Background: an optimization exercise with open tools, aiming at small area and a short achievable clock period. Do not read the settings as production practice. In this exercise RTL edits were held to simulation tests only and were not proved equivalent to the original. Some runs may be left out. An edit can pass the tests and still lose a function that they never use.

===== config.mk =====
export PLATFORM = sky130hd
export DESIGN_NAME = ROT_Cordic
export DESIGN_NICKNAME = ROT_Cordic
export VERILOG_FILES = /design/flow/design.v
export SDC_FILE = /design/flow/constraint.sdc
export NUM_CORES = 8
export LEC_CHECK = 0
export CAP_MARGIN = 20
export CORE_MARGIN = 2
export CORE_UTILIZATION = 40
export SLEW_MARGIN = 20

===== constraint.sdc =====
create_clock -name core_clock -period 5.5 [get_ports {clk}]
set_input_delay 1.1000 -clock core_clock [delete_from_list [all_inputs] [get_ports {clk}]]
set_output_delay 1.1000 -clock core_clock [all_outputs]
set_load 0.01 [all_outputs]

===== design.v =====
`timescale 1ns / 1ps
module Cordic_stage
#(parameter M=32,N=5)
(input signed [M-1:0] x_in,
 input signed [M-1:0] y_in,
 input signed [M-1:0] z_in,
 input [1:0] mode,
 input rst,
 input signed [M-1:0] atanj,
 input [31:0] j,
 input clk,
 output reg signed [M-1:0] x_out,
 output reg signed [M-1:0] y_out,
 output reg signed [M-1:0] z_out);
 always @(posedge clk)
 begin
     if(rst)
         begin
             x_out <= 32'b0;
             y_out <= 32'b0;
             z_out <= 32'b0;
         end
     else
         begin
             case(mode)
                2'b00:
                 begin
                     if(z_in[M-1])
                         begin
                             x_out <= x_in + (y_in >>>j);
                             y_out <= y_in - (x_in >>>j);
                             z_out <= z_in + atanj;
                         end
                     else
                         begin
                             x_out <= x_in - (y_in >>>j);
                             y_out <= y_in + (x_in >>>j);
                             z_out <= z_in - atanj;
                         end
                 end
                2'b01:
                 begin
                     if(y_in[M-1])
                         begin
                             x_out <= x_in - (y_in >>>j);
                             y_out <= y_in + (x_in >>>j);
                             z_out <= z_in - atanj;
                         end
                     else
                         begin
                             x_out <= x_in + (y_in >>>j);
                             y_out <= y_in - (x_in >>>j);
                             z_out <= z_in + atanj;
                         end
                 end
                 2'b10:
                 begin
                     if(z_in[M-1])
                         begin
                             x_out <= x_in - (y_in >>>(j+1));
                             y_out <= y_in - (x_in >>>(j+1));
                             z_out <= z_in + atanj;
                         end
                     else
                         begin
                             x_out <= x_in + (y_in >>>(j+1));
                             y_out <= y_in + (x_in >>>(j+1));
                             z_out <= z_in - atanj;
                         end
                 end
                2'b11:
                 begin
                     if(y_in[M-1])
                         begin
                             x_out <= x_in + (y_in >>>(j+1));
                             y_out <= y_in + (x_in >>>(j+1));
                             z_out <= z_in - atanj;
                         end
                     else
                         begin
                             x_out <= x_in - (y_in >>>(j+1));
                             y_out <= y_in - (x_in >>>(j+1));
                             z_out <= z_in + atanj;
                         end
                 end
             endcase    
         end
 end
endmodule
`timescale 1ns / 1ps
module pre_stage
#(parameter M=32,N=5)
(input signed [M-1:0] x_in,
 input signed [M-1:0] y_in,
 input signed [M-1:0] z_in,
 input [1:0] mode,
 input clk,
 output reg signed [M-1:0] x_0,
 output reg signed [M-1:0] y_0,
 output reg signed [M-1:0] z_0);
 localparam signed [M-1:0] pi_2       = 32'b00110010010000111111011010101001;
 localparam signed [M-1:0] minus_pi_2 = 32'b11001101101111000000100101010111;
 localparam signed [M-1:0] pi         = 32'b01100100100001111110110101010001;
 always @(posedge clk)
 begin
     case(mode)
        2'b00:
                begin
                x_0 <= (z_in>pi_2)?-y_in:(z_in<minus_pi_2)?y_in:x_in;
                y_0 <= (z_in>pi_2)?x_in:(z_in<minus_pi_2)?-x_in:y_in;
                z_0 <= (z_in>pi_2)?(z_in-pi_2):(z_in<minus_pi_2)?(z_in+pi_2):z_in;
                end
        2'b01:
                begin
                x_0 <= (x_in[M-1])? -x_in: x_in;
                y_0 <= (x_in[M-1])? -y_in: y_in;
                z_0 <= (x_in[M-1])? ((y_in[M-1])?(z_in-pi):(z_in+pi)): z_in;
                end
        2'b10:
                begin
                x_0 <= x_in;
                y_0 <= y_in;
                z_0 <= z_in;
                end
        2'b11:
                begin
                x_0 <= x_in;
                y_0 <= y_in;
                z_0 <= z_in;
                end               
     endcase
 end
endmodule
`timescale 1ns / 1ps
module ROT_Cordic
#(parameter M=32,N=5)
(input signed [M-1:0] x_in,
 input signed [M-1:0] y_in,
 input signed [M-1:0] z_in,
 input [1:0] mode,
 input clk,
 input rst,
 output signed [M-1:0] xf,
 output signed [M-1:0] yf,
 output signed [M-1:0] zf);
 genvar j;
 wire signed [M-1:0] x [0:M];
 wire signed [M-1:0] y [0:M];
 wire signed [M-1:0] z [0:M];
 wire signed [31:0] atanj [0:M-1];
assign atanj[0]  = (mode[1]) ? 32'b00010001100100111110101001111011 : 32'b00011001000111111011010101000100;
assign atanj[1]  = (mode[1]) ? 32'b00001000001011000101011101111101 : 32'b00001110110101100011100101111001;
assign atanj[2]  = (mode[1]) ? 32'b00000100000001010110001001000111 : 32'b00000111110101101101101110110011;
assign atanj[3]  = (mode[1]) ? 32'b00000010000000001010101100010001 : 32'b00000011111101011010111110011100;
assign atanj[4]  = (mode[1]) ? 32'b00000001000000000001010101011001 : 32'b00000001111111101010111001010010;
assign atanj[5]  = (mode[1]) ? 32'b00000000100000000000001010101011 : 32'b00000000111111111101010111011000;
assign atanj[6]  = (mode[1]) ? 32'b00000000010000000000000001010101 : 32'b00000000011111111111101010111011;
assign atanj[7]  = (mode[1]) ? 32'b00000000001000000000000000001011 : 32'b00000000001111111111111101010111;
assign atanj[8]  = (mode[1]) ? 32'b00000000000100000000000000000001 : 32'b00000000000111111111111111101011;
assign atanj[9]  = (mode[1]) ? 32'b00000000000010000000000000000000 : 32'b00000000000011111111111111111101;
assign atanj[10] = (mode[1]) ? 32'b00000000000001000000000000000000 : 32'b00000000000001111111111111111111;
assign atanj[11] = (mode[1]) ? 32'b00000000000000100000000000000000 : 32'b00000000000000111111111111111111;
assign atanj[12] = (mode[1]) ? 32'b00000000000000010000000000000000 : 32'b00000000000000011111111111111111;
assign atanj[13] = (mode[1]) ? 32'b00000000000000001000000000000000 : 32'b00000000000000001111111111111111;
assign atanj[14] = (mode[1]) ? 32'b00000000000000000100000000000000 : 32'b00000000000000000111111111111111;
assign atanj[15] = (mode[1]) ? 32'b00000000000000000010000000000000 : 32'b00000000000000000011111111111111;
assign atanj[16] = (mode[1]) ? 32'b00000000000000000001000000000000 : 32'b00000000000000000001111111111111;
assign atanj[17] = (mode[1]) ? 32'b00000000000000000000100000000000 : 32'b00000000000000000000111111111111;
assign atanj[18] = (mode[1]) ? 32'b00000000000000000000010000000000 : 32'b00000000000000000000011111111111;
assign atanj[19] = (mode[1]) ? 32'b00000000000000000000001000000000 : 32'b00000000000000000000001111111111;
assign atanj[20] = (mode[1]) ? 32'b00000000000000000000000100000000 : 32'b00000000000000000000000111111111;
assign atanj[21] = (mode[1]) ? 32'b00000000000000000000000010000000 : 32'b00000000000000000000000011111111;
assign atanj[22] = (mode[1]) ? 32'b00000000000000000000000001000000 : 32'b00000000000000000000000001111111;
assign atanj[23] = (mode[1]) ? 32'b00000000000000000000000000100000 : 32'b00000000000000000000000000111111;
assign atanj[24] = (mode[1]) ? 32'b00000000000000000000000000010000 : 32'b00000000000000000000000000011111;
assign atanj[25] = (mode[1]) ? 32'b00000000000000000000000000001000 : 32'b00000000000000000000000000001111;
assign atanj[26] = (mode[1]) ? 32'b00000000000000000000000000000100 : 32'b00000000000000000000000000000111;
assign atanj[27] = (mode[1]) ? 32'b00000000000000000000000000000010 : 32'b00000000000000000000000000000011;
assign atanj[28] = (mode[1]) ? 32'b00000000000000000000000000000001 : 32'b00000000000000000000000000000001;
assign atanj[29] = (mode[1]) ? 32'b00000000000000000000000000000000 : 32'b00000000000000000000000000000000;
assign atanj[30] = (mode[1]) ? 32'b00000000000000000000000000000000 : 32'b00000000000000000000000000000000;
assign atanj[31] = (mode[1]) ? 32'b00000000000000000000000000000000 : 32'b00000000000000000000000000000000;
pre_stage m1(x_in,y_in,z_in,mode,clk,x[0],y[0],z[0]);
assign xf = x[M];
assign yf = y[M];
assign zf = z[M];
 generate
 for( j=0; j<M; j=j+1)
 begin
 Cordic_stage c1 (x[j],y[j],z[j],mode,rst,atanj[j],j,clk,x[j+1],y[j+1],z[j+1]);
 end 
 endgenerate
endmodule

===== run.sh =====
#!/bin/bash
# synth_recipe.tcl (not shown) runs the flow's synth.tcl, then flattens the netlist and writes it again
# the make line also repeats each setting of config.mk as NAME=value (left out here)
make -C /OpenROAD-flow-scripts/flow DESIGN_CONFIG=/design/flow/config.mk WORK_HOME=/design/flow/orfs CLKGATE_MAP_FILE= SYNTH_SCRIPT=/design/flow/synth_recipe.tcl finish

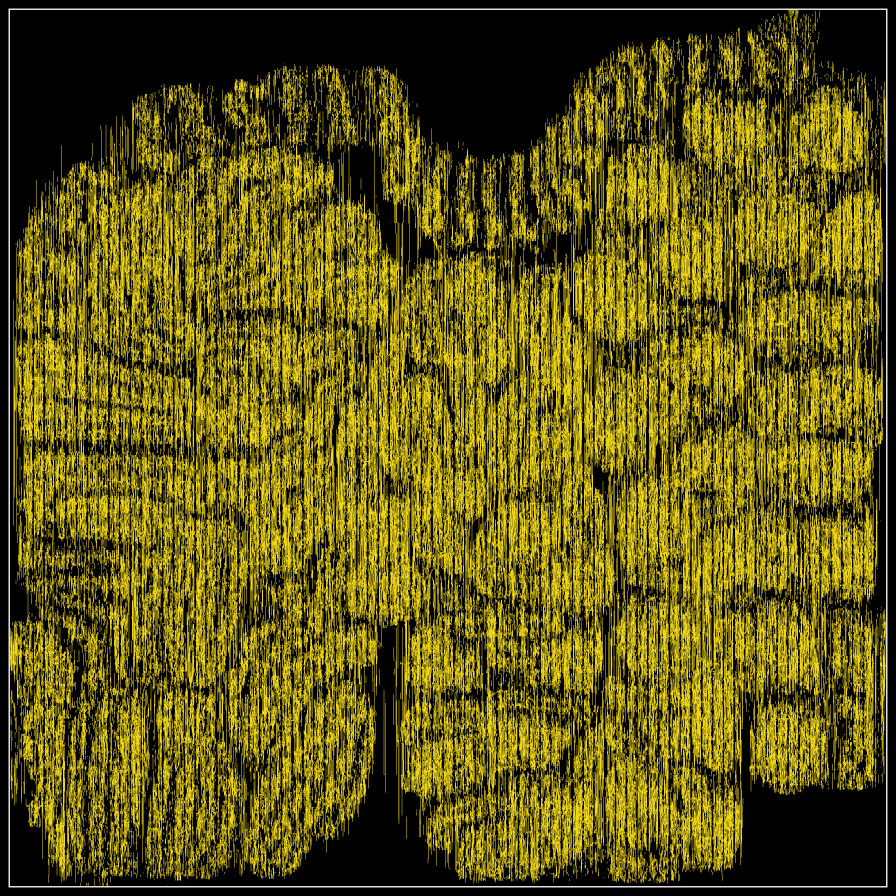
Fig. 1. M2 wires (run 1).
wire length on this layer: 897 mm
main direction: vertical
share of all routed wire: 44%
longest straight run: 317 µm
nets with wire on the layer: 57777
WL final: 2060000 µm
met2 Use GR: 0.506
DR vias: 513k

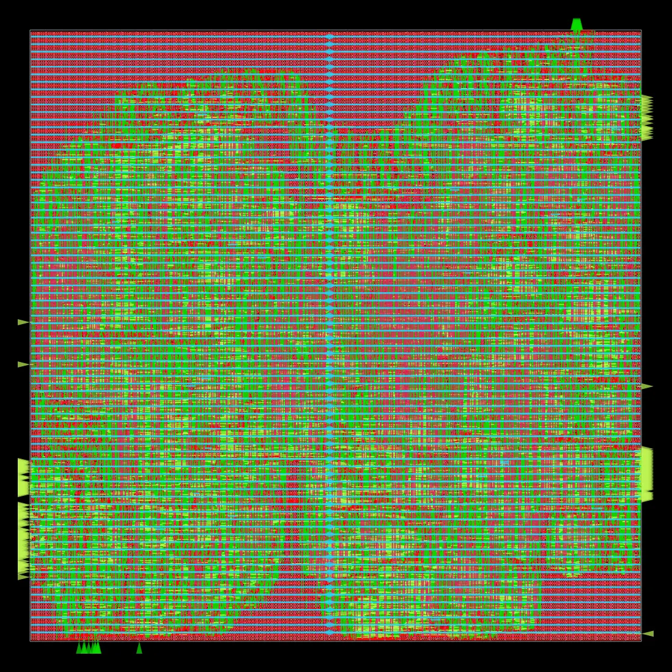
Fig. 2. The whole layout, all layers (run 1).
Die X: 1100 µm
I/O Pins: 196
Final Core Density: 0.434
Final Cell Area: 522000 µm²
die height: 1100 µm

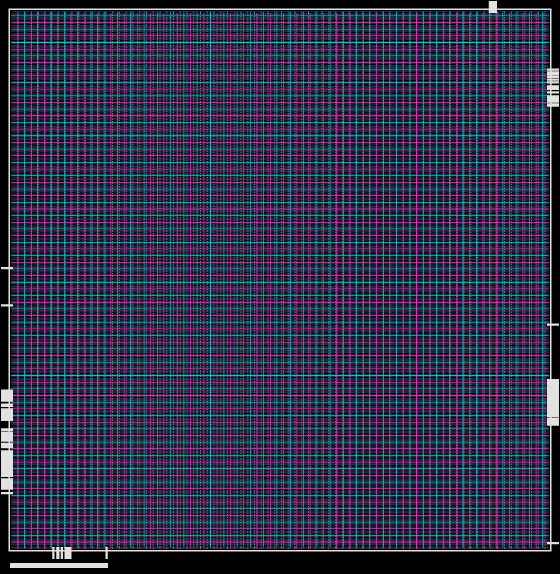
Fig. 3. Power grid (run 1).
Scale bar: 200 µm. Pins as bars on the die edge. Tap cells in grey.
[magenta] VSS
[cyan] VDD
met1 rails: 404
met4 straps: 80
signal pins: 196
tap cells: 15997
rows: 403

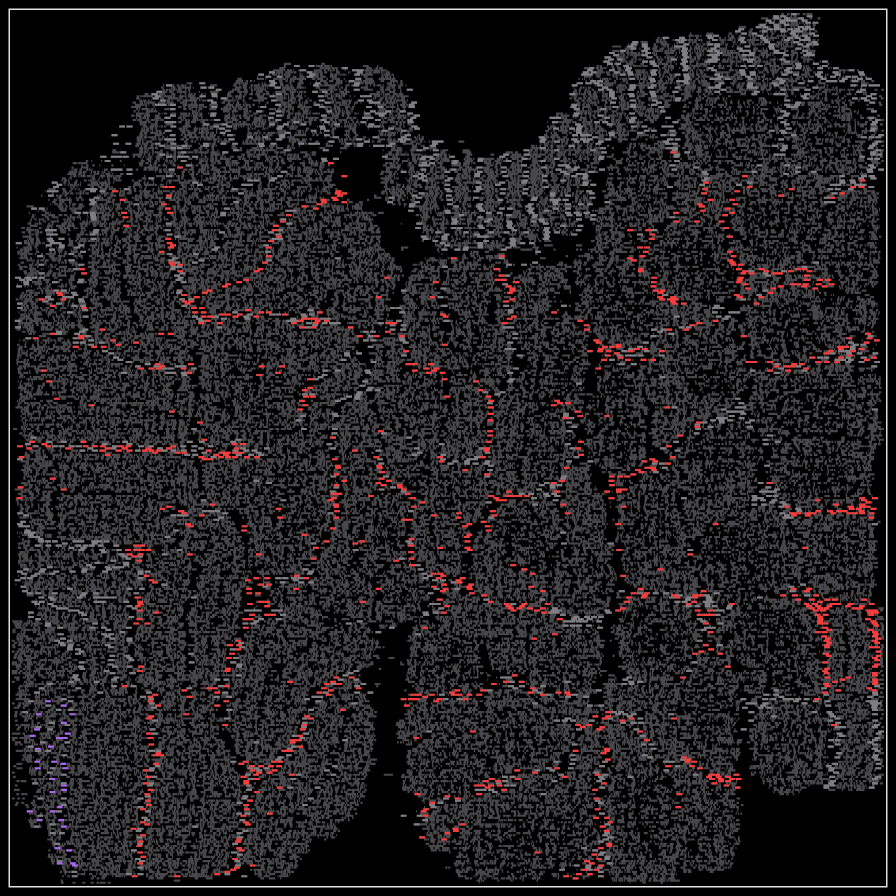
Fig. 4. Sequential cells grouped by signal name (run 1).
Other sequential cells in the stronger grey, the rest of the logic in the fainter grey.
[purple] m1.x_0 | flops: 32 | where: south-west
[red] genblk1.c1.y_out | flops: 1024
not coloured: 2112
FF/Latch Area: 63400 µm²
register share of the cell area: 0.122

==> impl_metrics.env, run 1 <==
export IMPL_crit_family="compound AO/OA/AOI/OAI gates"
export IMPL_hold_slack_ns=0.426
export IMPL_clockBufferDepth=5
export IMPL_largestClassByArea="multi-input gates"
export IMPL_min_period_ns=5.00
export IMPL_dieArea_um2=1220000
export IMPL_flops_and_latches=3168
export IMPL_status="no timing/DRC/antenna violations"
export IMPL_dpl_cell_count=82100
export IMPL_ant_nets=0
export IMPL_syn_inst=67900
export IMPL_final_cells=83000
export IMPL_nWellTaps=16000
export IMPL_coreArea_um2=1200000
export IMPL_htreeDepth=5
export IMPL_final_common_cell="nor2_1"
export IMPL_async_flop_share=0
export IMPL_setup_tns_ns=0
export IMPL_critPathArrivalTime_ns=6.00
export IMPL_critPathCaptureType="register"
export IMPL_multi_input_gates=56800
export IMPL_setup_ws_ns=0.501
export IMPL_highest_layer="met5"
export IMPL_max_cap_violations=0
export IMPL_n_all_buffers=1690
export IMPL_dr_wl_met2_um=897000
export IMPL_routedWlPerCell_um=24.8
export IMPL_multi_input_area_share=0.750
export IMPL_synthesis_nets=75000
export IMPL_post_route_drc_count=0
export IMPL_multi_input_area_um2=391000
export IMPL_syn_to_final_growth_pct=8.11
export IMPL_cts_made_buffers=427
export IMPL_synth_area_um2=483000
export IMPL_start_util=0.401
export IMPL_cpPeakStageDelay_ns=0.69
export IMPL_grt_max_degree=204
export IMPL_clkbuf_count=528
export IMPL_viasPerCell=6.18
export IMPL_first_pass_iters=8
export IMPL_slew_viol_final=0
export IMPL_period_share=0.909
export IMPL_maxSlewHeadroom=0.112
export IMPL_dpl_hpwl_um=1630000
export IMPL_track_usage=0.319
export IMPL_grt_pass1_wl_um=3050000
export IMPL_crit_fanout=7
export IMPL_cts_clk_slew_worst_paths_ns=0.06
export IMPL_clock_area_frac=0.0286
export IMPL_cts_hold_buf=0
export IMPL_synth_top_flop_cell="dfxtp_1"
export IMPL_dpl_cell_area_um2=507000
export IMPL_final_cell_mix="nor2_1 (8207), a21oi_1 (7965), ha_1 (6686), o21ai_0 (4758), inv_1 (4329)"
export IMPL_cts_root_buf="clkbuf_16"
export IMPL_max_freq_mhz=200
export IMPL_cts_resized=0
export IMPL_critPathKind="reg -> reg"
export IMPL_gp_congestion=1.02
export IMPL_wl_met1_um=859000
export IMPL_cts_sinks=3168
export IMPL_cp_slowest_cell="a2111oi_0"
export IMPL_yosys_warnings=3
export IMPL_rows=403
export IMPL_crit_buf_inv=2
export IMPL_cts_tree="done"
export IMPL_synth_area_per_cell_um2=7.11
export IMPL_max_slew_worst_pin_slew_ns=1.32
export IMPL_hold_viol_final=0
export IMPL_cp_common_cell="a2111oi_0"
export IMPL_pre_cts_ws_ns=-0.0136
export IMPL_layout_nonclk_buf_frac=0.0294
export IMPL_grt_overflow_total=0
export IMPL_fin_skew_ns=0.123
export IMPL_path_cells="inv_1 -> ha_1 -> o21bai_1 -> a21oi_1 -> o21ai_0 -> a2111oi_0 -> o31ai_1 -> a41o_1 -> a2111oi_0 -> a2111oi_0 -> buf_4 -> a211oi_1 -> o31ai_1 -> a21o_1 -> xor2_1 -> a2111oi_0"
export IMPL_num_antenna_cells=55
export IMPL_inverters=4454
export IMPL_synth_edf_count=0
export IMPL_synth_seq_cells=3168
export IMPL_drive_gt1_frac=0.0544
export IMPL_grt_pass1_vias=478000
[run 1: metal layers]
| metal | vias up | track usage |
|---|---|---|
| met5 | - | 0 |
| met4 | 40 | 0.200 |
| met3 | 4499 | 0.0397 |
| met2 | 22000 | 0.506 |
| met1 | 243000 | 0.411 |
| li1 | 243000 | - |
[run 1: path summary, 6_finish.rpt]
kind / from / endpoint / slack (ns) / cells after the start
worst max-delay path: genblk1[9].c1.x_out[13]$_SDFF_PP0_ / genblk1[10].c1.y_out[30]$_SDFF_PP0_ / 0.50 / 16
worst min register to register: genblk1[30].c1.z_out[0]$_SDFF_PP0_ / genblk1[31].c1.z_out[0]$_SDFF_PP0_ / 0.43 / 1
worst max register to register: genblk1[9].c1.x_out[13]$_SDFF_PP0_ / genblk1[10].c1.y_out[30]$_SDFF_PP0_ / 0.50 / 16
worst min-delay path: mode[0] / genblk1[7].c1.x_out[1]$_SDFF_PP0_ / 0.43 / 3
[run 1: kinds of logic (layout without fill, tap and decap cells)]
| logic type | count (synthesis) | after routing | synth area share |
|---|---|---|---|
| AO/OA/AOI/OAI | 24400 | 24400 | 0.319 |
| XOR/XNOR | 4196 | 4196 | 0.0761 |
| adder cells (fa/ha/maj) | 7003 | 7003 | 0.186 |
| buffers and inverters | 7890 | 6931 | 0.0614 |
| flip-flops | 3168 | 3168 | 0.131 |
| multiplexers | 986 | 986 | 0.0311 |
| other | 0 | 55 | 0 |
| AND/OR/NAND/NOR | 20300 | 20300 | 0.195 |
[run 1: synth_stat cells (313+ instances only)]
master	count	area (µm²)
o21bai_1	1645	12300
inv_1	4331	16300
dfxtp_1	3168	63400
a21o_1	1324	9940
a31oi_1	952	5960
o211ai_1	608	4560
mux4_2	402	9050
nand4_1	627	3920
nor2_1	8218	30800
o21a_1	681	5110
nor2b_1	831	5200
a21oi_1	8006	40100
nand2b_1	767	4800
nand2_1	3787	14200
nor3_1	1930	9660
nand3_1	1009	5050
mux2i_1	477	4770
clkbuf_1	2945	11100
o21ai_0	4792	24000
o22ai_1	313	1960
or3_1	636	3980
or2_2	328	2050
ha_1	6707	83900
o31ai_1	867	6510
and2_1	368	2300
buf_1	475	1780
a221oi_1	317	2780
xnor2_1	3225	28200
xor2_1	971	8500
a211oi_1	1564	11700
nor4_1	784	4900
and3_1	423	2650
## Run 2: what changed since run 1
==> design.v (replaced) <==
`timescale 1ns / 1ps
module Cordic_stage
#(parameter J=0, parameter [31:0] AC=32'd0, parameter [31:0] AH=32'd0)
(input clk,
 input rst,
 input [1:0] mode,
 input f_in,
 input [31:0] x_in,
 input [31:0] y_in,
 input [31:0] z_in,
 output reg f_out,
 output reg [31:0] x_out,
 output reg [31:0] y_out,
 output reg [31:0] z_out);
 wire zadd = mode[0] ? ~y_in[31] : z_in[31];    
 wire xsub = ~(zadd ^ mode[1]);                 
 wire ysub = zadd;                              
 wire zsub = ~zadd;
 wire [63:0] yx = {{32{y_in[31]}}, y_in};
 wire [63:0] xx = {{32{x_in[31]}}, x_in};
 wire [31:0] ys = mode[1] ? yx[J+1 +: 32] : yx[J +: 32];
 wire [31:0] xs = mode[1] ? xx[J+1 +: 32] : xx[J +: 32];
 wire [31:0] a  = mode[1] ? AH : AC;
 wire [31:0] xn = x_in + (ys ^ {32{xsub}}) + {31'd0, xsub};
 wire [31:0] yn = y_in + (xs ^ {32{ysub}}) + {31'd0, ysub};
 wire [31:0] zn = z_in + (a  ^ {32{zsub}}) + {31'd0, zsub};
 wire kill = rst | f_in;
 always @(posedge clk) begin
   f_out <= kill;
   x_out <= xn;
   y_out <= {yn[31] & ~kill, yn[30:0]};
   z_out <= rst ? 32'd0 : zn;
 end
endmodule
`timescale 1ns / 1ps
module pre_stage
#(parameter M=32,N=5)
(input signed [M-1:0] x_in,
 input signed [M-1:0] y_in,
 input signed [M-1:0] z_in,
 input [1:0] mode,
 input clk,
 output reg signed [M-1:0] x_0,
 output reg signed [M-1:0] y_0,
 output reg signed [M-1:0] z_0);
 localparam signed [M-1:0] pi_2       = 32'b00110010010000111111011010101001;
 localparam signed [M-1:0] minus_pi_2 = 32'b11001101101111000000100101010111;
 localparam signed [M-1:0] pi         = 32'b01100100100001111110110101010001;
 always @(posedge clk)
 begin
     case(mode)
        2'b00:
                begin
                x_0 <= (z_in>pi_2)?-y_in:(z_in<minus_pi_2)?y_in:x_in;
                y_0 <= (z_in>pi_2)?x_in:(z_in<minus_pi_2)?-x_in:y_in;
                z_0 <= (z_in>pi_2)?(z_in-pi_2):(z_in<minus_pi_2)?(z_in+pi_2):z_in;
                end
        2'b01:
                begin
                x_0 <= (x_in[M-1])? -x_in: x_in;
                y_0 <= (x_in[M-1])? -y_in: y_in;
                z_0 <= (x_in[M-1])? ((y_in[M-1])?(z_in-pi):(z_in+pi)): z_in;
                end
        2'b10:
                begin
                x_0 <= x_in;
                y_0 <= y_in;
                z_0 <= z_in;
                end
        2'b11:
                begin
                x_0 <= x_in;
                y_0 <= y_in;
                z_0 <= z_in;
                end               
     endcase
 end
endmodule
`timescale 1ns / 1ps
module ROT_Cordic
#(parameter M=32,N=5)
(input signed [M-1:0] x_in,
 input signed [M-1:0] y_in,
 input signed [M-1:0] z_in,
 input [1:0] mode,
 input clk,
 input rst,
 output signed [M-1:0] xf,
 output signed [M-1:0] yf,
 output signed [M-1:0] zf);
 localparam [32*32-1:0] ATC = {
  32'h00000000, 32'h00000000, 32'h00000000, 32'h00000001,
  32'h00000003, 32'h00000007, 32'h0000000F, 32'h0000001F,
  32'h0000003F, 32'h0000007F, 32'h000000FF, 32'h000001FF,
  32'h000003FF, 32'h000007FF, 32'h00000FFF, 32'h00001FFF,
  32'h00003FFF, 32'h00007FFF, 32'h0000FFFF, 32'h0001FFFF,
  32'h0003FFFF, 32'h0007FFFF, 32'h000FFFFD, 32'h001FFFEB,
  32'h003FFF57, 32'h007FFABB, 32'h00FFD5D8, 32'h01FEAE52,
  32'h03F5AF9C, 32'h07D6DBB3, 32'h0ED63979, 32'h191FB544};
 localparam [32*32-1:0] ATH = {
  32'h00000000, 32'h00000000, 32'h00000000, 32'h00000001,
  32'h00000002, 32'h00000004, 32'h00000008, 32'h00000010,
  32'h00000020, 32'h00000040, 32'h00000080, 32'h00000100,
  32'h00000200, 32'h00000400, 32'h00000800, 32'h00001000,
  32'h00002000, 32'h00004000, 32'h00008000, 32'h00010000,
  32'h00020000, 32'h00040000, 32'h00080000, 32'h00100001,
  32'h0020000B, 32'h00400055, 32'h008002AB, 32'h01001559,
  32'h0200AB11, 32'h04056247, 32'h082C577D, 32'h1193EA7B};
 wire [31:0] x [0:M];
 wire [31:0] y [0:M];
 wire [31:0] z [0:M];
 wire f [0:M];
 pre_stage m1(x_in,y_in,z_in,mode,clk,x[0],y[0],z[0]);
 assign f[0] = 1'b0;
 genvar j;
 generate
 for (j=0; j<M; j=j+1) begin : st
   Cordic_stage #(.J(j), .AC(ATC[32*j +: 32]), .AH(ATH[32*j +: 32])) c1
     (clk, rst, mode, f[j], x[j], y[j], z[j], f[j+1], x[j+1], y[j+1], z[j+1]);
 end
 endgenerate
 assign xf = x[M] & {M{~f[M]}};
 assign yf = y[M] & {M{~f[M]}};
 assign zf = z[M];
endmodule
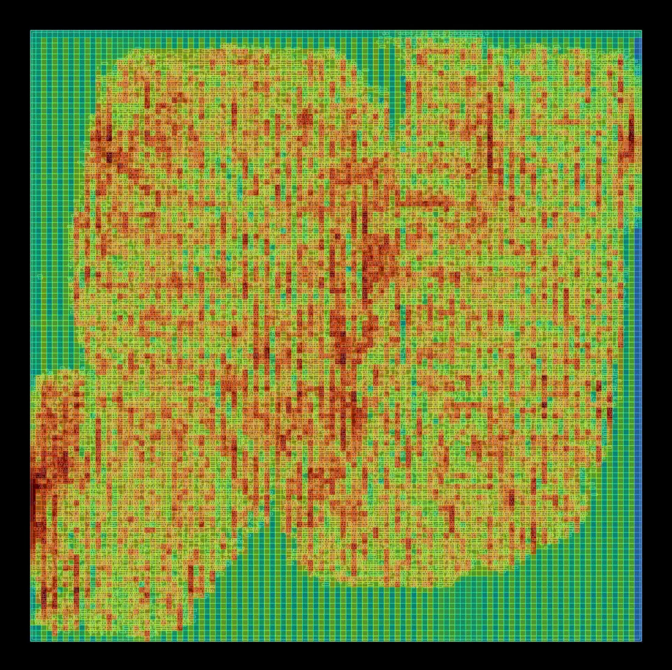
Fig. 5. Congestion heat map (run 2).
met2 Use GR: 0.413
Global Route met1 Usage: 0.291

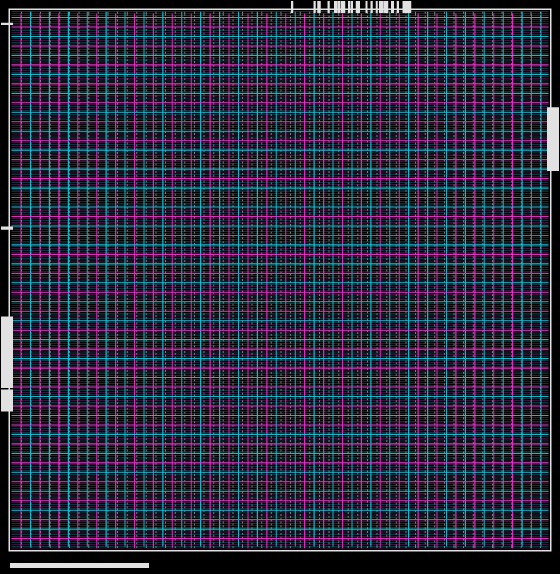
Fig. 6. Power grid (run 2).
Scale bar: 200 µm. Pins as bars on the die edge. Tap cells in grey.
[magenta] VSS
[cyan] VDD
tap cells: 7837
met4 straps: 56

==> impl_metrics.env, run 2 <==
export IMPL_syn_to_final_growth_pct=22.3
export IMPL_track_usage=0.233
export IMPL_cpPeakStageDelay_ns=0.43
export IMPL_maxSlewHeadroom=0.322
export IMPL_viasPerCell=5.35
export IMPL_ant_nets=0
export IMPL_r2r_end="st[3].c1.y_out[30]$_DFF_P_"
export IMPL_cts_sinks=3200
export IMPL_rows=283
export IMPL_final_common_cell="buf_4"
export IMPL_synth_top_family_by_area="compound AO/OA/AOI/OAI gates"
export IMPL_wl_met1_um=322000
export IMPL_max_slew_worst_pin_slew_ns=1.01
export IMPL_synth_xor_area_frac=0.146
export IMPL_synth_edf_count=0
export IMPL_grt_max_degree=171
export IMPL_start_util=0.401
export IMPL_path_cells="buf_8 -> buf_4 -> nand2b_1 -> nand2_2 -> inv_1 -> xnor2_1 -> inv_1 -> fa_1 -> nor2b_1 -> o21ai_0 -> a21boi_0 -> o21ai_0 -> a211oi_1 -> buf_4 -> o211ai_1 -> o211ai_1 -> nand4_1 -> a21oi_1 -> o41ai_1 -> o21bai_1 -> a21oi_1 -> xnor2_1"
export IMPL_crit_fanout=18
export IMPL_dpl_cell_area_um2=277000
export IMPL_post_route_drc_count=0
export IMPL_synth_fa_ha_area_frac=0.146
export IMPL_min_from="st[4].c1.f_out$_DFF_P_"
export IMPL_coreArea_um2=593000
export IMPL_met3_usage=0.0227
export IMPL_yosysTopAreaCell="dfxtp_1"
export IMPL_dr_wl_met2_um=349000
export IMPL_cts_resized=0
export IMPL_rr_worst_depth=18
export IMPL_io_pins=196
export IMPL_htreeDepth=5
export IMPL_slew_viol_final=0
export IMPL_setup_tns_ns=0
export IMPL_die_x_um=775
export IMPL_status="no timing/DRC/antenna violations"
export IMPL_hold_slack_ns=0.424
export IMPL_synth_area_um2=238000
export IMPL_cts_root_buf="clkbuf_16"
export IMPL_synth_simple_gate_area_frac=0.162
export IMPL_cp_slowest_cell="a211oi_1"
export IMPL_grt_busiest_layer="met2"
export IMPL_hold_viol_final=0
export IMPL_grt_pass1_vias=210000
export IMPL_dieArea_um2=601000
export IMPL_synth_compound_area_frac=0.213
export IMPL_critPathArrivalTime_ns=6.11
export IMPL_synth_area_per_cell_um2=8.31
export IMPL_final_cell_mix="buf_4 (3675), dfxtp_1 (3199), xnor2_1 (3031), nor2_1 (2918), ha_1 (2575)"
export IMPL_synth_top_area_share=0.269
export IMPL_fin_skew_ns=0.0944
export IMPL_crit_buf_inv=5
export IMPL_routedWlPerCell_um=18.1
export IMPL_async_flop_share=0
export IMPL_worstHoldEndpoint="st[5].c1.f_out$_DFF_P_"
export IMPL_cts_clk_slew_worst_paths_ns=0.06
export IMPL_vias=215000
export IMPL_hold_depth=1
export IMPL_cts_hold_buf=0
export IMPL_cts_tree="done"
export IMPL_min_period_ns=5.21
export IMPL_synth_mux_area_fraction=0.0331
export IMPL_yosys_warnings=34
export IMPL_highest_layer="met5"
==> run 2: cell types whose count changed in the layout (fill, tap and decap cells not counted), moves of 481 or more <==
cell / delta
nor2_1: -5289
o21bai_1: -1337
nor3_1: -1307
inv_1: -3354
o211ai_1: -481
buf_4: +2349
o21ai_0: -3416
a21oi_1: -5455
a211oi_1: -1389
a31oi_1: -653
nor4_1: -674
ha_1: -4111
nand2_1: -2194
o31ai_1: -724
==> run 2: area by class of cell <==
| class | count | area, µm² | share of cell area |
|---|---|---|---|
| multi-input combinational | 23500 | 169000 | 0.580 |
| sequential | 3200 | 64100 | 0.220 |
| timing repair buffer | 3938 | 30900 | 0.106 |
| clock buffer | 482 | 10600 | 0.0364 |
| tap | 7837 | 9810 | 0.0337 |
| inverter | 1003 | 3780 | 0.0130 |
| clock inverter | 225 | 2890 | 0.00994 |
| antenna | 24 | 60.1 | 0.000206 |
==> run 2: worst max-delay path by stage <==
stage / end / startpoint / slack (ns) / cells past startpoint
4_1_cts: st[3].c1.y_out[30]$_DFF_P_ / st[2].c1.y_out[31]$_DFF_P_ / 0.35 / 18
6_report: st[7].c1.x_out[30]$_DFF_P_ / mode[0] / 0.29 / 22
3_3_place_gp: st[7].c1.x_out[30]$_DFF_P_ / mode[0] / -0.46 / 22
5_1_grt: st[3].c1.y_out[30]$_DFF_P_ / st[2].c1.y_out[31]$_DFF_P_ / 0.004 / 18
2_1_floorplan: st[26].c1.x_out[31]$_DFF_P_ / mode[1] / -0.28 / 26
3_5_place_dp: st[7].c1.x_out[30]$_DFF_P_ / mode[0] / -0.60 / 22
==> run 2: stage by stage <==
stage                     setup slack (ns)  std cells   util
after global routing               0.00421      40200  0.490
after floorplan                     -0.276      28600      -
after detailed placement            -0.601      39500  0.468
after CTS                            0.346      40200  0.490
final                                0.293      40200  0.490
after global placement              -0.458      39500  0.468
==> run 2: worst register-to-register path: stages (launching register included) <==
cell	delay, ns
dfxtp_1	0.64
nand2b_1	0.27
nand2_2	0.12
xnor2_1	0.21
inv_1	0.07
fa_1	0.39
nor2b_1	0.11
o21ai_0	0.10
a21boi_0	0.28
o21a_1	0.16
o21ai_0	0.10
a21oi_1	0.26
o2111ai_1	0.27
a211oi_1	0.44
o21ai_0	0.23
a2111oi_0	0.63
o21ai_0	0.25
o211ai_1	0.27
xor2_1	0.16
==> run 3: a larger rewrite; changed files in full <==
==> design.v <==
`timescale 1ns / 1ps
module Cordic_stage
#(parameter J=0, parameter [31:0] AC=32'd0, parameter [31:0] AH=32'd0)
(input clk,
 input rst,
 input [1:0] mode,
 input f_in,
 input [31:0] x_in,
 input [31:0] y_in,
 input [31:0] z_in,
 output reg f_out,
 output reg [31:0] x_out,
 output reg [31:0] y_out,
 output reg [31:0] z_out);
 wire zadd = mode[0] ? ~y_in[31] : z_in[31];    
 wire xsub = ~(zadd ^ mode[1]);                 
 wire ysub = zadd;                              
 wire zsub = ~zadd;
 wire [63:0] yx = {{32{y_in[31]}}, y_in};
 wire [63:0] xx = {{32{x_in[31]}}, x_in};
 wire [31:0] ys = mode[1] ? yx[J+1 +: 32] : yx[J +: 32];
 wire [31:0] xs = mode[1] ? xx[J+1 +: 32] : xx[J +: 32];
 wire [31:0] a  = mode[1] ? AH : AC;
 wire [31:0] xn, yn, zn;
 add32_sk ax (x_in, ys ^ {32{xsub}}, xsub, xn);
 add32_sk ay (y_in, xs ^ {32{ysub}}, ysub, yn);
 add32_sk az (z_in, a  ^ {32{zsub}}, zsub, zn);
 wire kill = rst | f_in;
 always @(posedge clk) begin
   f_out <= kill;
   x_out <= xn;
   y_out <= {yn[31] & ~kill, yn[30:0]};
   z_out <= rst ? 32'd0 : zn;
 end
endmodule
module add32_sk (input [31:0] a, input [31:0] b, input ci, output [31:0] s);
 wire [31:0] p0 = a ^ b;
 wire [31:0] g0 = a & b;
 wire gc0 = g0[0] | (p0[0] & ci);
 wire g1_1 = g0[1] | (p0[1] & gc0);
 wire p1_1 = p0[1] & p0[0];
 wire g1_3 = g0[3] | (p0[3] & g0[2]);
 wire p1_3 = p0[3] & p0[2];
 wire g1_5 = g0[5] | (p0[5] & g0[4]);
 wire p1_5 = p0[5] & p0[4];
 wire g1_7 = g0[7] | (p0[7] & g0[6]);
 wire p1_7 = p0[7] & p0[6];
 wire g1_9 = g0[9] | (p0[9] & g0[8]);
 wire p1_9 = p0[9] & p0[8];
 wire g1_11 = g0[11] | (p0[11] & g0[10]);
 wire p1_11 = p0[11] & p0[10];
 wire g1_13 = g0[13] | (p0[13] & g0[12]);
 wire p1_13 = p0[13] & p0[12];
 wire g1_15 = g0[15] | (p0[15] & g0[14]);
 wire p1_15 = p0[15] & p0[14];
 wire g1_17 = g0[17] | (p0[17] & g0[16]);
 wire p1_17 = p0[17] & p0[16];
 wire g1_19 = g0[19] | (p0[19] & g0[18]);
 wire p1_19 = p0[19] & p0[18];
 wire g1_21 = g0[21] | (p0[21] & g0[20]);
 wire p1_21 = p0[21] & p0[20];
 wire g1_23 = g0[23] | (p0[23] & g0[22]);
 wire p1_23 = p0[23] & p0[22];
 wire g1_25 = g0[25] | (p0[25] & g0[24]);
 wire p1_25 = p0[25] & p0[24];
 wire g1_27 = g0[27] | (p0[27] & g0[26]);
 wire p1_27 = p0[27] & p0[26];
 wire g1_29 = g0[29] | (p0[29] & g0[28]);
 wire p1_29 = p0[29] & p0[28];
 wire g1_31 = g0[31] | (p0[31] & g0[30]);
 wire p1_31 = p0[31] & p0[30];
 wire g2_2 = g0[2] | (p0[2] & g1_1);
 wire p2_2 = p0[2] & p1_1;
 wire g2_3 = g1_3 | (p1_3 & g1_1);
 wire p2_3 = p1_3 & p1_1;
 wire g2_6 = g0[6] | (p0[6] & g1_5);
 wire p2_6 = p0[6] & p1_5;
 wire g2_7 = g1_7 | (p1_7 & g1_5);
 wire p2_7 = p1_7 & p1_5;
 wire g2_10 = g0[10] | (p0[10] & g1_9);
 wire p2_10 = p0[10] & p1_9;
 wire g2_11 = g1_11 | (p1_11 & g1_9);
 wire p2_11 = p1_11 & p1_9;
 wire g2_14 = g0[14] | (p0[14] & g1_13);
 wire p2_14 = p0[14] & p1_13;
 wire g2_15 = g1_15 | (p1_15 & g1_13);
 wire p2_15 = p1_15 & p1_13;
 wire g2_18 = g0[18] | (p0[18] & g1_17);
 wire p2_18 = p0[18] & p1_17;
 wire g2_19 = g1_19 | (p1_19 & g1_17);
 wire p2_19 = p1_19 & p1_17;
 wire g2_22 = g0[22] | (p0[22] & g1_21);
 wire p2_22 = p0[22] & p1_21;
 wire g2_23 = g1_23 | (p1_23 & g1_21);
 wire p2_23 = p1_23 & p1_21;
 wire g2_26 = g0[26] | (p0[26] & g1_25);
 wire p2_26 = p0[26] & p1_25;
 wire g2_27 = g1_27 | (p1_27 & g1_25);
 wire p2_27 = p1_27 & p1_25;
 wire g2_30 = g0[30] | (p0[30] & g1_29);
 wire p2_30 = p0[30] & p1_29;
 wire g2_31 = g1_31 | (p1_31 & g1_29);
 wire p2_31 = p1_31 & p1_29;
 wire g3_4 = g0[4] | (p0[4] & g2_3);
 wire p3_4 = p0[4] & p2_3;
 wire g3_5 = g1_5 | (p1_5 & g2_3);
 wire p3_5 = p1_5 & p2_3;
 wire g3_6 = g2_6 | (p2_6 & g2_3);
 wire p3_6 = p2_6 & p2_3;
 wire g3_7 = g2_7 | (p2_7 & g2_3);
 wire p3_7 = p2_7 & p2_3;
 wire g3_12 = g0[12] | (p0[12] & g2_11);
 wire p3_12 = p0[12] & p2_11;
 wire g3_13 = g1_13 | (p1_13 & g2_11);
 wire p3_13 = p1_13 & p2_11;
 wire g3_14 = g2_14 | (p2_14 & g2_11);
 wire p3_14 = p2_14 & p2_11;
 wire g3_15 = g2_15 | (p2_15 & g2_11);
 wire p3_15 = p2_15 & p2_11;
 wire g3_20 = g0[20] | (p0[20] & g2_19);
 wire p3_20 = p0[20] & p2_19;
 wire g3_21 = g1_21 | (p1_21 & g2_19);
 wire p3_21 = p1_21 & p2_19;
 wire g3_22 = g2_22 | (p2_22 & g2_19);
 wire p3_22 = p2_22 & p2_19;
 wire g3_23 = g2_23 | (p2_23 & g2_19);
 wire p3_23 = p2_23 & p2_19;
 wire g3_28 = g0[28] | (p0[28] & g2_27);
 wire p3_28 = p0[28] & p2_27;
 wire g3_29 = g1_29 | (p1_29 & g2_27);
 wire p3_29 = p1_29 & p2_27;
 wire g3_30 = g2_30 | (p2_30 & g2_27);
 wire p3_30 = p2_30 & p2_27;
 wire g3_31 = g2_31 | (p2_31 & g2_27);
 wire p3_31 = p2_31 & p2_27;
 wire g4_8 = g0[8] | (p0[8] & g3_7);
 wire p4_8 = p0[8] & p3_7;
 wire g4_9 = g1_9 | (p1_9 & g3_7);
 wire p4_9 = p1_9 & p3_7;
 wire g4_10 = g2_10 | (p2_10 & g3_7);
 wire p4_10 = p2_10 & p3_7;
 wire g4_11 = g2_11 | (p2_11 & g3_7);
 wire p4_11 = p2_11 & p3_7;
 wire g4_12 = g3_12 | (p3_12 & g3_7);
 wire p4_12 = p3_12 & p3_7;
 wire g4_13 = g3_13 | (p3_13 & g3_7);
 wire p4_13 = p3_13 & p3_7;
 wire g4_14 = g3_14 | (p3_14 & g3_7);
 wire p4_14 = p3_14 & p3_7;
 wire g4_15 = g3_15 | (p3_15 & g3_7);
 wire p4_15 = p3_15 & p3_7;
 wire g4_24 = g0[24] | (p0[24] & g3_23);
 wire p4_24 = p0[24] & p3_23;
 wire g4_25 = g1_25 | (p1_25 & g3_23);
 wire p4_25 = p1_25 & p3_23;
 wire g4_26 = g2_26 | (p2_26 & g3_23);
 wire p4_26 = p2_26 & p3_23;
 wire g4_27 = g2_27 | (p2_27 & g3_23);
 wire p4_27 = p2_27 & p3_23;
 wire g4_28 = g3_28 | (p3_28 & g3_23);
 wire p4_28 = p3_28 & p3_23;
 wire g4_29 = g3_29 | (p3_29 & g3_23);
 wire p4_29 = p3_29 & p3_23;
 wire g4_30 = g3_30 | (p3_30 & g3_23);
 wire p4_30 = p3_30 & p3_23;
 wire g4_31 = g3_31 | (p3_31 & g3_23);
 wire p4_31 = p3_31 & p3_23;
 wire g5_16 = g0[16] | (p0[16] & g4_15);
 wire p5_16 = p0[16] & p4_15;
 wire g5_17 = g1_17 | (p1_17 & g4_15);
 wire p5_17 = p1_17 & p4_15;
 wire g5_18 = g2_18 | (p2_18 & g4_15);
 wire p5_18 = p2_18 & p4_15;
 wire g5_19 = g2_19 | (p2_19 & g4_15);
 wire p5_19 = p2_19 & p4_15;
 wire g5_20 = g3_20 | (p3_20 & g4_15);
 wire p5_20 = p3_20 & p4_15;
 wire g5_21 = g3_21 | (p3_21 & g4_15);
 wire p5_21 = p3_21 & p4_15;
 wire g5_22 = g3_22 | (p3_22 & g4_15);
 wire p5_22 = p3_22 & p4_15;
 wire g5_23 = g3_23 | (p3_23 & g4_15);
 wire p5_23 = p3_23 & p4_15;
 wire g5_24 = g4_24 | (p4_24 & g4_15);
 wire p5_24 = p4_24 & p4_15;
 wire g5_25 = g4_25 | (p4_25 & g4_15);
 wire p5_25 = p4_25 & p4_15;
 wire g5_26 = g4_26 | (p4_26 & g4_15);
 wire p5_26 = p4_26 & p4_15;
 wire g5_27 = g4_27 | (p4_27 & g4_15);
 wire p5_27 = p4_27 & p4_15;
 wire g5_28 = g4_28 | (p4_28 & g4_15);
 wire p5_28 = p4_28 & p4_15;
 wire g5_29 = g4_29 | (p4_29 & g4_15);
 wire p5_29 = p4_29 & p4_15;
 wire g5_30 = g4_30 | (p4_30 & g4_15);
 wire p5_30 = p4_30 & p4_15;
 wire g5_31 = g4_31 | (p4_31 & g4_15);
 wire p5_31 = p4_31 & p4_15;
 wire [31:0] c = {g5_30, g5_29, g5_28, g5_27, g5_26, g5_25, g5_24, g5_23, g5_22, g5_21, g5_20, g5_19, g5_18, g5_17, g5_16, g4_15, g4_14, g4_13, g4_12, g4_11, g4_10, g4_9, g4_8, g3_7, g3_6, g3_5, g3_4, g2_3, g2_2, g1_1, gc0, ci};
 assign s = p0 ^ c;
endmodule
`timescale 1ns / 1ps
module pre_stage
#(parameter M=32,N=5)
(input signed [M-1:0] x_in,
 input signed [M-1:0] y_in,
 input signed [M-1:0] z_in,
 input [1:0] mode,
 input clk,
 output reg signed [M-1:0] x_0,
 output reg signed [M-1:0] y_0,
 output reg signed [M-1:0] z_0);
 localparam signed [M-1:0] pi_2       = 32'b00110010010000111111011010101001;
 localparam signed [M-1:0] minus_pi_2 = 32'b11001101101111000000100101010111;
 localparam signed [M-1:0] pi         = 32'b01100100100001111110110101010001;
 always @(posedge clk)
 begin
     case(mode)
        2'b00:
                begin
                x_0 <= (z_in>pi_2)?-y_in:(z_in<minus_pi_2)?y_in:x_in;
                y_0 <= (z_in>pi_2)?x_in:(z_in<minus_pi_2)?-x_in:y_in;
                z_0 <= (z_in>pi_2)?(z_in-pi_2):(z_in<minus_pi_2)?(z_in+pi_2):z_in;
                end
        2'b01:
                begin
                x_0 <= (x_in[M-1])? -x_in: x_in;
                y_0 <= (x_in[M-1])? -y_in: y_in;
                z_0 <= (x_in[M-1])? ((y_in[M-1])?(z_in-pi):(z_in+pi)): z_in;
                end
        2'b10:
                begin
                x_0 <= x_in;
                y_0 <= y_in;
                z_0 <= z_in;
                end
        2'b11:
                begin
                x_0 <= x_in;
                y_0 <= y_in;
                z_0 <= z_in;
                end               
     endcase
 end
endmodule
`timescale 1ns / 1ps
module ROT_Cordic
#(parameter M=32,N=5)
(input signed [M-1:0] x_in,
 input signed [M-1:0] y_in,
 input signed [M-1:0] z_in,
 input [1:0] mode,
 input clk,
 input rst,
 output signed [M-1:0] xf,
 output signed [M-1:0] yf,
 output signed [M-1:0] zf);
 localparam [32*32-1:0] ATC = {
  32'h00000000, 32'h00000000, 32'h00000000, 32'h00000001,
  32'h00000003, 32'h00000007, 32'h0000000F, 32'h0000001F,
  32'h0000003F, 32'h0000007F, 32'h000000FF, 32'h000001FF,
  32'h000003FF, 32'h000007FF, 32'h00000FFF, 32'h00001FFF,
  32'h00003FFF, 32'h00007FFF, 32'h0000FFFF, 32'h0001FFFF,
  32'h0003FFFF, 32'h0007FFFF, 32'h000FFFFD, 32'h001FFFEB,
  32'h003FFF57, 32'h007FFABB, 32'h00FFD5D8, 32'h01FEAE52,
  32'h03F5AF9C, 32'h07D6DBB3, 32'h0ED63979, 32'h191FB544};
 localparam [32*32-1:0] ATH = {
  32'h00000000, 32'h00000000, 32'h00000000, 32'h00000001,
  32'h00000002, 32'h00000004, 32'h00000008, 32'h00000010,
  32'h00000020, 32'h00000040, 32'h00000080, 32'h00000100,
  32'h00000200, 32'h00000400, 32'h00000800, 32'h00001000,
  32'h00002000, 32'h00004000, 32'h00008000, 32'h00010000,
  32'h00020000, 32'h00040000, 32'h00080000, 32'h00100001,
  32'h0020000B, 32'h00400055, 32'h008002AB, 32'h01001559,
  32'h0200AB11, 32'h04056247, 32'h082C577D, 32'h1193EA7B};
 wire [31:0] x [0:M];
 wire [31:0] y [0:M];
 wire [31:0] z [0:M];
 wire f [0:M];
 pre_stage m1(x_in,y_in,z_in,mode,clk,x[0],y[0],z[0]);
 assign f[0] = 1'b0;
 genvar j;
 generate
 for (j=0; j<M; j=j+1) begin : st
   Cordic_stage #(.J(j), .AC(ATC[32*j +: 32]), .AH(ATH[32*j +: 32])) c1
     (clk, rst, mode, f[j], x[j], y[j], z[j], f[j+1], x[j+1], y[j+1], z[j+1]);
 end
 endgenerate
 assign xf = x[M] & {M{~f[M]}};
 assign yf = y[M] & {M{~f[M]}};
 assign zf = z[M];
endmodule
==> config.mk <==
export PLATFORM = sky130hd
export DESIGN_NAME = ROT_Cordic
export DESIGN_NICKNAME = ROT_Cordic
export VERILOG_FILES = /design/flow/design.v
export SDC_FILE = /design/flow/constraint.sdc
export NUM_CORES = 8
export LEC_CHECK = 0
export CAP_MARGIN = 20
export CORE_MARGIN = 2
export CORE_UTILIZATION = 60
export SETUP_SLACK_MARGIN = 1.5
export SLEW_MARGIN = 20
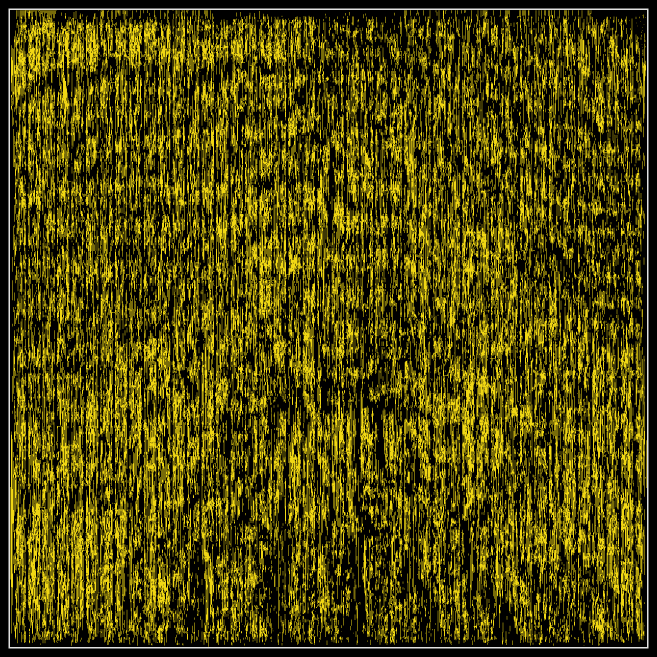
Fig. 7. M2 wires (run 3).
share of all routed wire: 47%
main direction: vertical
wire length on this layer: 266 mm
longest straight run: 189 µm
met2 Use GR: 0.496
DR vias: 176k

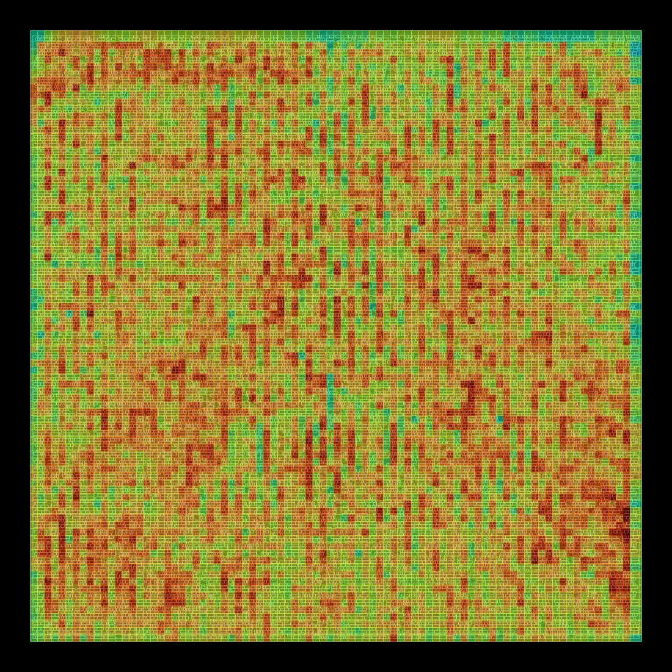
Fig. 8. Congestion heat map (run 3).
DR WL/cell: 18.7 µm
grt peak-use layer: met2
Final Core Density: 0.734

==> impl_metrics.env, run 3 <==
export IMPL_status="no timing/DRC/antenna violations"
export IMPL_io_pins=196
export IMPL_synth_edf_count=0
export IMPL_synth_area_um2=211000
export IMPL_first_pass_iters=8
export IMPL_crit_fanout=7
export IMPL_cts_clk_slew_worst_paths_ns=0.06
export IMPL_critPathKind="in -> reg"
export IMPL_maxSlewHeadroom=0.360
export IMPL_yosys_cell_types_count=105
export IMPL_critPathArrivalTime_ns=5.05
export IMPL_grt_pass1_vias=167000
export IMPL_synth_seq_cells=3200
export IMPL_rsz0062_at_grt="true"
export IMPL_hold_viol_final=0
export IMPL_final_cell_mix="dfxtp_1 (3169), xnor2_1 (2565), nor2_1 (2442), ha_1 (2148), buf_4 (1586)"
export IMPL_die_x_um=597
export IMPL_clockBufferDepth=4
export IMPL_grt_overflow_total=0
export IMPL_dieArea_um2=357000
export IMPL_final_common_cell="dfxtp_1"
export IMPL_htreeDepth=5
export IMPL_yosys_warnings=34
export IMPL_async_flop_share=0
export IMPL_critPathCaptureType="register"
export IMPL_slew_viol_final=0
export IMPL_cts_hold_buf=0
export IMPL_cpPeakStageDelay_ns=0.49
export IMPL_coreArea_um2=350000
export IMPL_final_setup_viol_count=0
export IMPL_die_h_um=597
export IMPL_io_buffers=195
export IMPL_viasPerCell=5.75
export IMPL_period_share=0.766
export IMPL_post_route_drc_count=0
export IMPL_syn_to_final_growth_pct=21.6
export IMPL_track_usage=0.299
export IMPL_nets=28400
export IMPL_final_cells=30600
export IMPL_startpoint_type="input port"
export IMPL_grt_max_degree=214
export IMPL_cp_slowest_cell="or4b_1"
export IMPL_synth_area_per_cell_um2=8.80
export IMPL_synth_top_area_share=0.303
export IMPL_ant_nets=0
export IMPL_start_util=0.604
export IMPL_dpl_cell_count=29300
export IMPL_drive_gt1_frac=0.171
export IMPL_hold_class="reg -> reg"
export IMPL_min_period_ns=4.21
export IMPL_cts_made_buffers=354
export IMPL_yosysTopAreaCell="dfxtp_1"
export IMPL_cts_tree="done"
export IMPL_rows=217
export IMPL_max_slew_worst_pin_slew_ns=0.960
export IMPL_dpl_hpwl_um=415000
export IMPL_fin_skew_ns=0.0445
export IMPL_syn_inst=24000
export IMPL_cp_data_required_time_ns=6.34
export IMPL_cts_sinks=3200
export IMPL_hold_slack_ns=0.429
export IMPL_path_cells="buf_16 -> buf_16 -> nand2b_4 -> buf_6 -> nand2_4 -> nor2_4 -> a21oi_4 -> fa_2 -> nand2b_1 -> a211o_1 -> a211o_1 -> a41oi_2 -> o221ai_2 -> or4b_1 -> a31o_2 -> o31a_1 -> or4_4 -> nor2_2 -> a211oi_1 -> a221oi_1"
export IMPL_cts_root_buf="clkbuf_16"
run 3: cell families after synthesis:
family          after synthesis  synth area share
compound gates             5123             0.154
xor+xnor                   3573             0.148
fa+ha+maj                  2638             0.168
buf+inv                    2010            0.0361
flops                      3200             0.303
mux                         902            0.0428
simple gates               6572             0.148
run 3: what timing repair did:
action	in CTS	in global routing
gates resized for setup	648	1918
setup endpoints to repair	1158	1155
pin swaps	231	820
buffers inserted	167	480
gates cloned	21	28
run 3: cell type report:
type,instances,area (µm²)
repair buffers,2155,20200
clock inverters,176,2360
inverters,1232,4750
multi-input cells,18800,150000
flip-flops and latches,3200,64100
repair inverters,1,30.0
well taps,4599,5750
fillers,26600,93100
diodes,2,5.00
clock buffers,466,9910
run 3: final timing paths:
path	start	endpoint	slack (ns)	cells past startpoint
hold reg to reg	st[26].c1.f_out$_DFF_P_	st[27].c1.f_out$_DFF_P_	0.43	1
setup / recovery	mode[0]	st[15].c1.z_out[31]$_SDFF_PP0_	1.29	20
setup reg to reg	st[14].c1.y_out[31]$_DFF_P_	st[15].c1.z_out[31]$_SDFF_PP0_	1.36	17
hold / removal	st[26].c1.f_out$_DFF_P_	st[27].c1.f_out$_DFF_P_	0.43	1
run 3: layer usage:
metal  GRT usage  share of wire
met1       0.418           0.47
met2       0.496           0.47
met4      0.0726          0.025
met3      0.0279          0.044
met5           0        0.00011
run 3: metrics by stage:
step / setup WS, ns / setup TNS, ns / utilization / area, µm²
floorplan: -0.102 / -1.88 / - / 213000
global placement: -0.105 / -1.27 / 0.650 / 227000
detailed placement: -0.181 / -3.11 / 0.650 / 227000
CTS: 1.32 / 0 / 0.698 / 244000
global route: 1.14 / 0 / 0.734 / 257000
finish: 1.29 / 0 / 0.734 / 257000
run 3: critical path: cells and delay by family:
kind	cells	cell delay, ns
adders and majority gates	1	0.22
and+or+nand+nor	7	1.37
buffers and inverters	3	0.45
AOI/OAI and AO/OA	9	1.88
## Run 4: what changed since run 3
--- a/config.mk
+++ b/config.mk
@@ -7,6 +7,6 @@
 export LEC_CHECK = 0
 export CAP_MARGIN = 20
 export CORE_MARGIN = 2
-export CORE_UTILIZATION = 60
+export CORE_UTILIZATION = 70
 export SETUP_SLACK_MARGIN = 1.5
 export SLEW_MARGIN = 20
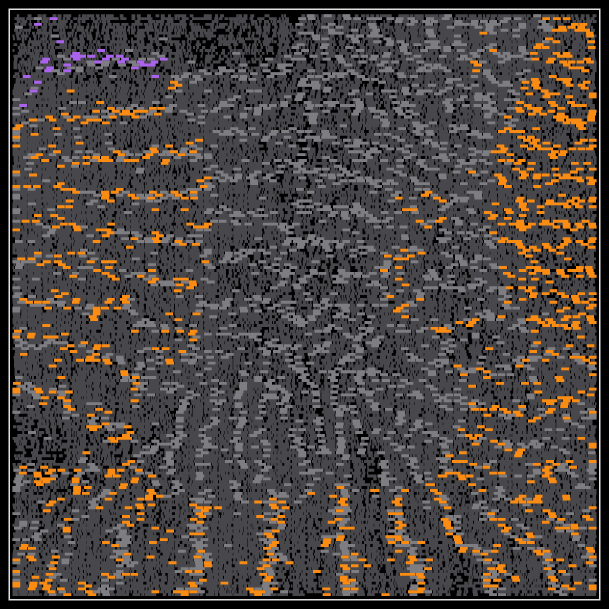
Fig. 9. Sequential cells grouped by signal name (run 4).
Other sequential cells in the stronger grey, the rest of the logic in the fainter grey.
[orange] st.c1.y_out | flops: 1024 | where: widely spread
[purple] m1.x_0 | flops: 32 | where: north-west
not coloured: 2144

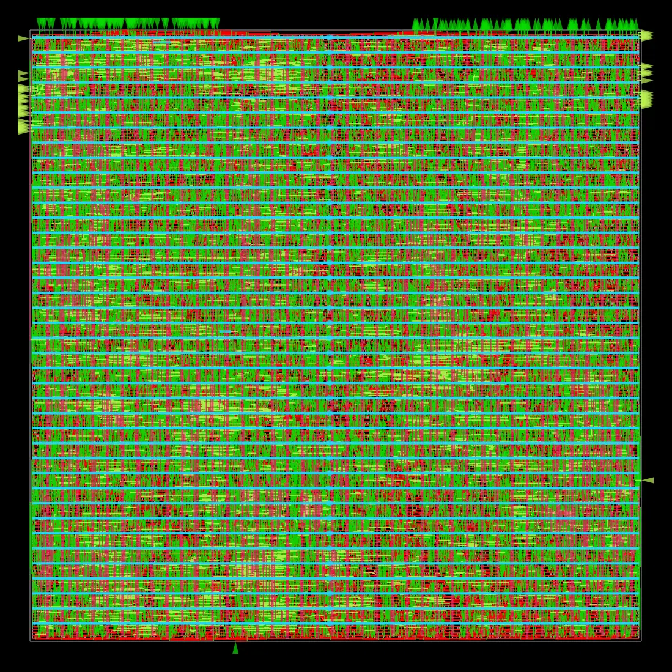
Fig. 10. The whole layout, all layers (run 4).
die height: 553 µm
WL final: 639000 µm
Final Core Density: 0.866
Final Cell Area: 260000 µm²

==> impl_metrics.env, run 4 <==
export IMPL_status="no timing/DRC/antenna violations"
export IMPL_cts_root_buf="clkbuf_16"
export IMPL_io_pins=196
export IMPL_io_buffers=195
export IMPL_drive_gt1_frac=0.184
export IMPL_min_from="st[1].c1.z_out[0]$_SDFF_PP0_"
export IMPL_critPathCaptureType="register"
export IMPL_async_flop_share=0
export IMPL_start_util=0.704
export IMPL_rows=201
export IMPL_synth_area_per_cell_um2=8.80
export IMPL_fin_skew_ns=0.0441
export IMPL_dpl_cell_count=28200
export IMPL_htreeDepth=5
export IMPL_grt_overflow_total=0
export IMPL_crit_fanout=7
export IMPL_track_usage=0.347
export IMPL_syn_to_final_growth_pct=22.9
export IMPL_hold_slack_ns=0.429
export IMPL_grt_util_met2=0.587
export IMPL_cts_hold_buf=0
export IMPL_synth_seq_cells=3200
export IMPL_yosys_warnings=34
export IMPL_worstHoldEndpoint="st[2].c1.z_out[0]$_SDFF_PP0_"
export IMPL_reg2reg_slack_ns=1.22
export IMPL_syn_inst=24000
export IMPL_rr_worst_depth=20
export IMPL_cts_sinks=3200
export IMPL_slew_viol_final=0
export IMPL_ant_nets=0
export IMPL_r2r_end="st[3].c1.x_out[29]$_DFF_P_"
export IMPL_final_cells=29900
export IMPL_synth_area_um2=211000
export IMPL_synthesis_nets=26700
export IMPL_nets=28400
export IMPL_cts_tree="done"
export IMPL_gp_congestion=0.937
export IMPL_post_route_drc_count=0
export IMPL_clockBufferDepth=4
export IMPL_cpPeakStageDelay_ns=0.37
export IMPL_grt_pass1_wl_um=884000
export IMPL_crit_family="compound AO/OA/AOI/OAI gates"
export IMPL_critPathArrivalTime_ns=5.38
export IMPL_routedWlPerCell_um=21.4
export IMPL_period_share=0.824
export IMPL_final_common_cell="dfxtp_1"
export IMPL_final_setup_viol_count=0
export IMPL_coreArea_um2=300000
export IMPL_viasPerCell=6.29
export IMPL_cts_made_buffers=347
export IMPL_use_met1=0.464
export IMPL_hold_class="reg -> reg"
export IMPL_crit_buf_inv=10
export IMPL_cp_data_required_time_ns=6.35
export IMPL_maxSlewHeadroom=0.290
export IMPL_vias=188000
export IMPL_yosys_cell_types_count=105
export IMPL_synth_top_area_share=0.303
export IMPL_dieArea_um2=306000
export IMPL_rsz0062_at_grt="true"
export IMPL_max_slew_worst_pin_slew_ns=1.07
export IMPL_fillers=15800
export IMPL_worst_r2r_startpoint="st[2].c1.y_out[31]$_DFF_P_"
export IMPL_final_cell_mix="dfxtp_1 (3177), xnor2_1 (2498), nor2_1 (2435), ha_1 (2104), buf_4 (1414)"
export IMPL_grt_pass1_vias=171000
export IMPL_critPathKind="in -> reg"
export IMPL_dpl_hpwl_um=400000
export IMPL_hold_viol_final=0
export IMPL_startpoint_type="input port"
export IMPL_yosysTopAreaCell="dfxtp_1"
export IMPL_min_period_ns=4.53
export IMPL_met3_usage=0.0343
export IMPL_hold_depth=1
export IMPL_grt_busiest_layer="met2"
export IMPL_cts_clk_slew_worst_paths_ns=0.06
export IMPL_cp_slowest_cell="a221o_1"
export IMPL_grt_max_degree=208
export IMPL_synth_edf_count=0
export IMPL_first_pass_iters=9
export IMPL_die_x_um=553
export IMPL_grt_antenna_before_repair=7
export IMPL_setup_tns_ns=0
run 4: cell count changes in the layout (fill, tap and decap cells not counted), moves of 33 or more:
| cell | previous run | this run |
|---|---|---|
| o21ai_0 | 706 | 644 |
| xnor2_2 | 95 | 135 |
| a21oi_1 | 1348 | 1279 |
| buf_6 | 157 | 228 |
| xnor2_1 | 2565 | 2498 |
| ha_1 | 2148 | 2104 |
| ha_4 | 44 | 77 |
| buf_12 | 94 | 129 |
| o21ai_2 | 138 | 191 |
| buf_4 | 1586 | 1414 |
| a21oi_2 | 225 | 284 |
run 4: per-layer routing:
metal  up-vias  part of all wire
met5         -          0.000034
met4         4             0.046
met3      2172             0.070
met2      8252              0.48
met1     90400              0.41
li1      87400                 -
run 4: final cells by class:
class	instances	area, µm²	area share
multi-input combinational	18800	153000	0.589
sequential	3200	64100	0.247
timing repair buffer	2099	20800	0.0802
clock buffer	467	9930	0.0382
tap	3958	4950	0.0191
inverter	1232	4770	0.0183
clock inverter	165	2240	0.00862
timing repair inverter	2	41.3	0.000159
antenna	4	10.0	0.0000385
run 4: worst max-delay path by stage:
stage,slack (ns),endpoint,from,cells past startpoint
floorplan,-0.10,st[0].c1.z_out[22]$_SDFF_PP0_,mode[1],25
global placement,-0.15,st[9].c1.z_out[26]$_SDFF_PP0_,mode[0],20
detailed placement,-0.19,st[9].c1.z_out[26]$_SDFF_PP0_,mode[0],20
CTS,1.26,st[15].c1.z_out[31]$_SDFF_PP0_,mode[0],19
global route,0.91,st[11].c1.x_out[31]$_DFF_P_,mode[0],26
finish,0.97,st[11].c1.x_out[31]$_DFF_P_,mode[0],26
run 4: cells by family after synthesis:
logic type	count (synthesis)	synth area share
XOR/XNOR	3573	0.148
AND/OR/NAND/NOR	6572	0.148
flip-flops	3200	0.303
AO/OA/AOI/OAI	5123	0.154
multiplexers	902	0.0428
buffers and inverters	2010	0.0361
adder cells (fa/ha/maj)	2638	0.168
run 4: per-stage QoR:
step / util / setup slack (ns) / instance area [µm²]
after floorplan: - / -0.102 / 213000
after global placement: 0.744 / -0.146 / 223000
after detailed placement: 0.744 / -0.193 / 223000
after CTS: 0.803 / 1.26 / 241000
after global routing: 0.866 / 0.909 / 260000
final: 0.866 / 0.968 / 260000
run 4: repair_timing:
action	CTS	global route
setup endpoints to repair	1163	1189
buffers inserted	215	802
gates resized for setup	819	2495
pin swaps	278	1198
gates cloned	25	49
## Run 5: what changed since run 4
==> flow/run.sh (new file) <==
#!/bin/bash
# Own layout flow: the standard ORFS flow (standard.sh) with two
# synthesis changes: no full/half-adder cell extraction (ADDER_MAP_FILE
# empty) and ABC run with a delay-driven mapping script (abc_map.script).
# Everything after synthesis is the standard flow.
set -euo pipefail
W=$PWD
export FLOW_WORK=$W
export FLOW_ABC_SCRIPT=$W/flow/abc_map.script
bash standard.sh SYNTH_SCRIPT=$W/flow/synth.tcl ADDER_MAP_FILE= finish > $W/flow_make.log 2>&1
==> flow/abc_map.script (new file) <==
strash
dch -f
map -D 2000
topo
stime -c
buffer -c
upsize -c -D 2000
dnsize -c -D 2000
==> flow/synth.tcl (new file) <==
proc abc {args} {
  set i [lsearch -exact $args -script]
  if {$i >= 0} {
    lset args [expr {$i + 1}] $::env(FLOW_ABC_SCRIPT)
  }
  puts "flow abc: $args"
  yosys abc {*}$args
}
source $::env(FLOW_WORK)/synth_recipe.tcl
==> standard.sh (new file) <==
#!/bin/bash
# synth_recipe.tcl (not shown) runs the flow's synth.tcl, then flattens the netlist and writes it again
# the make line also repeats each setting of config.mk as NAME=value (left out here)
make -C /OpenROAD-flow-scripts/flow DESIGN_CONFIG=/design/flow/config.mk WORK_HOME=/design/flow/orfs CLKGATE_MAP_FILE= SYNTH_SCRIPT=/design/flow/synth_recipe.tcl "${@:-finish}"
--- a/config.mk
+++ b/config.mk
@@ -7,6 +7,6 @@
 export LEC_CHECK = 0
 export CAP_MARGIN = 20
 export CORE_MARGIN = 2
-export CORE_UTILIZATION = 70
+export CORE_UTILIZATION = 60
 export SETUP_SLACK_MARGIN = 1.5
 export SLEW_MARGIN = 20
removed: run.sh
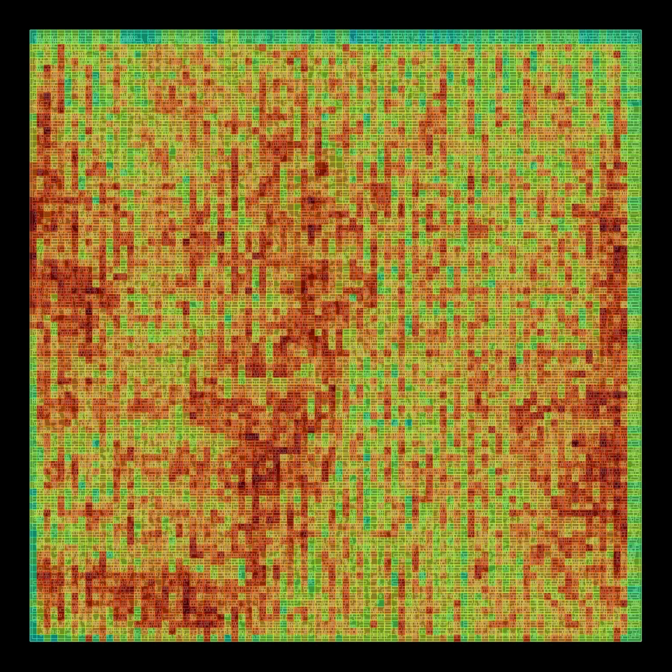
Fig. 11. Congestion heat map (run 5).
met3 Usage GRT: 0.0355
Global Route met1 Usage: 0.403
GRT Total Usage: 0.331
DR WL/cell: 16.6 µm
met2 Use GR: 0.566

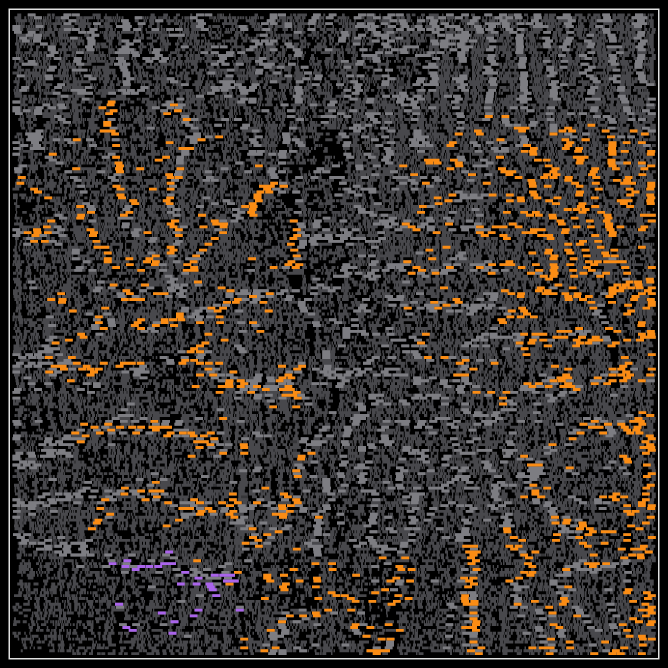
Fig. 12. Sequential cells grouped by signal name (run 5).
Other sequential cells in the stronger grey, the rest of the logic in the fainter grey.
[orange] st.c1.y_out | flops: 1024 | where: widely spread
[purple] m1.x_0 | flops: 32 | where: south-west

==> impl_metrics.env, run 5 <==
export IMPL_yosysTopAreaCell="dfxtp_1"
export IMPL_period_share=0.731
export IMPL_grt_max_degree=170
export IMPL_multi_input_area_share=0.554
export IMPL_synth_area_um2=218000
export IMPL_max_freq_mhz=249
export IMPL_min_period_ns=4.02
export IMPL_yosysSeqAreaShare=0.294
export IMPL_startpoint_type="input port"
export IMPL_max_cap_violations=0
export IMPL_grt_pass1_wl_um=993000
export IMPL_synthesis_nets=33400
export IMPL_dieArea_um2=369000
export IMPL_synth_edf_count=0
export IMPL_hold_class="reg -> reg"
export IMPL_seq_share=0.267
export IMPL_htreeDepth=5
export IMPL_io_pins=196
export IMPL_synth_seq_cells=3200
export IMPL_crit_fanout=26
export IMPL_seqCellArea_um2=64100
export IMPL_inverters=4603
export IMPL_cpPeakStageDelay_ns=0.42
export IMPL_synthTopCellsByArea="dfxtp_1 (29%), nor2_1 (12%), xor2_1 (11%)"
export IMPL_die_x_um=607
export IMPL_layout_nonclk_buf_frac=0.0285
export IMPL_clockBufferDepth=4
export IMPL_final_setup_viol_count=0
export IMPL_gp_congestion=0.964
export IMPL_reg_top3="st.c1.x_out (1024), st.c1.y_out (1024), st.c1.z_out (1024)"
export IMPL_io_buffers=195
export IMPL_fin_skew_ns=0.0444
export IMPL_highest_layer="met5"
export IMPL_drive_gt1_frac=0.0601
export IMPL_path_cells="buf_16 -> clkinv_16 -> buf_12 -> xor2_4 -> buf_12 -> xor2_1 -> nor2_1 -> a21boi_1 -> o21ai_2 -> inv_1 -> o21ai_2 -> nand4_1 -> nand2_2 -> inv_2 -> o21ai_1 -> o21ai_0 -> a21oi_2 -> buf_4"
export IMPL_met3_length_um=32800
export IMPL_yosys_cell_types_count=106
export IMPL_maxSlewHeadroom=0.312
export IMPL_cts_root_buf="clkbuf_16"
export IMPL_rsz0062_at_grt="true"
export IMPL_syn_to_final_growth_pct=9.76
export IMPL_cts_made_buffers=354
export IMPL_critPathCaptureType="register"
export IMPL_hold_slack_ns=0.399
export IMPL_max_slew_worst_pin_slew_ns=1.03
export IMPL_wl_met1_um=270000
export IMPL_flops_and_latches=3200
export IMPL_final_common_cell="nor2_1"
export IMPL_drt_iter0_drc=15000
export IMPL_cts_tree="done"
export IMPL_slew_viol_final=0
export IMPL_coreArea_um2=362000
export IMPL_setup_tns_ns=0
export IMPL_multi_input_gates=24600
export IMPL_yosys_warnings=34
export IMPL_start_util=0.602
export IMPL_cp_slowest_cell="a21oi_2"
export IMPL_multi_input_area_um2=133000
export IMPL_final_cell_mix="nor2_1 (6870), nand2_1 (4739), inv_1 (4489), dfxtp_1 (3196), xor2_1 (2736)"
export IMPL_cts_sinks=3200
export IMPL_ant_nets=0
export IMPL_first_pass_iters=9
export IMPL_num_antenna_cells=8
export IMPL_cts_clk_slew_worst_paths_ns=0.05
export IMPL_clock_area_frac=0.0524
export IMPL_critPathArrivalTime_ns=4.90
export IMPL_synth_top_flop_cell="dfxtp_1"
export IMPL_dpl_hpwl_um=489000
export IMPL_die_h_um=607
export IMPL_dr_wl_met2_um=295000
export IMPL_clkLatencyLatePin_ns=0.96
export IMPL_grt_overflow_total=0
export IMPL_viasPerCell=5.38
export IMPL_vias=207000
export IMPL_drt_total_wl_um=640000
export IMPL_grt_antenna_before_repair=19
export IMPL_synth_area_per_cell_um2=6.55
export IMPL_async_flop_share=0
export IMPL_critPathKind="in -> reg"
export IMPL_n_all_buffers=695
export IMPL_largestClassByArea="multi-input gates"
export IMPL_crit_buf_inv=7
export IMPL_hold_viol_final=0
export IMPL_fillers=33000
export IMPL_synth_common_cells="nor2_1 (6893), nand2_1 (4761), inv_1 (4512), dfxtp_1 (3200), xor2_1 (2742)"
export IMPL_nWellTaps=4794
export IMPL_nets=33500
export IMPL_post_route_drc_count=0
export IMPL_syn_inst=33300
export IMPL_post_synth_top_count_cell="nor2_1"
export IMPL_rows=221
export IMPL_cp_data_required_time_ns=6.38
export IMPL_status="no timing/DRC/antenna violations"
export IMPL_grt_pass1_vias=190000
export IMPL_synth_top_area_share=0.294
export IMPL_crit_family="buffers and inverters"
export IMPL_clkbuf_count=460
run 5: worst paths after layout:
kind                                                     start                        endpoint  slack [ns]  cells after the start
worst min-delay path            st[30].c1.z_out[19]$_SDFF_PP0_  st[31].c1.z_out[19]$_SDFF_PP0_        0.40                      2
worst max register to register   st[8].c1.z_out[31]$_SDFF_PP0_      st[9].c1.y_out[26]$_DFF_P_        1.72                     14
worst max-delay path                                   mode[1]   st[9].c1.z_out[18]$_SDFF_PP0_        1.48                     18
worst min register to register  st[30].c1.z_out[19]$_SDFF_PP0_  st[31].c1.z_out[19]$_SDFF_PP0_        0.40                      2
run 5: what timing repair did:
item	4_1_cts	5_1_grt
gates cloned	1	15
hold buffers	0	0
buffers inserted	20	78
pin swaps	7	26
endpoints found under the setup margin	602	1108
resized for setup	56	301
run 5: per-stage QoR:
step           std cells  cell area (µm²)  utilization  worst slack (ns)
3_3_place_gp       37800           224000        0.619             0.129
2_1_floorplan      33300           218000            -              1.49
3_5_place_dp       37800           224000        0.619            0.0791
4_1_cts            38400           237000        0.655              1.50
6_report           38500           240000        0.661              1.48
5_1_grt            38500           240000        0.661              1.38
run 5: logic make-up (layout without fill, tap and decap cells):
logic type               count (synthesis)  in the layout  share of synthesized area
AO/OA/AOI/OAI                         6719           6720                      0.179
XOR/XNOR                              4122           4122                      0.166
adder cells (fa/ha/maj)                 49             49                    0.00225
buffers and inverters                 5558           5933                      0.104
flip-flops                            3200           3200                      0.294
multiplexers                            26             26                    0.00134
other                                    0              8                          0
AND/OR/NAND/NOR                      13700          13700                      0.254
run 5: layer usage:
metal,vias up,track usage
met5,-,0
met4,18,0.192
met3,1613,0.0355
met2,5661,0.566
met1,93700,0.403
li1,106000,-
run 5: worst reg2reg max path: stages, from the launching register on:
cell       delay, ns
dfxtp_1         0.34
o21ai_4         0.45
buf_4           0.21
buf_4           0.26
xnor2_1         0.15
maj3_1          0.38
nand2_1         0.11
a31oi_2         0.17
a2111oi_4       0.50
nor2_1          0.11
nor2_2          0.22
nor2_1          0.15
inv_1           0.14
o21ai_1         0.08
xor2_1          0.36
## Run 6: what changed since run 5
--- a/design.v
+++ b/design.v
@@ -1,6 +1,7 @@
 `timescale 1ns / 1ps
 module Cordic_stage
-#(parameter J=0, parameter [31:0] AC=32'd0, parameter [31:0] AH=32'd0)
+#(parameter J=0, parameter [31:0] AC=32'd0, parameter [31:0] AH=32'd0,
+  parameter CLRXY=0)    
 (input clk,
  input rst,
  input [1:0] mode,
@@ -22,21 +23,27 @@
  wire [31:0] xs = mode[1] ? xx[J+1 +: 32] : xx[J +: 32];
  wire [31:0] a  = mode[1] ? AH : AC;
  wire [31:0] xn, yn, zn;
- add32_sk ax (x_in, ys ^ {32{xsub}}, xsub, xn);
- add32_sk ay (y_in, xs ^ {32{ysub}}, ysub, yn);
- add32_sk az (z_in, a  ^ {32{zsub}}, zsub, zn);
+ addsub32 ax (x_in, ys, xsub, xn);
+ addsub32 ay (y_in, xs, ysub, yn);
+ addsub32 az (z_in, a,  zsub, zn);
  wire kill = rst | f_in;
  always @(posedge clk) begin
    f_out <= kill;
-   x_out <= xn;
-   y_out <= {yn[31] & ~kill, yn[30:0]};
+   if (CLRXY) begin
+     x_out <= kill ? 32'd0 : xn;
+     y_out <= kill ? 32'd0 : yn;
+   end else begin
+     x_out <= xn;
+     y_out <= {yn[31] & ~kill, yn[30:0]};
+   end
    z_out <= rst ? 32'd0 : zn;
  end
 endmodule
-module add32_sk (input [31:0] a, input [31:0] b, input ci, output [31:0] s);
- wire [31:0] p0 = a ^ b;
- wire [31:0] g0 = a & b;
- wire gc0 = g0[0] | (p0[0] & ci);
+module addsub32 (input [31:0] a, input [31:0] b, input sub, output [31:0] s);
+ wire [31:0] bb = b ^ {32{sub}};
+ wire [31:0] p0 = a ^ bb;
+ wire [31:0] g0 = a & bb;
+ wire gc0 = g0[0] | (p0[0] & sub);
  wire g1_1 = g0[1] | (p0[1] & gc0);
  wire p1_1 = p0[1] & p0[0];
  wire g1_3 = g0[3] | (p0[3] & g0[2]);
@@ -197,7 +204,7 @@
  wire p5_30 = p4_30 & p4_15;
  wire g5_31 = g4_31 | (p4_31 & g4_15);
  wire p5_31 = p4_31 & p4_15;
- wire [31:0] c = {g5_30, g5_29, g5_28, g5_27, g5_26, g5_25, g5_24, g5_23, g5_22, g5_21, g5_20, g5_19, g5_18, g5_17, g5_16, g4_15, g4_14, g4_13, g4_12, g4_11, g4_10, g4_9, g4_8, g3_7, g3_6, g3_5, g3_4, g2_3, g2_2, g1_1, gc0, ci};
+ wire [31:0] c = {g5_30, g5_29, g5_28, g5_27, g5_26, g5_25, g5_24, g5_23, g5_22, g5_21, g5_20, g5_19, g5_18, g5_17, g5_16, g4_15, g4_14, g4_13, g4_12, g4_11, g4_10, g4_9, g4_8, g3_7, g3_6, g3_5, g3_4, g2_3, g2_2, g1_1, gc0, sub};
  assign s = p0 ^ c;
 endmodule
 `timescale 1ns / 1ps
@@ -283,11 +290,11 @@
  genvar j;
  generate
  for (j=0; j<M; j=j+1) begin : st
-   Cordic_stage #(.J(j), .AC(ATC[32*j +: 32]), .AH(ATH[32*j +: 32])) c1
+   Cordic_stage #(.J(j), .AC(ATC[32*j +: 32]), .AH(ATH[32*j +: 32]), .CLRXY(j == M-1)) c1
      (clk, rst, mode, f[j], x[j], y[j], z[j], f[j+1], x[j+1], y[j+1], z[j+1]);
  end
  endgenerate
- assign xf = x[M] & {M{~f[M]}};
- assign yf = y[M] & {M{~f[M]}};
+ assign xf = x[M];
+ assign yf = y[M];
  assign zf = z[M];
 endmodule
--- a/config.mk
+++ b/config.mk
@@ -8,5 +8,6 @@
 export CAP_MARGIN = 20
 export CORE_MARGIN = 2
 export CORE_UTILIZATION = 60
-export SETUP_SLACK_MARGIN = 1.5
+export SETUP_SLACK_MARGIN = 2.5
 export SLEW_MARGIN = 20
+export TNS_END_PERCENT = 0
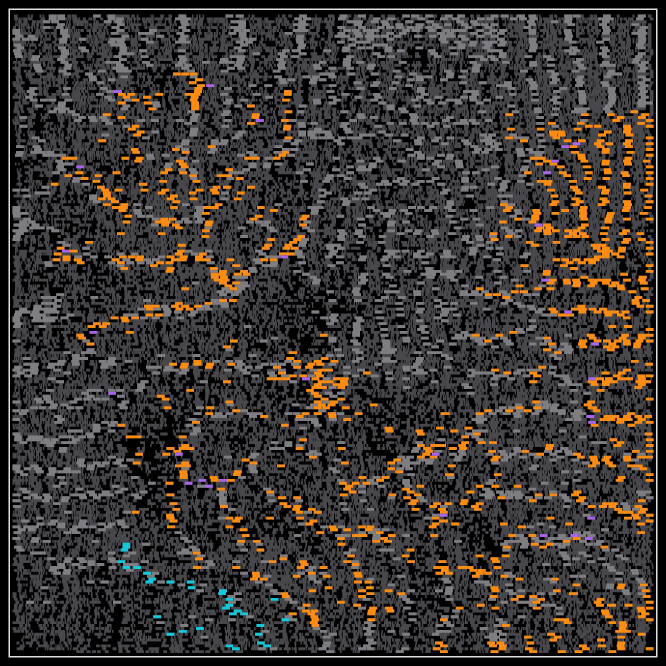
Fig. 13. Sequential cells grouped by signal name (run 6).
Other sequential cells in the stronger grey, the rest of the logic in the fainter grey.
[cyan] m1.x_0 | flops: 32
[purple] st.c1.f_out | flops: 31
[orange] st.c1.y_out | flops: 1024 | where: widely spread
not coloured: 2112
register share of the cell area: 0.267
Final Core Density: 0.669

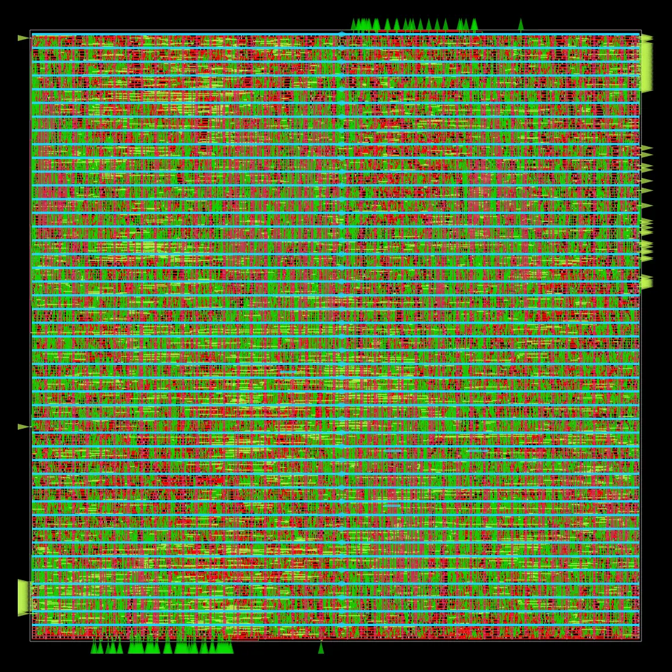
Fig. 14. The whole layout, all layers (run 6).
Final Cell Area: 240000 µm²
Die ar.: 366000 µm²
WL final: 637000 µm
row count: 220

==> impl_metrics.env, run 6 <==
export IMPL_min_period_ns=3.77
export IMPL_yosysSeqAreaShare=0.295
export IMPL_max_slew_worst_pin_slew_ns=1.02
export IMPL_setup_ws_ns=1.73
export IMPL_synth_fa_ha_area_frac=0.00324
export IMPL_pre_cts_ws_ns=0.148
export IMPL_drive_gt1_frac=0.0680
export IMPL_critPathCaptureType="register"
export IMPL_grt_pass1_wl_um=1000000
export IMPL_final_cell_mix="nor2_1 (6616), nand2_1 (4692), inv_1 (4360), dfxtp_1 (3184), xor2_1 (2822)"
export IMPL_dpl_cell_area_um2=223000
export IMPL_grt_overflow_total=0
export IMPL_critPathKind="in -> reg"
export IMPL_synthTopCellsByArea="dfxtp_1 (30%), nor2_1 (12%), xor2_1 (11%)"
export IMPL_post_route_drc_count=0
export IMPL_final_setup_viol_count=0
export IMPL_ant_nets=0
export IMPL_hold_viol_final=0
export IMPL_cp_slowest_cell="o21ai_0"
export IMPL_nets=33200
export IMPL_status="no timing/DRC/antenna violations"
export IMPL_hold_class="reg -> reg"
export IMPL_grt_pass1_vias=192000
export IMPL_final_common_cell="nor2_1"
export IMPL_syn_to_final_growth_pct=10.8
export IMPL_synth_top_area_share=0.295
export IMPL_setup_tns_ns=0
export IMPL_startpoint_type="input port"
export IMPL_drt_iter0_drc=16100
export IMPL_cts_made_buffers=355
export IMPL_fin_skew_ns=0.0546
export IMPL_async_flop_share=0
export IMPL_synth_compound_area_frac=0.178
export IMPL_worst_r2r_startpoint="st[13].c1.y_out[31]$_DFF_P_"
export IMPL_gp_congestion=0.980
export IMPL_period_share=0.686
export IMPL_viasPerCell=5.41
export IMPL_reg_top3="st.c1.x_out (1024), st.c1.y_out (1024), st.c1.z_out (1024)"
export IMPL_max_cap_violations=0
export IMPL_cpPeakStageDelay_ns=0.49
export IMPL_synth_area_per_cell_um2=6.60
export IMPL_die_h_um=605
export IMPL_yosys_cell_types_count=114
export IMPL_hold_slack_ns=0.400
export IMPL_track_usage=0.336
export IMPL_yosys_warnings=34
export IMPL_cts_hold_buf=0
export IMPL_crit_fanout=29
export IMPL_cts_root_buf="clkbuf_16"
export IMPL_synthesis_nets=33000
export IMPL_cts_sinks=3199
export IMPL_first_pass_iters=7
export IMPL_io_pins=196
export IMPL_htreeDepth=5
export IMPL_slew_viol_final=0
export IMPL_vias=206000
export IMPL_cp_data_required_time_ns=6.32
export IMPL_grt_antenna_before_repair=10
export IMPL_io_buffers=195
export IMPL_max_freq_mhz=265
export IMPL_path_cells="buf_16 -> buf_16 -> buf_16 -> buf_4 -> bufbuf_16 -> o21ai_0 -> xnor2_1 -> nand2_1 -> nand2_1 -> nand2_1 -> o22ai_1 -> nand2_1 -> o211ai_1 -> nor2_4 -> nor4_4 -> o21ai_0 -> xnor2_1"
export IMPL_synth_top_family_by_area="simple AND/OR/NAND/NOR gates"
export IMPL_synth_top_flop_cell="dfxtp_1"
export IMPL_yosysTopAreaCell="dfxtp_1"
export IMPL_routedWlPerCell_um=16.7
export IMPL_synth_seq_cells=3199
export IMPL_synth_common_cells="nor2_1 (6679), nand2_1 (4734), inv_1 (4387), dfxtp_1 (3199), xor2_1 (2834)"
export IMPL_maxSlewHeadroom=0.320
export IMPL_synth_xor_area_frac=0.170
export IMPL_rsz0062_at_grt="true"
export IMPL_coreArea_um2=359000
export IMPL_die_x_um=605
export IMPL_synth_edf_count=0
export IMPL_cts_clk_slew_worst_paths_ns=0.06
export IMPL_cts_tree="done"
export IMPL_dpl_hpwl_um=485000
export IMPL_synth_mux_area_fraction=0.00129
export IMPL_critPathArrivalTime_ns=4.59
export IMPL_grt_max_degree=142
export IMPL_post_synth_top_count_cell="nor2_1"
export IMPL_synth_simple_gate_area_frac=0.250
export IMPL_min_from="st[30].c1.z_out[19]$_SDFF_PP0_"
[run 6: logic make-up (layout without fill, tap and decap cells)]
family | Yosys count | after routing
mux | 25 | 25
flops | 3199 | 3199
fa+ha+maj | 69 | 69
buf+inv | 5412 | 5898
other cells | 0 | 6
xor+xnor | 4170 | 4170
compound gates | 6634 | 6634
simple gates | 13400 | 13400
[run 6: worst paths after layout]
path / endpoint / slack, ns / cells past startpoint
setup / recovery: st[3].c1.y_out[30]$_DFF_P_ / 1.73 / 17
hold / removal: st[31].c1.z_out[19]$_SDFF_PP0_ / 0.40 / 2
setup reg to reg: st[14].c1.z_out[31]$_SDFF_PP0_ / 1.86 / 21
hold reg to reg: st[31].c1.z_out[19]$_SDFF_PP0_ / 0.40 / 2
[run 6: worst max-delay path, delay by kind of cell]
kind	cells	cell delay, ns
buf+inv	5	1.02
simple gates	6	0.77
compound gates	4	1.11
xor+xnor	2	0.52
[run 6: final cells by class]
type                       count  area [µm²]
antenna                        6        15.0
clock buffer                 452        9860
clock inverter               196        2480
fill                       32400      119000
inverter                    4475       16900
multi-input combinational  24300      133000
sequential                  3199       64100
tap                         4773        5970
timing repair buffer         770        8380
timing repair inverter         5        32.5
[run 6: timing repair]
item / CTS / global route
pin swaps: 65 / 36
gates resized for setup: 461 / 137
cloned: 33 / 5
setup buffers: 120 / 34
endpoints found under the setup margin: 2567 / 2486
[run 6: through the flow]
stage               cells  utilization
floorplan           32900            -
global route        38200        0.669
detailed placement  37300        0.621
finish              38200        0.669
global placement    37300        0.621
CTS                 38100        0.666
[run 6: metal layers]
metal / track usage / up-vias / routed length (µm)
li1: - / 105000 / -
met1: 0.416 / 94000 / 270000
met2: 0.581 / 5736 / 297000
met3: 0.0374 / 1565 / 35000
met4: 0.163 / 8 / 34000
met5: 0 / - / 59
## Run 7: files that changed since run 6, shown whole
==> design.v <==
`timescale 1ns / 1ps
module Cordic_stage
#(parameter J=0, parameter [31:0] AC=32'd0, parameter [31:0] AH=32'd0,
  parameter CLRXY=0)    
(input clk,
 input rst,
 input [1:0] mode,
 input f_in,
 input [31:0] x_in,
 input [31:0] y_in,
 input [31:0] z_in,
 output reg f_out,
 output reg [31:0] x_out,
 output reg [31:0] y_out,
 output reg [31:0] z_out);
 wire zadd = mode[0] ? ~y_in[31] : z_in[31];
 wire [63:0] yx = {{32{y_in[31]}}, y_in};
 wire [63:0] xx = {{32{x_in[31]}}, x_in};
 wire [31:0] ysel = mode[1] ? ~yx[J+1 +: 32] : yx[J +: 32];
 wire [31:0] xs   = mode[1] ?  xx[J+1 +: 32] : xx[J +: 32];
 wire [31:0] a    = mode[1] ? AH : AC;
 wire [31:0] xn, yn, zn;
 addc32 ax (x_in, ysel ^ {32{~zadd}}, ~(zadd ^ mode[1]), xn);
 addc32 ay (y_in, xs   ^ {32{zadd}},  zadd,              yn);
 addc32 az (z_in, a    ^ {32{~zadd}}, ~zadd,             zn);
 wire kill = rst | f_in;
 always @(posedge clk) begin
   f_out <= kill;
   if (CLRXY) begin
     x_out <= kill ? 32'd0 : xn;
     y_out <= kill ? 32'd0 : yn;
   end else begin
     x_out <= xn;
     y_out <= {yn[31] & ~kill, yn[30:0]};
   end
   z_out <= rst ? 32'd0 : zn;
 end
endmodule
module addc32 (input [31:0] a, input [31:0] b, input sub, output [31:0] s);
 wire [31:0] bb = b;
 wire [31:0] p0 = a ^ bb;
 wire [31:0] g0 = a & bb;
 wire gc0 = g0[0] | (p0[0] & sub);
 wire g1_1 = g0[1] | (p0[1] & gc0);
 wire p1_1 = p0[1] & p0[0];
 wire g1_3 = g0[3] | (p0[3] & g0[2]);
 wire p1_3 = p0[3] & p0[2];
 wire g1_5 = g0[5] | (p0[5] & g0[4]);
 wire p1_5 = p0[5] & p0[4];
 wire g1_7 = g0[7] | (p0[7] & g0[6]);
 wire p1_7 = p0[7] & p0[6];
 wire g1_9 = g0[9] | (p0[9] & g0[8]);
 wire p1_9 = p0[9] & p0[8];
 wire g1_11 = g0[11] | (p0[11] & g0[10]);
 wire p1_11 = p0[11] & p0[10];
 wire g1_13 = g0[13] | (p0[13] & g0[12]);
 wire p1_13 = p0[13] & p0[12];
 wire g1_15 = g0[15] | (p0[15] & g0[14]);
 wire p1_15 = p0[15] & p0[14];
 wire g1_17 = g0[17] | (p0[17] & g0[16]);
 wire p1_17 = p0[17] & p0[16];
 wire g1_19 = g0[19] | (p0[19] & g0[18]);
 wire p1_19 = p0[19] & p0[18];
 wire g1_21 = g0[21] | (p0[21] & g0[20]);
 wire p1_21 = p0[21] & p0[20];
 wire g1_23 = g0[23] | (p0[23] & g0[22]);
 wire p1_23 = p0[23] & p0[22];
 wire g1_25 = g0[25] | (p0[25] & g0[24]);
 wire p1_25 = p0[25] & p0[24];
 wire g1_27 = g0[27] | (p0[27] & g0[26]);
 wire p1_27 = p0[27] & p0[26];
 wire g1_29 = g0[29] | (p0[29] & g0[28]);
 wire p1_29 = p0[29] & p0[28];
 wire g1_31 = g0[31] | (p0[31] & g0[30]);
 wire p1_31 = p0[31] & p0[30];
 wire g2_3 = g1_3 | (p1_3 & g1_1);
 wire p2_3 = p1_3 & p1_1;
 wire g2_7 = g1_7 | (p1_7 & g1_5);
 wire p2_7 = p1_7 & p1_5;
 wire g2_11 = g1_11 | (p1_11 & g1_9);
 wire p2_11 = p1_11 & p1_9;
 wire g2_15 = g1_15 | (p1_15 & g1_13);
 wire p2_15 = p1_15 & p1_13;
 wire g2_19 = g1_19 | (p1_19 & g1_17);
 wire p2_19 = p1_19 & p1_17;
 wire g2_23 = g1_23 | (p1_23 & g1_21);
 wire p2_23 = p1_23 & p1_21;
 wire g2_27 = g1_27 | (p1_27 & g1_25);
 wire p2_27 = p1_27 & p1_25;
 wire g2_31 = g1_31 | (p1_31 & g1_29);
 wire p2_31 = p1_31 & p1_29;
 wire g3_7 = g2_7 | (p2_7 & g2_3);
 wire p3_7 = p2_7 & p2_3;
 wire g3_15 = g2_15 | (p2_15 & g2_11);
 wire p3_15 = p2_15 & p2_11;
 wire g3_23 = g2_23 | (p2_23 & g2_19);
 wire p3_23 = p2_23 & p2_19;
 wire g3_31 = g2_31 | (p2_31 & g2_27);
 wire p3_31 = p2_31 & p2_27;
 wire g4_15 = g3_15 | (p3_15 & g3_7);
 wire p4_15 = p3_15 & p3_7;
 wire g4_31 = g3_31 | (p3_31 & g3_23);
 wire p4_31 = p3_31 & p3_23;
 wire g5_31 = g4_31 | (p4_31 & g4_15);
 wire p5_31 = p4_31 & p4_15;
 wire g6_23 = g3_23 | (p3_23 & g4_15);
 wire p6_23 = p3_23 & p4_15;
 wire g7_11 = g2_11 | (p2_11 & g3_7);
 wire p7_11 = p2_11 & p3_7;
 wire g7_19 = g2_19 | (p2_19 & g4_15);
 wire p7_19 = p2_19 & p4_15;
 wire g7_27 = g2_27 | (p2_27 & g6_23);
 wire p7_27 = p2_27 & p6_23;
 wire g8_5 = g1_5 | (p1_5 & g2_3);
 wire p8_5 = p1_5 & p2_3;
 wire g8_9 = g1_9 | (p1_9 & g3_7);
 wire p8_9 = p1_9 & p3_7;
 wire g8_13 = g1_13 | (p1_13 & g7_11);
 wire p8_13 = p1_13 & p7_11;
 wire g8_17 = g1_17 | (p1_17 & g4_15);
 wire p8_17 = p1_17 & p4_15;
 wire g8_21 = g1_21 | (p1_21 & g7_19);
 wire p8_21 = p1_21 & p7_19;
 wire g8_25 = g1_25 | (p1_25 & g6_23);
 wire p8_25 = p1_25 & p6_23;
 wire g8_29 = g1_29 | (p1_29 & g7_27);
 wire p8_29 = p1_29 & p7_27;
 wire g9_2 = g0[2] | (p0[2] & g1_1);
 wire p9_2 = p0[2] & p1_1;
 wire g9_4 = g0[4] | (p0[4] & g2_3);
 wire p9_4 = p0[4] & p2_3;
 wire g9_6 = g0[6] | (p0[6] & g8_5);
 wire p9_6 = p0[6] & p8_5;
 wire g9_8 = g0[8] | (p0[8] & g3_7);
 wire p9_8 = p0[8] & p3_7;
 wire g9_10 = g0[10] | (p0[10] & g8_9);
 wire p9_10 = p0[10] & p8_9;
 wire g9_12 = g0[12] | (p0[12] & g7_11);
 wire p9_12 = p0[12] & p7_11;
 wire g9_14 = g0[14] | (p0[14] & g8_13);
 wire p9_14 = p0[14] & p8_13;
 wire g9_16 = g0[16] | (p0[16] & g4_15);
 wire p9_16 = p0[16] & p4_15;
 wire g9_18 = g0[18] | (p0[18] & g8_17);
 wire p9_18 = p0[18] & p8_17;
 wire g9_20 = g0[20] | (p0[20] & g7_19);
 wire p9_20 = p0[20] & p7_19;
 wire g9_22 = g0[22] | (p0[22] & g8_21);
 wire p9_22 = p0[22] & p8_21;
 wire g9_24 = g0[24] | (p0[24] & g6_23);
 wire p9_24 = p0[24] & p6_23;
 wire g9_26 = g0[26] | (p0[26] & g8_25);
 wire p9_26 = p0[26] & p8_25;
 wire g9_28 = g0[28] | (p0[28] & g7_27);
 wire p9_28 = p0[28] & p7_27;
 wire g9_30 = g0[30] | (p0[30] & g8_29);
 wire p9_30 = p0[30] & p8_29;
 wire [31:0] c = {g9_30, g8_29, g9_28, g7_27, g9_26, g8_25, g9_24, g6_23, g9_22, g8_21, g9_20, g7_19, g9_18, g8_17, g9_16, g4_15, g9_14, g8_13, g9_12, g7_11, g9_10, g8_9, g9_8, g3_7, g9_6, g8_5, g9_4, g2_3, g9_2, g1_1, gc0, sub};
 assign s = p0 ^ c;
endmodule
`timescale 1ns / 1ps
module pre_stage
#(parameter M=32,N=5)
(input signed [M-1:0] x_in,
 input signed [M-1:0] y_in,
 input signed [M-1:0] z_in,
 input [1:0] mode,
 input clk,
 output reg signed [M-1:0] x_0,
 output reg signed [M-1:0] y_0,
 output reg signed [M-1:0] z_0);
 localparam [M-1:0] pi_2       = 32'b00110010010000111111011010101001;
 localparam [M-1:0] minus_pi_2 = 32'b11001101101111000000100101010111;
 localparam [M-1:0] pi         = 32'b01100100100001111110110101010001;
 wire gt = ~z_in[M-1] & (z_in[M-2:0] > pi_2[M-2:0]);
 wire lt =  z_in[M-1] & (z_in[M-2:0] < minus_pi_2[M-2:0]);
 wire m00 = (mode == 2'b00);
 wire m01 = (mode == 2'b01);
 wire up  = m00 & gt;           
 wire dn  = m00 & lt;           
 wire flp = m01 & x_in[M-1];    
 wire sw = up | dn;
 wire nx = up | flp;
 wire ny = dn | flp;
 wire [M-1:0] xs = sw ? y_in : x_in;
 wire [M-1:0] ys = sw ? x_in : y_in;
 wire [M-1:0] k = up  ? minus_pi_2 :
                  dn  ? pi_2 :
                  flp ? (y_in[M-1] ? -pi : pi) : {M{1'b0}};
 always @(posedge clk) begin
   x_0 <= (xs ^ {M{nx}}) + {{(M-1){1'b0}}, nx};
   y_0 <= (ys ^ {M{ny}}) + {{(M-1){1'b0}}, ny};
   z_0 <= z_in + k;
 end
endmodule
`timescale 1ns / 1ps
module ROT_Cordic
#(parameter M=32,N=5)
(input signed [M-1:0] x_in,
 input signed [M-1:0] y_in,
 input signed [M-1:0] z_in,
 input [1:0] mode,
 input clk,
 input rst,
 output signed [M-1:0] xf,
 output signed [M-1:0] yf,
 output signed [M-1:0] zf);
 localparam [32*32-1:0] ATC = {
  32'h00000000, 32'h00000000, 32'h00000000, 32'h00000001,
  32'h00000003, 32'h00000007, 32'h0000000F, 32'h0000001F,
  32'h0000003F, 32'h0000007F, 32'h000000FF, 32'h000001FF,
  32'h000003FF, 32'h000007FF, 32'h00000FFF, 32'h00001FFF,
  32'h00003FFF, 32'h00007FFF, 32'h0000FFFF, 32'h0001FFFF,
  32'h0003FFFF, 32'h0007FFFF, 32'h000FFFFD, 32'h001FFFEB,
  32'h003FFF57, 32'h007FFABB, 32'h00FFD5D8, 32'h01FEAE52,
  32'h03F5AF9C, 32'h07D6DBB3, 32'h0ED63979, 32'h191FB544};
 localparam [32*32-1:0] ATH = {
  32'h00000000, 32'h00000000, 32'h00000000, 32'h00000001,
  32'h00000002, 32'h00000004, 32'h00000008, 32'h00000010,
  32'h00000020, 32'h00000040, 32'h00000080, 32'h00000100,
  32'h00000200, 32'h00000400, 32'h00000800, 32'h00001000,
  32'h00002000, 32'h00004000, 32'h00008000, 32'h00010000,
  32'h00020000, 32'h00040000, 32'h00080000, 32'h00100001,
  32'h0020000B, 32'h00400055, 32'h008002AB, 32'h01001559,
  32'h0200AB11, 32'h04056247, 32'h082C577D, 32'h1193EA7B};
 wire [31:0] x [0:M];
 wire [31:0] y [0:M];
 wire [31:0] z [0:M];
 wire f [0:M];
 pre_stage m1(x_in,y_in,z_in,mode,clk,x[0],y[0],z[0]);
 assign f[0] = 1'b0;
 genvar j;
 generate
 for (j=0; j<M; j=j+1) begin : st
   Cordic_stage #(.J(j), .AC(ATC[32*j +: 32]), .AH(ATH[32*j +: 32]), .CLRXY(j == M-1)) c1
     (clk, rst, mode, f[j], x[j], y[j], z[j], f[j+1], x[j+1], y[j+1], z[j+1]);
 end
 endgenerate
 assign xf = x[M];
 assign yf = y[M];
 assign zf = z[M];
endmodule
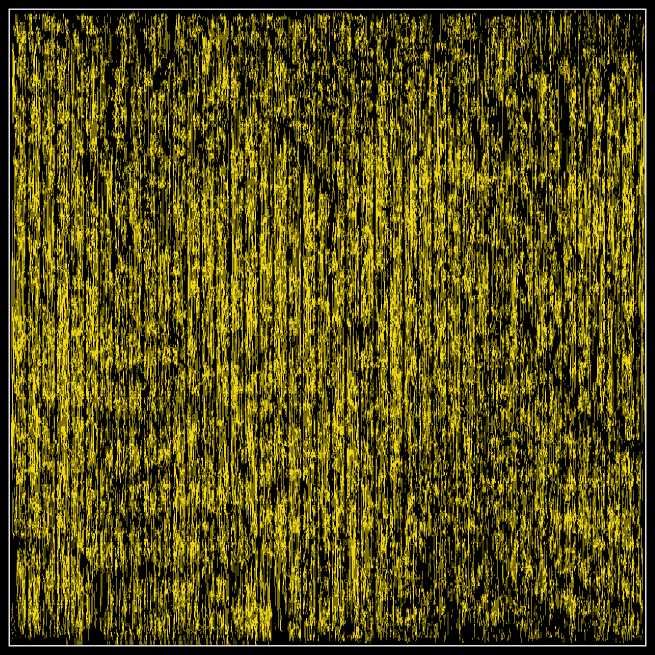
Fig. 15. M2 wires (run 7).
main direction: vertical
share of all routed wire: 48%
wire length on this layer: 280 mm

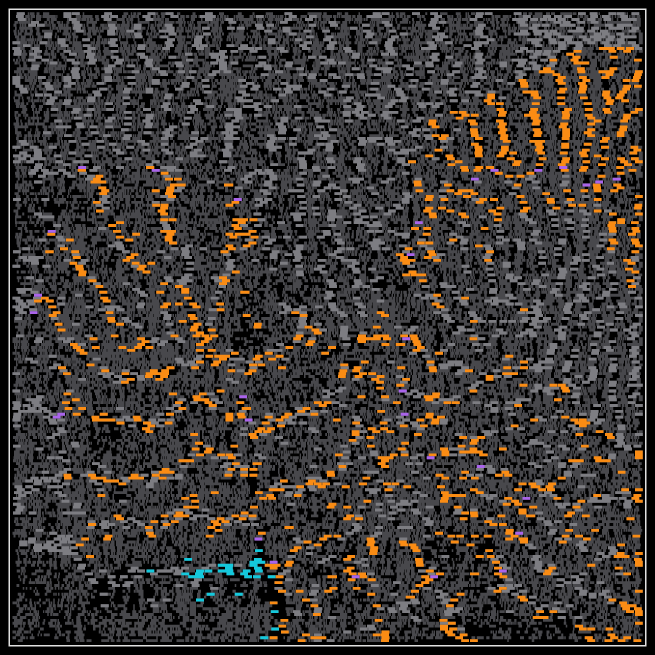
Fig. 16. Sequential cells grouped by signal name (run 7).
Other sequential cells in the stronger grey, the rest of the logic in the fainter grey.
[purple] st.c1.f_out | flops: 31 | where: widely spread
[orange] st.c1.y_out | flops: 1024 | where: widely spread
[cyan] m1.x_0 | flops: 32
not coloured: 2112
Final Core Density: 0.683
FF/Latch Area: 64100 µm²

==> impl_metrics.env, run 7 <==
export IMPL_status="no timing/DRC/antenna violations"
export IMPL_die_x_um=595
export IMPL_critPathArrivalTime_ns=4.44
export IMPL_largestClassByArea="multi-input gates"
export IMPL_ant_nets=0
export IMPL_nets=31800
export IMPL_post_synth_top_count_cell="nor2_1"
export IMPL_startpoint_type="input port"
export IMPL_gp_congestion=0.932
export IMPL_grt_max_degree=124
export IMPL_maxSlewHeadroom=0.345
export IMPL_clkbuf_count=471
export IMPL_io_buffers=195
export IMPL_viasPerCell=5.26
export IMPL_syn_inst=31200
export IMPL_vias=192000
export IMPL_cp_data_required_time_ns=6.32
export IMPL_clock_area_frac=0.0526
export IMPL_io_pins=196
export IMPL_rows=217
export IMPL_yosysSeqAreaShare=0.306
export IMPL_seq_share=0.269
export IMPL_final_setup_viol_count=0
export IMPL_min_period_ns=3.62
export IMPL_layout_nonclk_buf_frac=0.0472
export IMPL_rsz0062_at_grt="true"
export IMPL_num_antenna_cells=6
export IMPL_yosysTopAreaCell="dfxtp_1"
export IMPL_max_cap_violations=0
export IMPL_multi_input_area_share=0.544
export IMPL_critPathKind="in -> reg"
export IMPL_dieArea_um2=354000
export IMPL_first_pass_iters=6
export IMPL_cts_sinks=3199
export IMPL_drt_total_wl_um=583000
export IMPL_nWellTaps=4599
export IMPL_synth_top_area_share=0.306
export IMPL_fin_skew_ns=0.0387
export IMPL_clockBufferDepth=4
export IMPL_async_flop_share=0
export IMPL_final_common_cell="nor2_1"
export IMPL_grt_overflow_total=0
export IMPL_yosys_warnings=34
export IMPL_max_slew_worst_pin_slew_ns=0.983
export IMPL_track_usage=0.312
export IMPL_fillers=30400
export IMPL_path_cells="buf_16 -> buf_16 -> buf_4 -> o21ai_0 -> nand2_1 -> o21ai_1 -> maj3_1 -> o21ai_0 -> a21o_2 -> a211oi_4 -> o221ai_4 -> a21boi_4 -> o21ai_2 -> maj3_2 -> xor2_1"
export IMPL_cts_clk_slew_worst_paths_ns=0.06
export IMPL_reg_top3="st.c1.x_out (1024), st.c1.y_out (1024), st.c1.z_out (1024)"
export IMPL_grt_pass1_vias=178000
export IMPL_drive_gt1_frac=0.0948
export IMPL_die_h_um=595
export IMPL_yosys_cell_types_count=108
export IMPL_setup_tns_ns=0
export IMPL_synth_seq_cells=3199
export IMPL_cts_root_buf="clkbuf_16"
export IMPL_final_cell_mix="nor2_1 (6456), nand2_1 (4743), inv_1 (3854), dfxtp_1 (3172), xor2_1 (2663)"
export IMPL_synth_edf_count=0
export IMPL_pre_cts_ws_ns=0.0813
export IMPL_htreeDepth=5
export IMPL_dpl_hpwl_um=436000
export IMPL_crit_fanout=9
export IMPL_max_freq_mhz=276
export IMPL_slew_viol_final=0
export IMPL_flops_and_latches=3199
export IMPL_synth_top_flop_cell="dfxtp_1"
export IMPL_coreArea_um2=349000
export IMPL_multi_input_area_um2=130000
export IMPL_routedWlPerCell_um=16.0
export IMPL_grt_pass1_wl_um=909000
export IMPL_synthTopCellsByArea="dfxtp_1 (31%), nor2_1 (12%), xor2_1 (12%)"
export IMPL_period_share=0.659
export IMPL_cp_slowest_cell="o21ai_0"
export IMPL_hold_viol_final=0
export IMPL_critPathCaptureType="register"
export IMPL_cpPeakStageDelay_ns=0.39
export IMPL_synth_common_cells="nor2_1 (6549), nand2_1 (4789), inv_1 (3873), dfxtp_1 (3199), xor2_1 (2765)"
export IMPL_cts_made_buffers=353
export IMPL_n_all_buffers=1015
export IMPL_synthesis_nets=31300
export IMPL_synth_area_um2=210000
export IMPL_grt_antenna_before_repair=17
export IMPL_syn_to_final_growth_pct=13.6
export IMPL_cts_tree="done"
export IMPL_hold_class="reg -> reg"
export IMPL_setup_ws_ns=1.88
export IMPL_start_util=0.601
export IMPL_synth_area_per_cell_um2=6.73
export IMPL_clkLatencyLatePin_ns=0.95
export IMPL_post_route_drc_count=0
export IMPL_inverters=3933
export IMPL_drt_iter0_drc=12200
export IMPL_multi_input_gates=23200
run 7: kinds of logic after synthesis:
kind of cell | Yosys count | share of synthesized area
flip-flops | 3199 | 0.306
multiplexers | 1 | 0.0000478
AND/OR/NAND/NOR | 13300 | 0.259
AO/OA/AOI/OAI | 5665 | 0.162
adder cells (fa/ha/maj) | 83 | 0.00410
XOR/XNOR | 4081 | 0.172
buffers and inverters | 4787 | 0.0974
run 7: worst max-delay path, delay by kind of cell:
kind | cells | cell delay (ns)
compound gates | 8 | 1.97
xor+xnor | 1 | 0.14
buf+inv | 3 | 0.51
fa+ha+maj | 2 | 0.57
simple gates | 1 | 0.10
run 7: timing repair:
| action | in CTS | in global routing |
|---|---|---|
| hold buffers | 0 | 0 |
| hold endpoints to repair | 0 | 0 |
| setup endpoints to repair | 2477 | 2308 |
| buffers inserted | 166 | 148 |
| resized for setup | 541 | 668 |
| cloned | 35 | 27 |
| pin swaps | 100 | 174 |
run 7: path summary, 6_finish.rpt:
check / startpoint / end / slack [ns] / depth (start not counted)
worst max-delay path: mode[1] / st[4].c1.y_out[27]$_DFF_P_ / 1.88 / 15
worst min-delay path: st[29].c1.z_out[17]$_SDFF_PP0_ / st[30].c1.z_out[17]$_SDFF_PP0_ / 0.40 / 2
worst max register to register: st[17].c1.y_out[31]$_DFF_P_ / st[18].c1.x_out[27]$_DFF_P_ / 1.95 / 14
worst min register to register: st[29].c1.z_out[17]$_SDFF_PP0_ / st[30].c1.z_out[17]$_SDFF_PP0_ / 0.40 / 2
run 7: metal layers:
metal | global-route usage | part of all wire | vias to the layer above
met2 | 0.557 | 0.48 | 4332
met5 | 0 | 0.00012 | -
li1 | - | - | 99500
met3 | 0.0306 | 0.046 | 1177
met1 | 0.378 | 0.43 | 87400
met4 | 0.138 | 0.048 | 10
run 7: stage by stage:
step	cells	hold slack, ns	area [µm²]
after floorplan	31200	0.388	210000
after global placement	35500	0.390	216000
after detailed placement	35500	0.392	216000
after CTS	36400	0.399	233000
after global routing	36600	0.409	238000
final	36600	0.398	238000
## Run 8: what changed since run 7
--- a/config.mk
+++ b/config.mk
@@ -8,6 +8,9 @@
 export CAP_MARGIN = 20
 export CORE_MARGIN = 2
 export CORE_UTILIZATION = 60
+export CTS_CLUSTER_DIAMETER = 100
+export CTS_CLUSTER_SIZE = 30
+export PLACE_DENSITY = 0.8
 export SETUP_SLACK_MARGIN = 2.5
 export SLEW_MARGIN = 20
 export TNS_END_PERCENT = 0
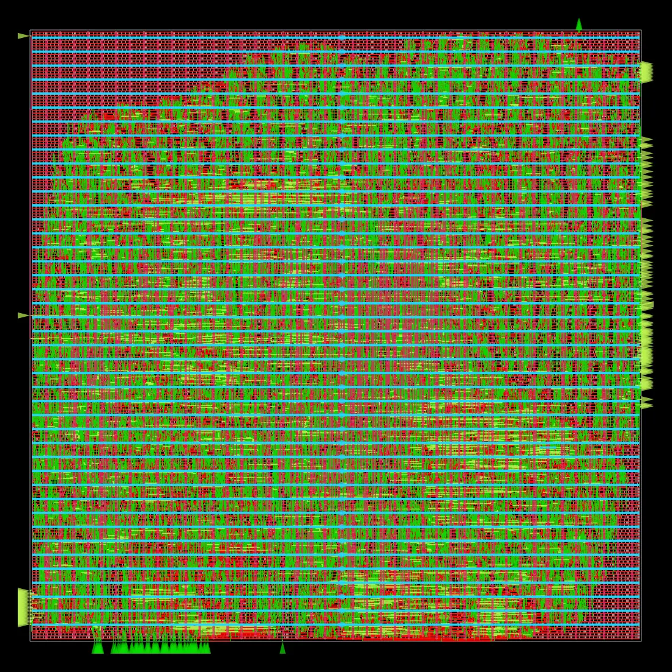
Fig. 17. The whole layout, all layers (run 8).
Final Core Density: 0.673
die height: 595 µm
Die X: 595 µm

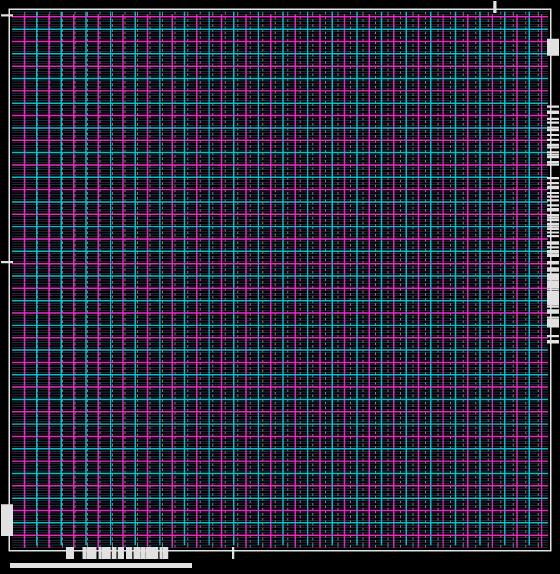
Fig. 18. Power grid (run 8).
Scale bar: 200 µm. Pins as bars on the die edge. Tap cells in grey.
[cyan] VDD
[magenta] VSS
rows: 217
signal pins: 196
met4 straps: 43
met1 rails: 218
tap cells: 4599
CORE AREA: 349000 µm²

==> impl_metrics.env, run 8 <==
export IMPL_synth_top_flop_cell="dfxtp_1"
export IMPL_fin_skew_ns=0.0541
export IMPL_async_flop_share=0
export IMPL_wl_met1_um=231000
export IMPL_reg_top3="st.c1.x_out (1024), st.c1.y_out (1024), st.c1.z_out (1024)"
export IMPL_vias=194000
export IMPL_hold_slack_ns=0.404
export IMPL_yosys_warnings=34
export IMPL_dr_wl_met2_um=277000
export IMPL_cts_clk_slew_worst_paths_ns=0.11
export IMPL_met3_usage=0.0328
export IMPL_syn_inst=31200
export IMPL_grt_pass1_vias=180000
export IMPL_max_cap_violations=0
export IMPL_period_share=0.646
export IMPL_viasPerCell=5.34
export IMPL_cp_startpoint="mode[0]"
export IMPL_syn_to_final_growth_pct=12.0
export IMPL_path_cells="buf_16 -> buf_16 -> buf_12 -> o21ai_4 -> buf_12 -> buf_16 -> buf_16 -> xor2_4 -> and2_1 -> nor2_1 -> a21oi_2 -> o221ai_2 -> a2111oi_1 -> a21boi_4 -> o21ai_4 -> nand2_2 -> a21boi_2 -> o21a_1 -> nor3_1"
export IMPL_synth_top_area_share=0.306
export IMPL_crit_family="compound AO/OA/AOI/OAI gates"
export IMPL_rr_worst_depth=20
export IMPL_io_buffers=195
export IMPL_dpl_hpwl_um=413000
export IMPL_drive_gt1_frac=0.102
export IMPL_cts_tree="done"
export IMPL_drt_total_wl_um=571000
export IMPL_grt_pass1_wl_um=885000
export IMPL_nets=31800
export IMPL_rows=217
export IMPL_max_slew_worst_pin_slew_ns=1.01
export IMPL_drt_iter0_drc=13400
export IMPL_critPathCaptureType="register"
export IMPL_synthTopCellsByArea="dfxtp_1 (31%), nor2_1 (12%), xor2_1 (12%)"
export IMPL_cts_sinks=3199
export IMPL_startpoint_type="input port"
export IMPL_synth_common_cells="nor2_1 (6549), nand2_1 (4789), inv_1 (3873), dfxtp_1 (3199), xor2_1 (2765)"
export IMPL_cp_data_required_time_ns=6.32
export IMPL_critPathCapture="st[5].c1.y_out[31]$_DFF_P_"
export IMPL_cpPeakStageDelay_ns=0.46
export IMPL_yosysTopAreaCell="dfxtp_1"
export IMPL_grt_busiest_layer="met2"
export IMPL_design_area_um2=235000
export IMPL_final_cell_mix="nor2_1 (6408), nand2_1 (4679), inv_1 (3847), dfxtp_1 (3173), xor2_1 (2637)"
export IMPL_htreeDepth=4
export IMPL_clockBufferDepth=4
export IMPL_yosys_cell_types_count=108
export IMPL_cts_hold_buf=0
export IMPL_final_setup_viol_count=0
export IMPL_clkLatencyLatePin_ns=0.94
export IMPL_rsz0062_at_grt="true"
export IMPL_cts_root_buf="clkbuf_16"
export IMPL_track_usage=0.300
export IMPL_status="no timing/DRC/antenna violations"
export IMPL_cts_resized=751
export IMPL_hold_class="reg -> reg"
export IMPL_dpl_cell_area_um2=216000
export IMPL_met3_length_um=30300
export IMPL_grt_max_degree=178
export IMPL_final_common_cell="nor2_1"
export IMPL_fillers=29600
export IMPL_ant_nets=0
export IMPL_synth_area_per_cell_um2=6.73
export IMPL_slew_viol_final=0
export IMPL_use_met1=0.350
export IMPL_pre_cts_ws_ns=0.201
export IMPL_gp_congestion=0.954
export IMPL_crit_fanout=12
export IMPL_start_util=0.601
export IMPL_io_pins=196
export IMPL_post_synth_top_count_cell="nor2_1"
export IMPL_r2r_end="st[14].c1.x_out[31]$_DFF_P_"
export IMPL_synth_area_um2=210000
export IMPL_first_pass_iters=6
export IMPL_dpl_cell_count=35600
export IMPL_highest_layer="met5"
export IMPL_grt_antenna_before_repair=8
export IMPL_cts_made_buffers=142
export IMPL_critPathKind="in -> reg"
export IMPL_synth_seq_cells=3199
export IMPL_critPathArrivalTime_ns=4.38
export IMPL_min_period_ns=3.55
export IMPL_setup_tns_ns=0
export IMPL_yosysSeqAreaShare=0.306
export IMPL_cp_slowest_cell="a2111oi_1"
export IMPL_routedWlPerCell_um=15.7
export IMPL_hold_viol_final=0
export IMPL_crit_buf_inv=6
export IMPL_post_route_drc_count=0
export IMPL_final_cells=36400
run 8: cell types whose count changed in the layout (fill, tap and decap cells not counted), moves of 40 or more:
cell       change
buf_4        +194
bufinv_16     -40
clkbuf_1      -47
clkbuf_16    -208
clkbuf_8      -54
clkinv_2      -49
nand2_1       -64
nand2_2       +46
nor2_1        -48
nor2_2        +47
o21ai_0       -41
run 8: layout make-up:
cell class | count | area (µm²) | area share
inverters | 3933 | 14900 | 0.0633
multi-input cells | 23200 | 132000 | 0.561
repair inverters | 1 | 11.3 | 0.0000480
clock buffers | 159 | 3810 | 0.0163
repair buffers | 1268 | 13700 | 0.0583
flip-flops and latches | 3199 | 64100 | 0.273
well taps | 4599 | 5750 | 0.0245
diodes | 5 | 12.5 | 0.0000533
clock inverters | 54 | 744 | 0.00317
run 8: through the flow:
step | utilization
after floorplan | -
after global placement | 0.619
after detailed placement | 0.619
after CTS | 0.652
after global routing | 0.673
final | 0.673
run 8: cells by family after synthesis:
group	after synthesis	synth area share
adders and majority gates	83	0.00410
DFF	3199	0.306
and+or+nand+nor	13300	0.259
muxes	1	0.0000478
buffers and inverters	4787	0.0974
AOI/OAI and AO/OA	5665	0.162
xor gates and xnor gates	4081	0.172
run 8: worst min-delay path by stage:
stage | from | to | cells after the start
3_3_place_gp | st[30].c1.z_out[0]$_SDFF_PP0_ | st[31].c1.z_out[0]$_SDFF_PP0_ | 2
5_1_grt | st[30].c1.z_out[9]$_SDFF_PP0_ | st[31].c1.z_out[9]$_SDFF_PP0_ | 2
4_1_cts | st[28].c1.z_out[25]$_SDFF_PP0_ | st[29].c1.z_out[25]$_SDFF_PP0_ | 2
2_1_floorplan | st[28].c1.z_out[0]$_SDFF_PP0_ | st[29].c1.z_out[0]$_SDFF_PP0_ | 2
3_5_place_dp | st[28].c1.z_out[10]$_SDFF_PP0_ | st[29].c1.z_out[10]$_SDFF_PP0_ | 2
6_report | st[28].c1.z_out[29]$_SDFF_PP0_ | st[29].c1.z_out[29]$_SDFF_PP0_ | 2

==> notes/layouts.md <==
Pictures saved along the way, in no particular order.

Congestion heat map.
panel A
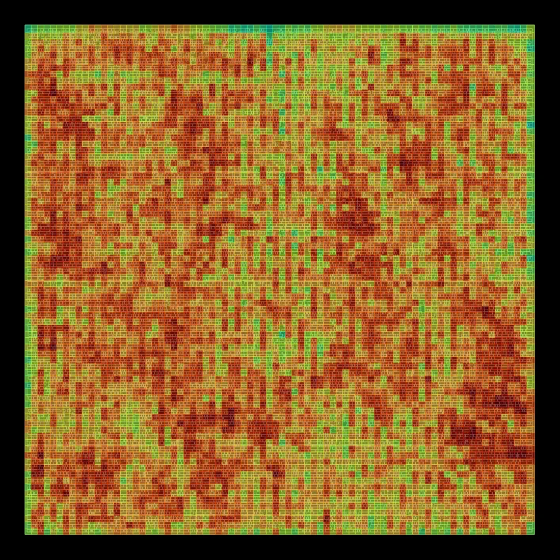
panel B
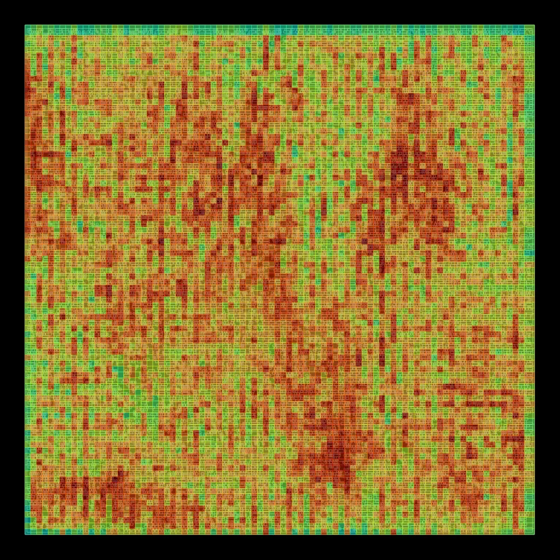
panel C
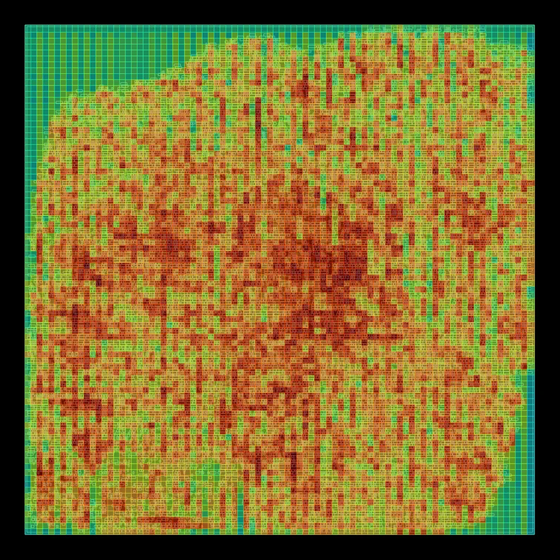
panel D
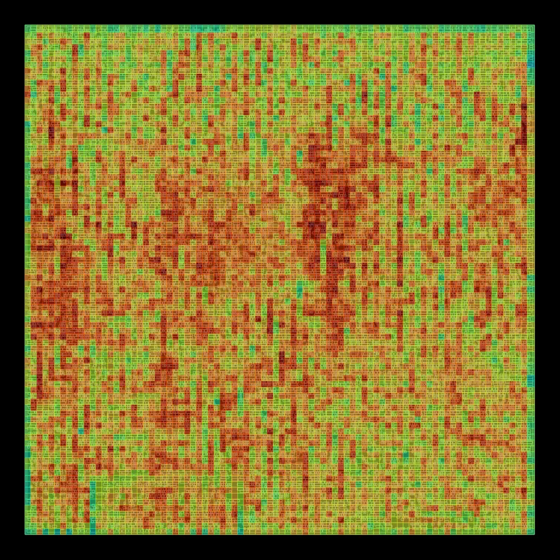
panel E
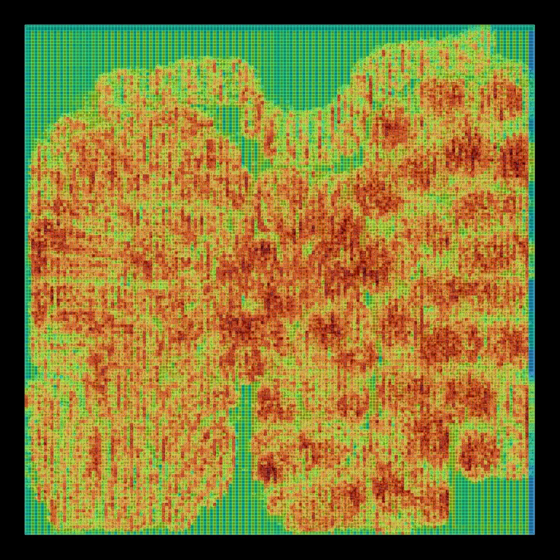
For run 6, see panel B.
For run 4, see panel A.
For run 8, see panel C.
For run 1, see panel E.
For run 7, see panel D.


==> notes/layouts.md <==
Pictures saved along the way, in no particular order.

The whole layout, all layers.
picture 1
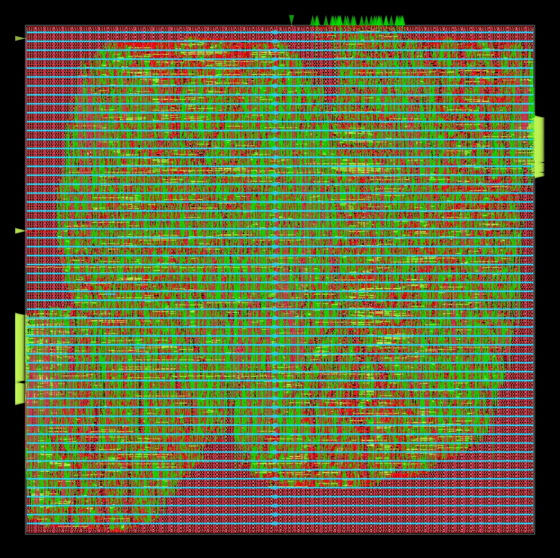
picture 2
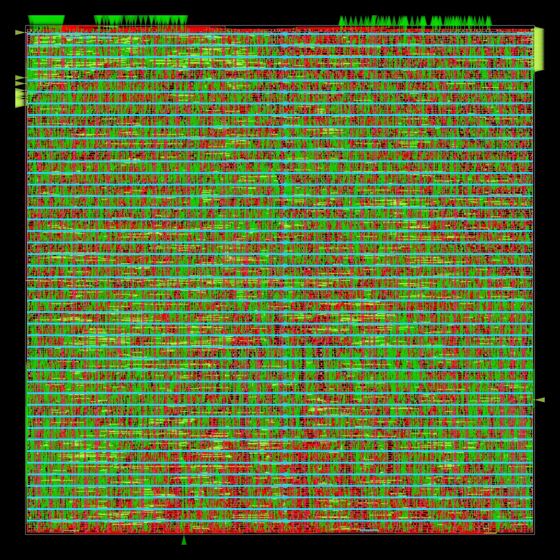
picture 3
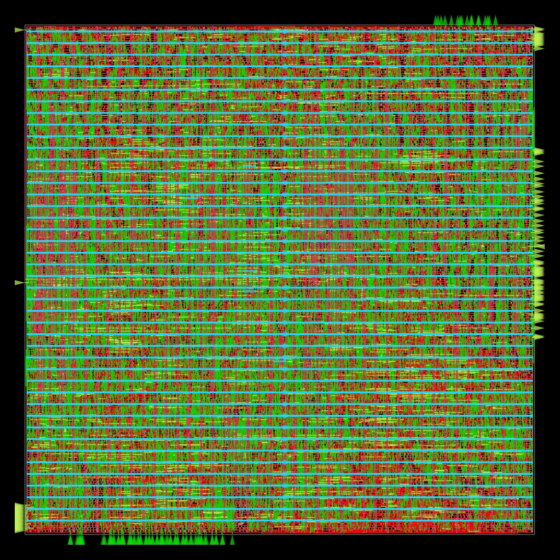
Picture 3 comes from run 7.
Picture 1 comes from run 2.
Picture 2 comes from run 3.
- most wire: picture 1
- fewest cells: picture 2

## afterwards: timing with drivers on the ports
In the flow no input, the clock included, has a driving cell. The finished layouts below were timed again as built, in two steps. Step 1 assumes that a clkbuf_16 drives the clock port and a buf_2 every other input. Step 2 also shifts input and output timing later by t, the mid clock arrival at the registers, as if the neighbouring blocks saw the same clock. Slacks: ideal ports / drivers / drivers and shift; pairs: ideal ports / drivers.
run | t, ns | setup slack, ns | worst register clock-pin slew, ns | pins driven straight from the clock port
run 1 | 1.379 | 0.501 / 0.501 / -0.360 | 0.09 / 0.09 | 1
run 2 | 1.110 | 0.293 / 0.360 / -0.750 | 0.07 / 0.07 | 1
run 3 | 1.050 | 1.287 / 1.054 / 0.005 | 0.07 / 0.07 | 1
run 4 | 1.051 | 0.968 / 0.805 / -0.246 | 0.07 / 0.07 | 1
run 5 | 1.073 | 1.478 / 1.189 / 0.117 | 0.07 / 0.07 | 1
run 6 | 1.067 | 1.729 / 1.542 / 0.475 | 0.07 / 0.07 | 1
run 7 | 1.052 | 1.877 / 1.601 / 0.549 | 0.07 / 0.07 | 1
run 8 | 1.018 | 1.948 / 1.521 / 0.503 | 0.12 / 0.12 | 1
Met with ideal ports but missed after step 2: setup timing in run 1, run 2 and run 4. The setup slack of run 8, which loses most, moves by -0.427 ns with the drivers and by -1.445 ns with both steps.
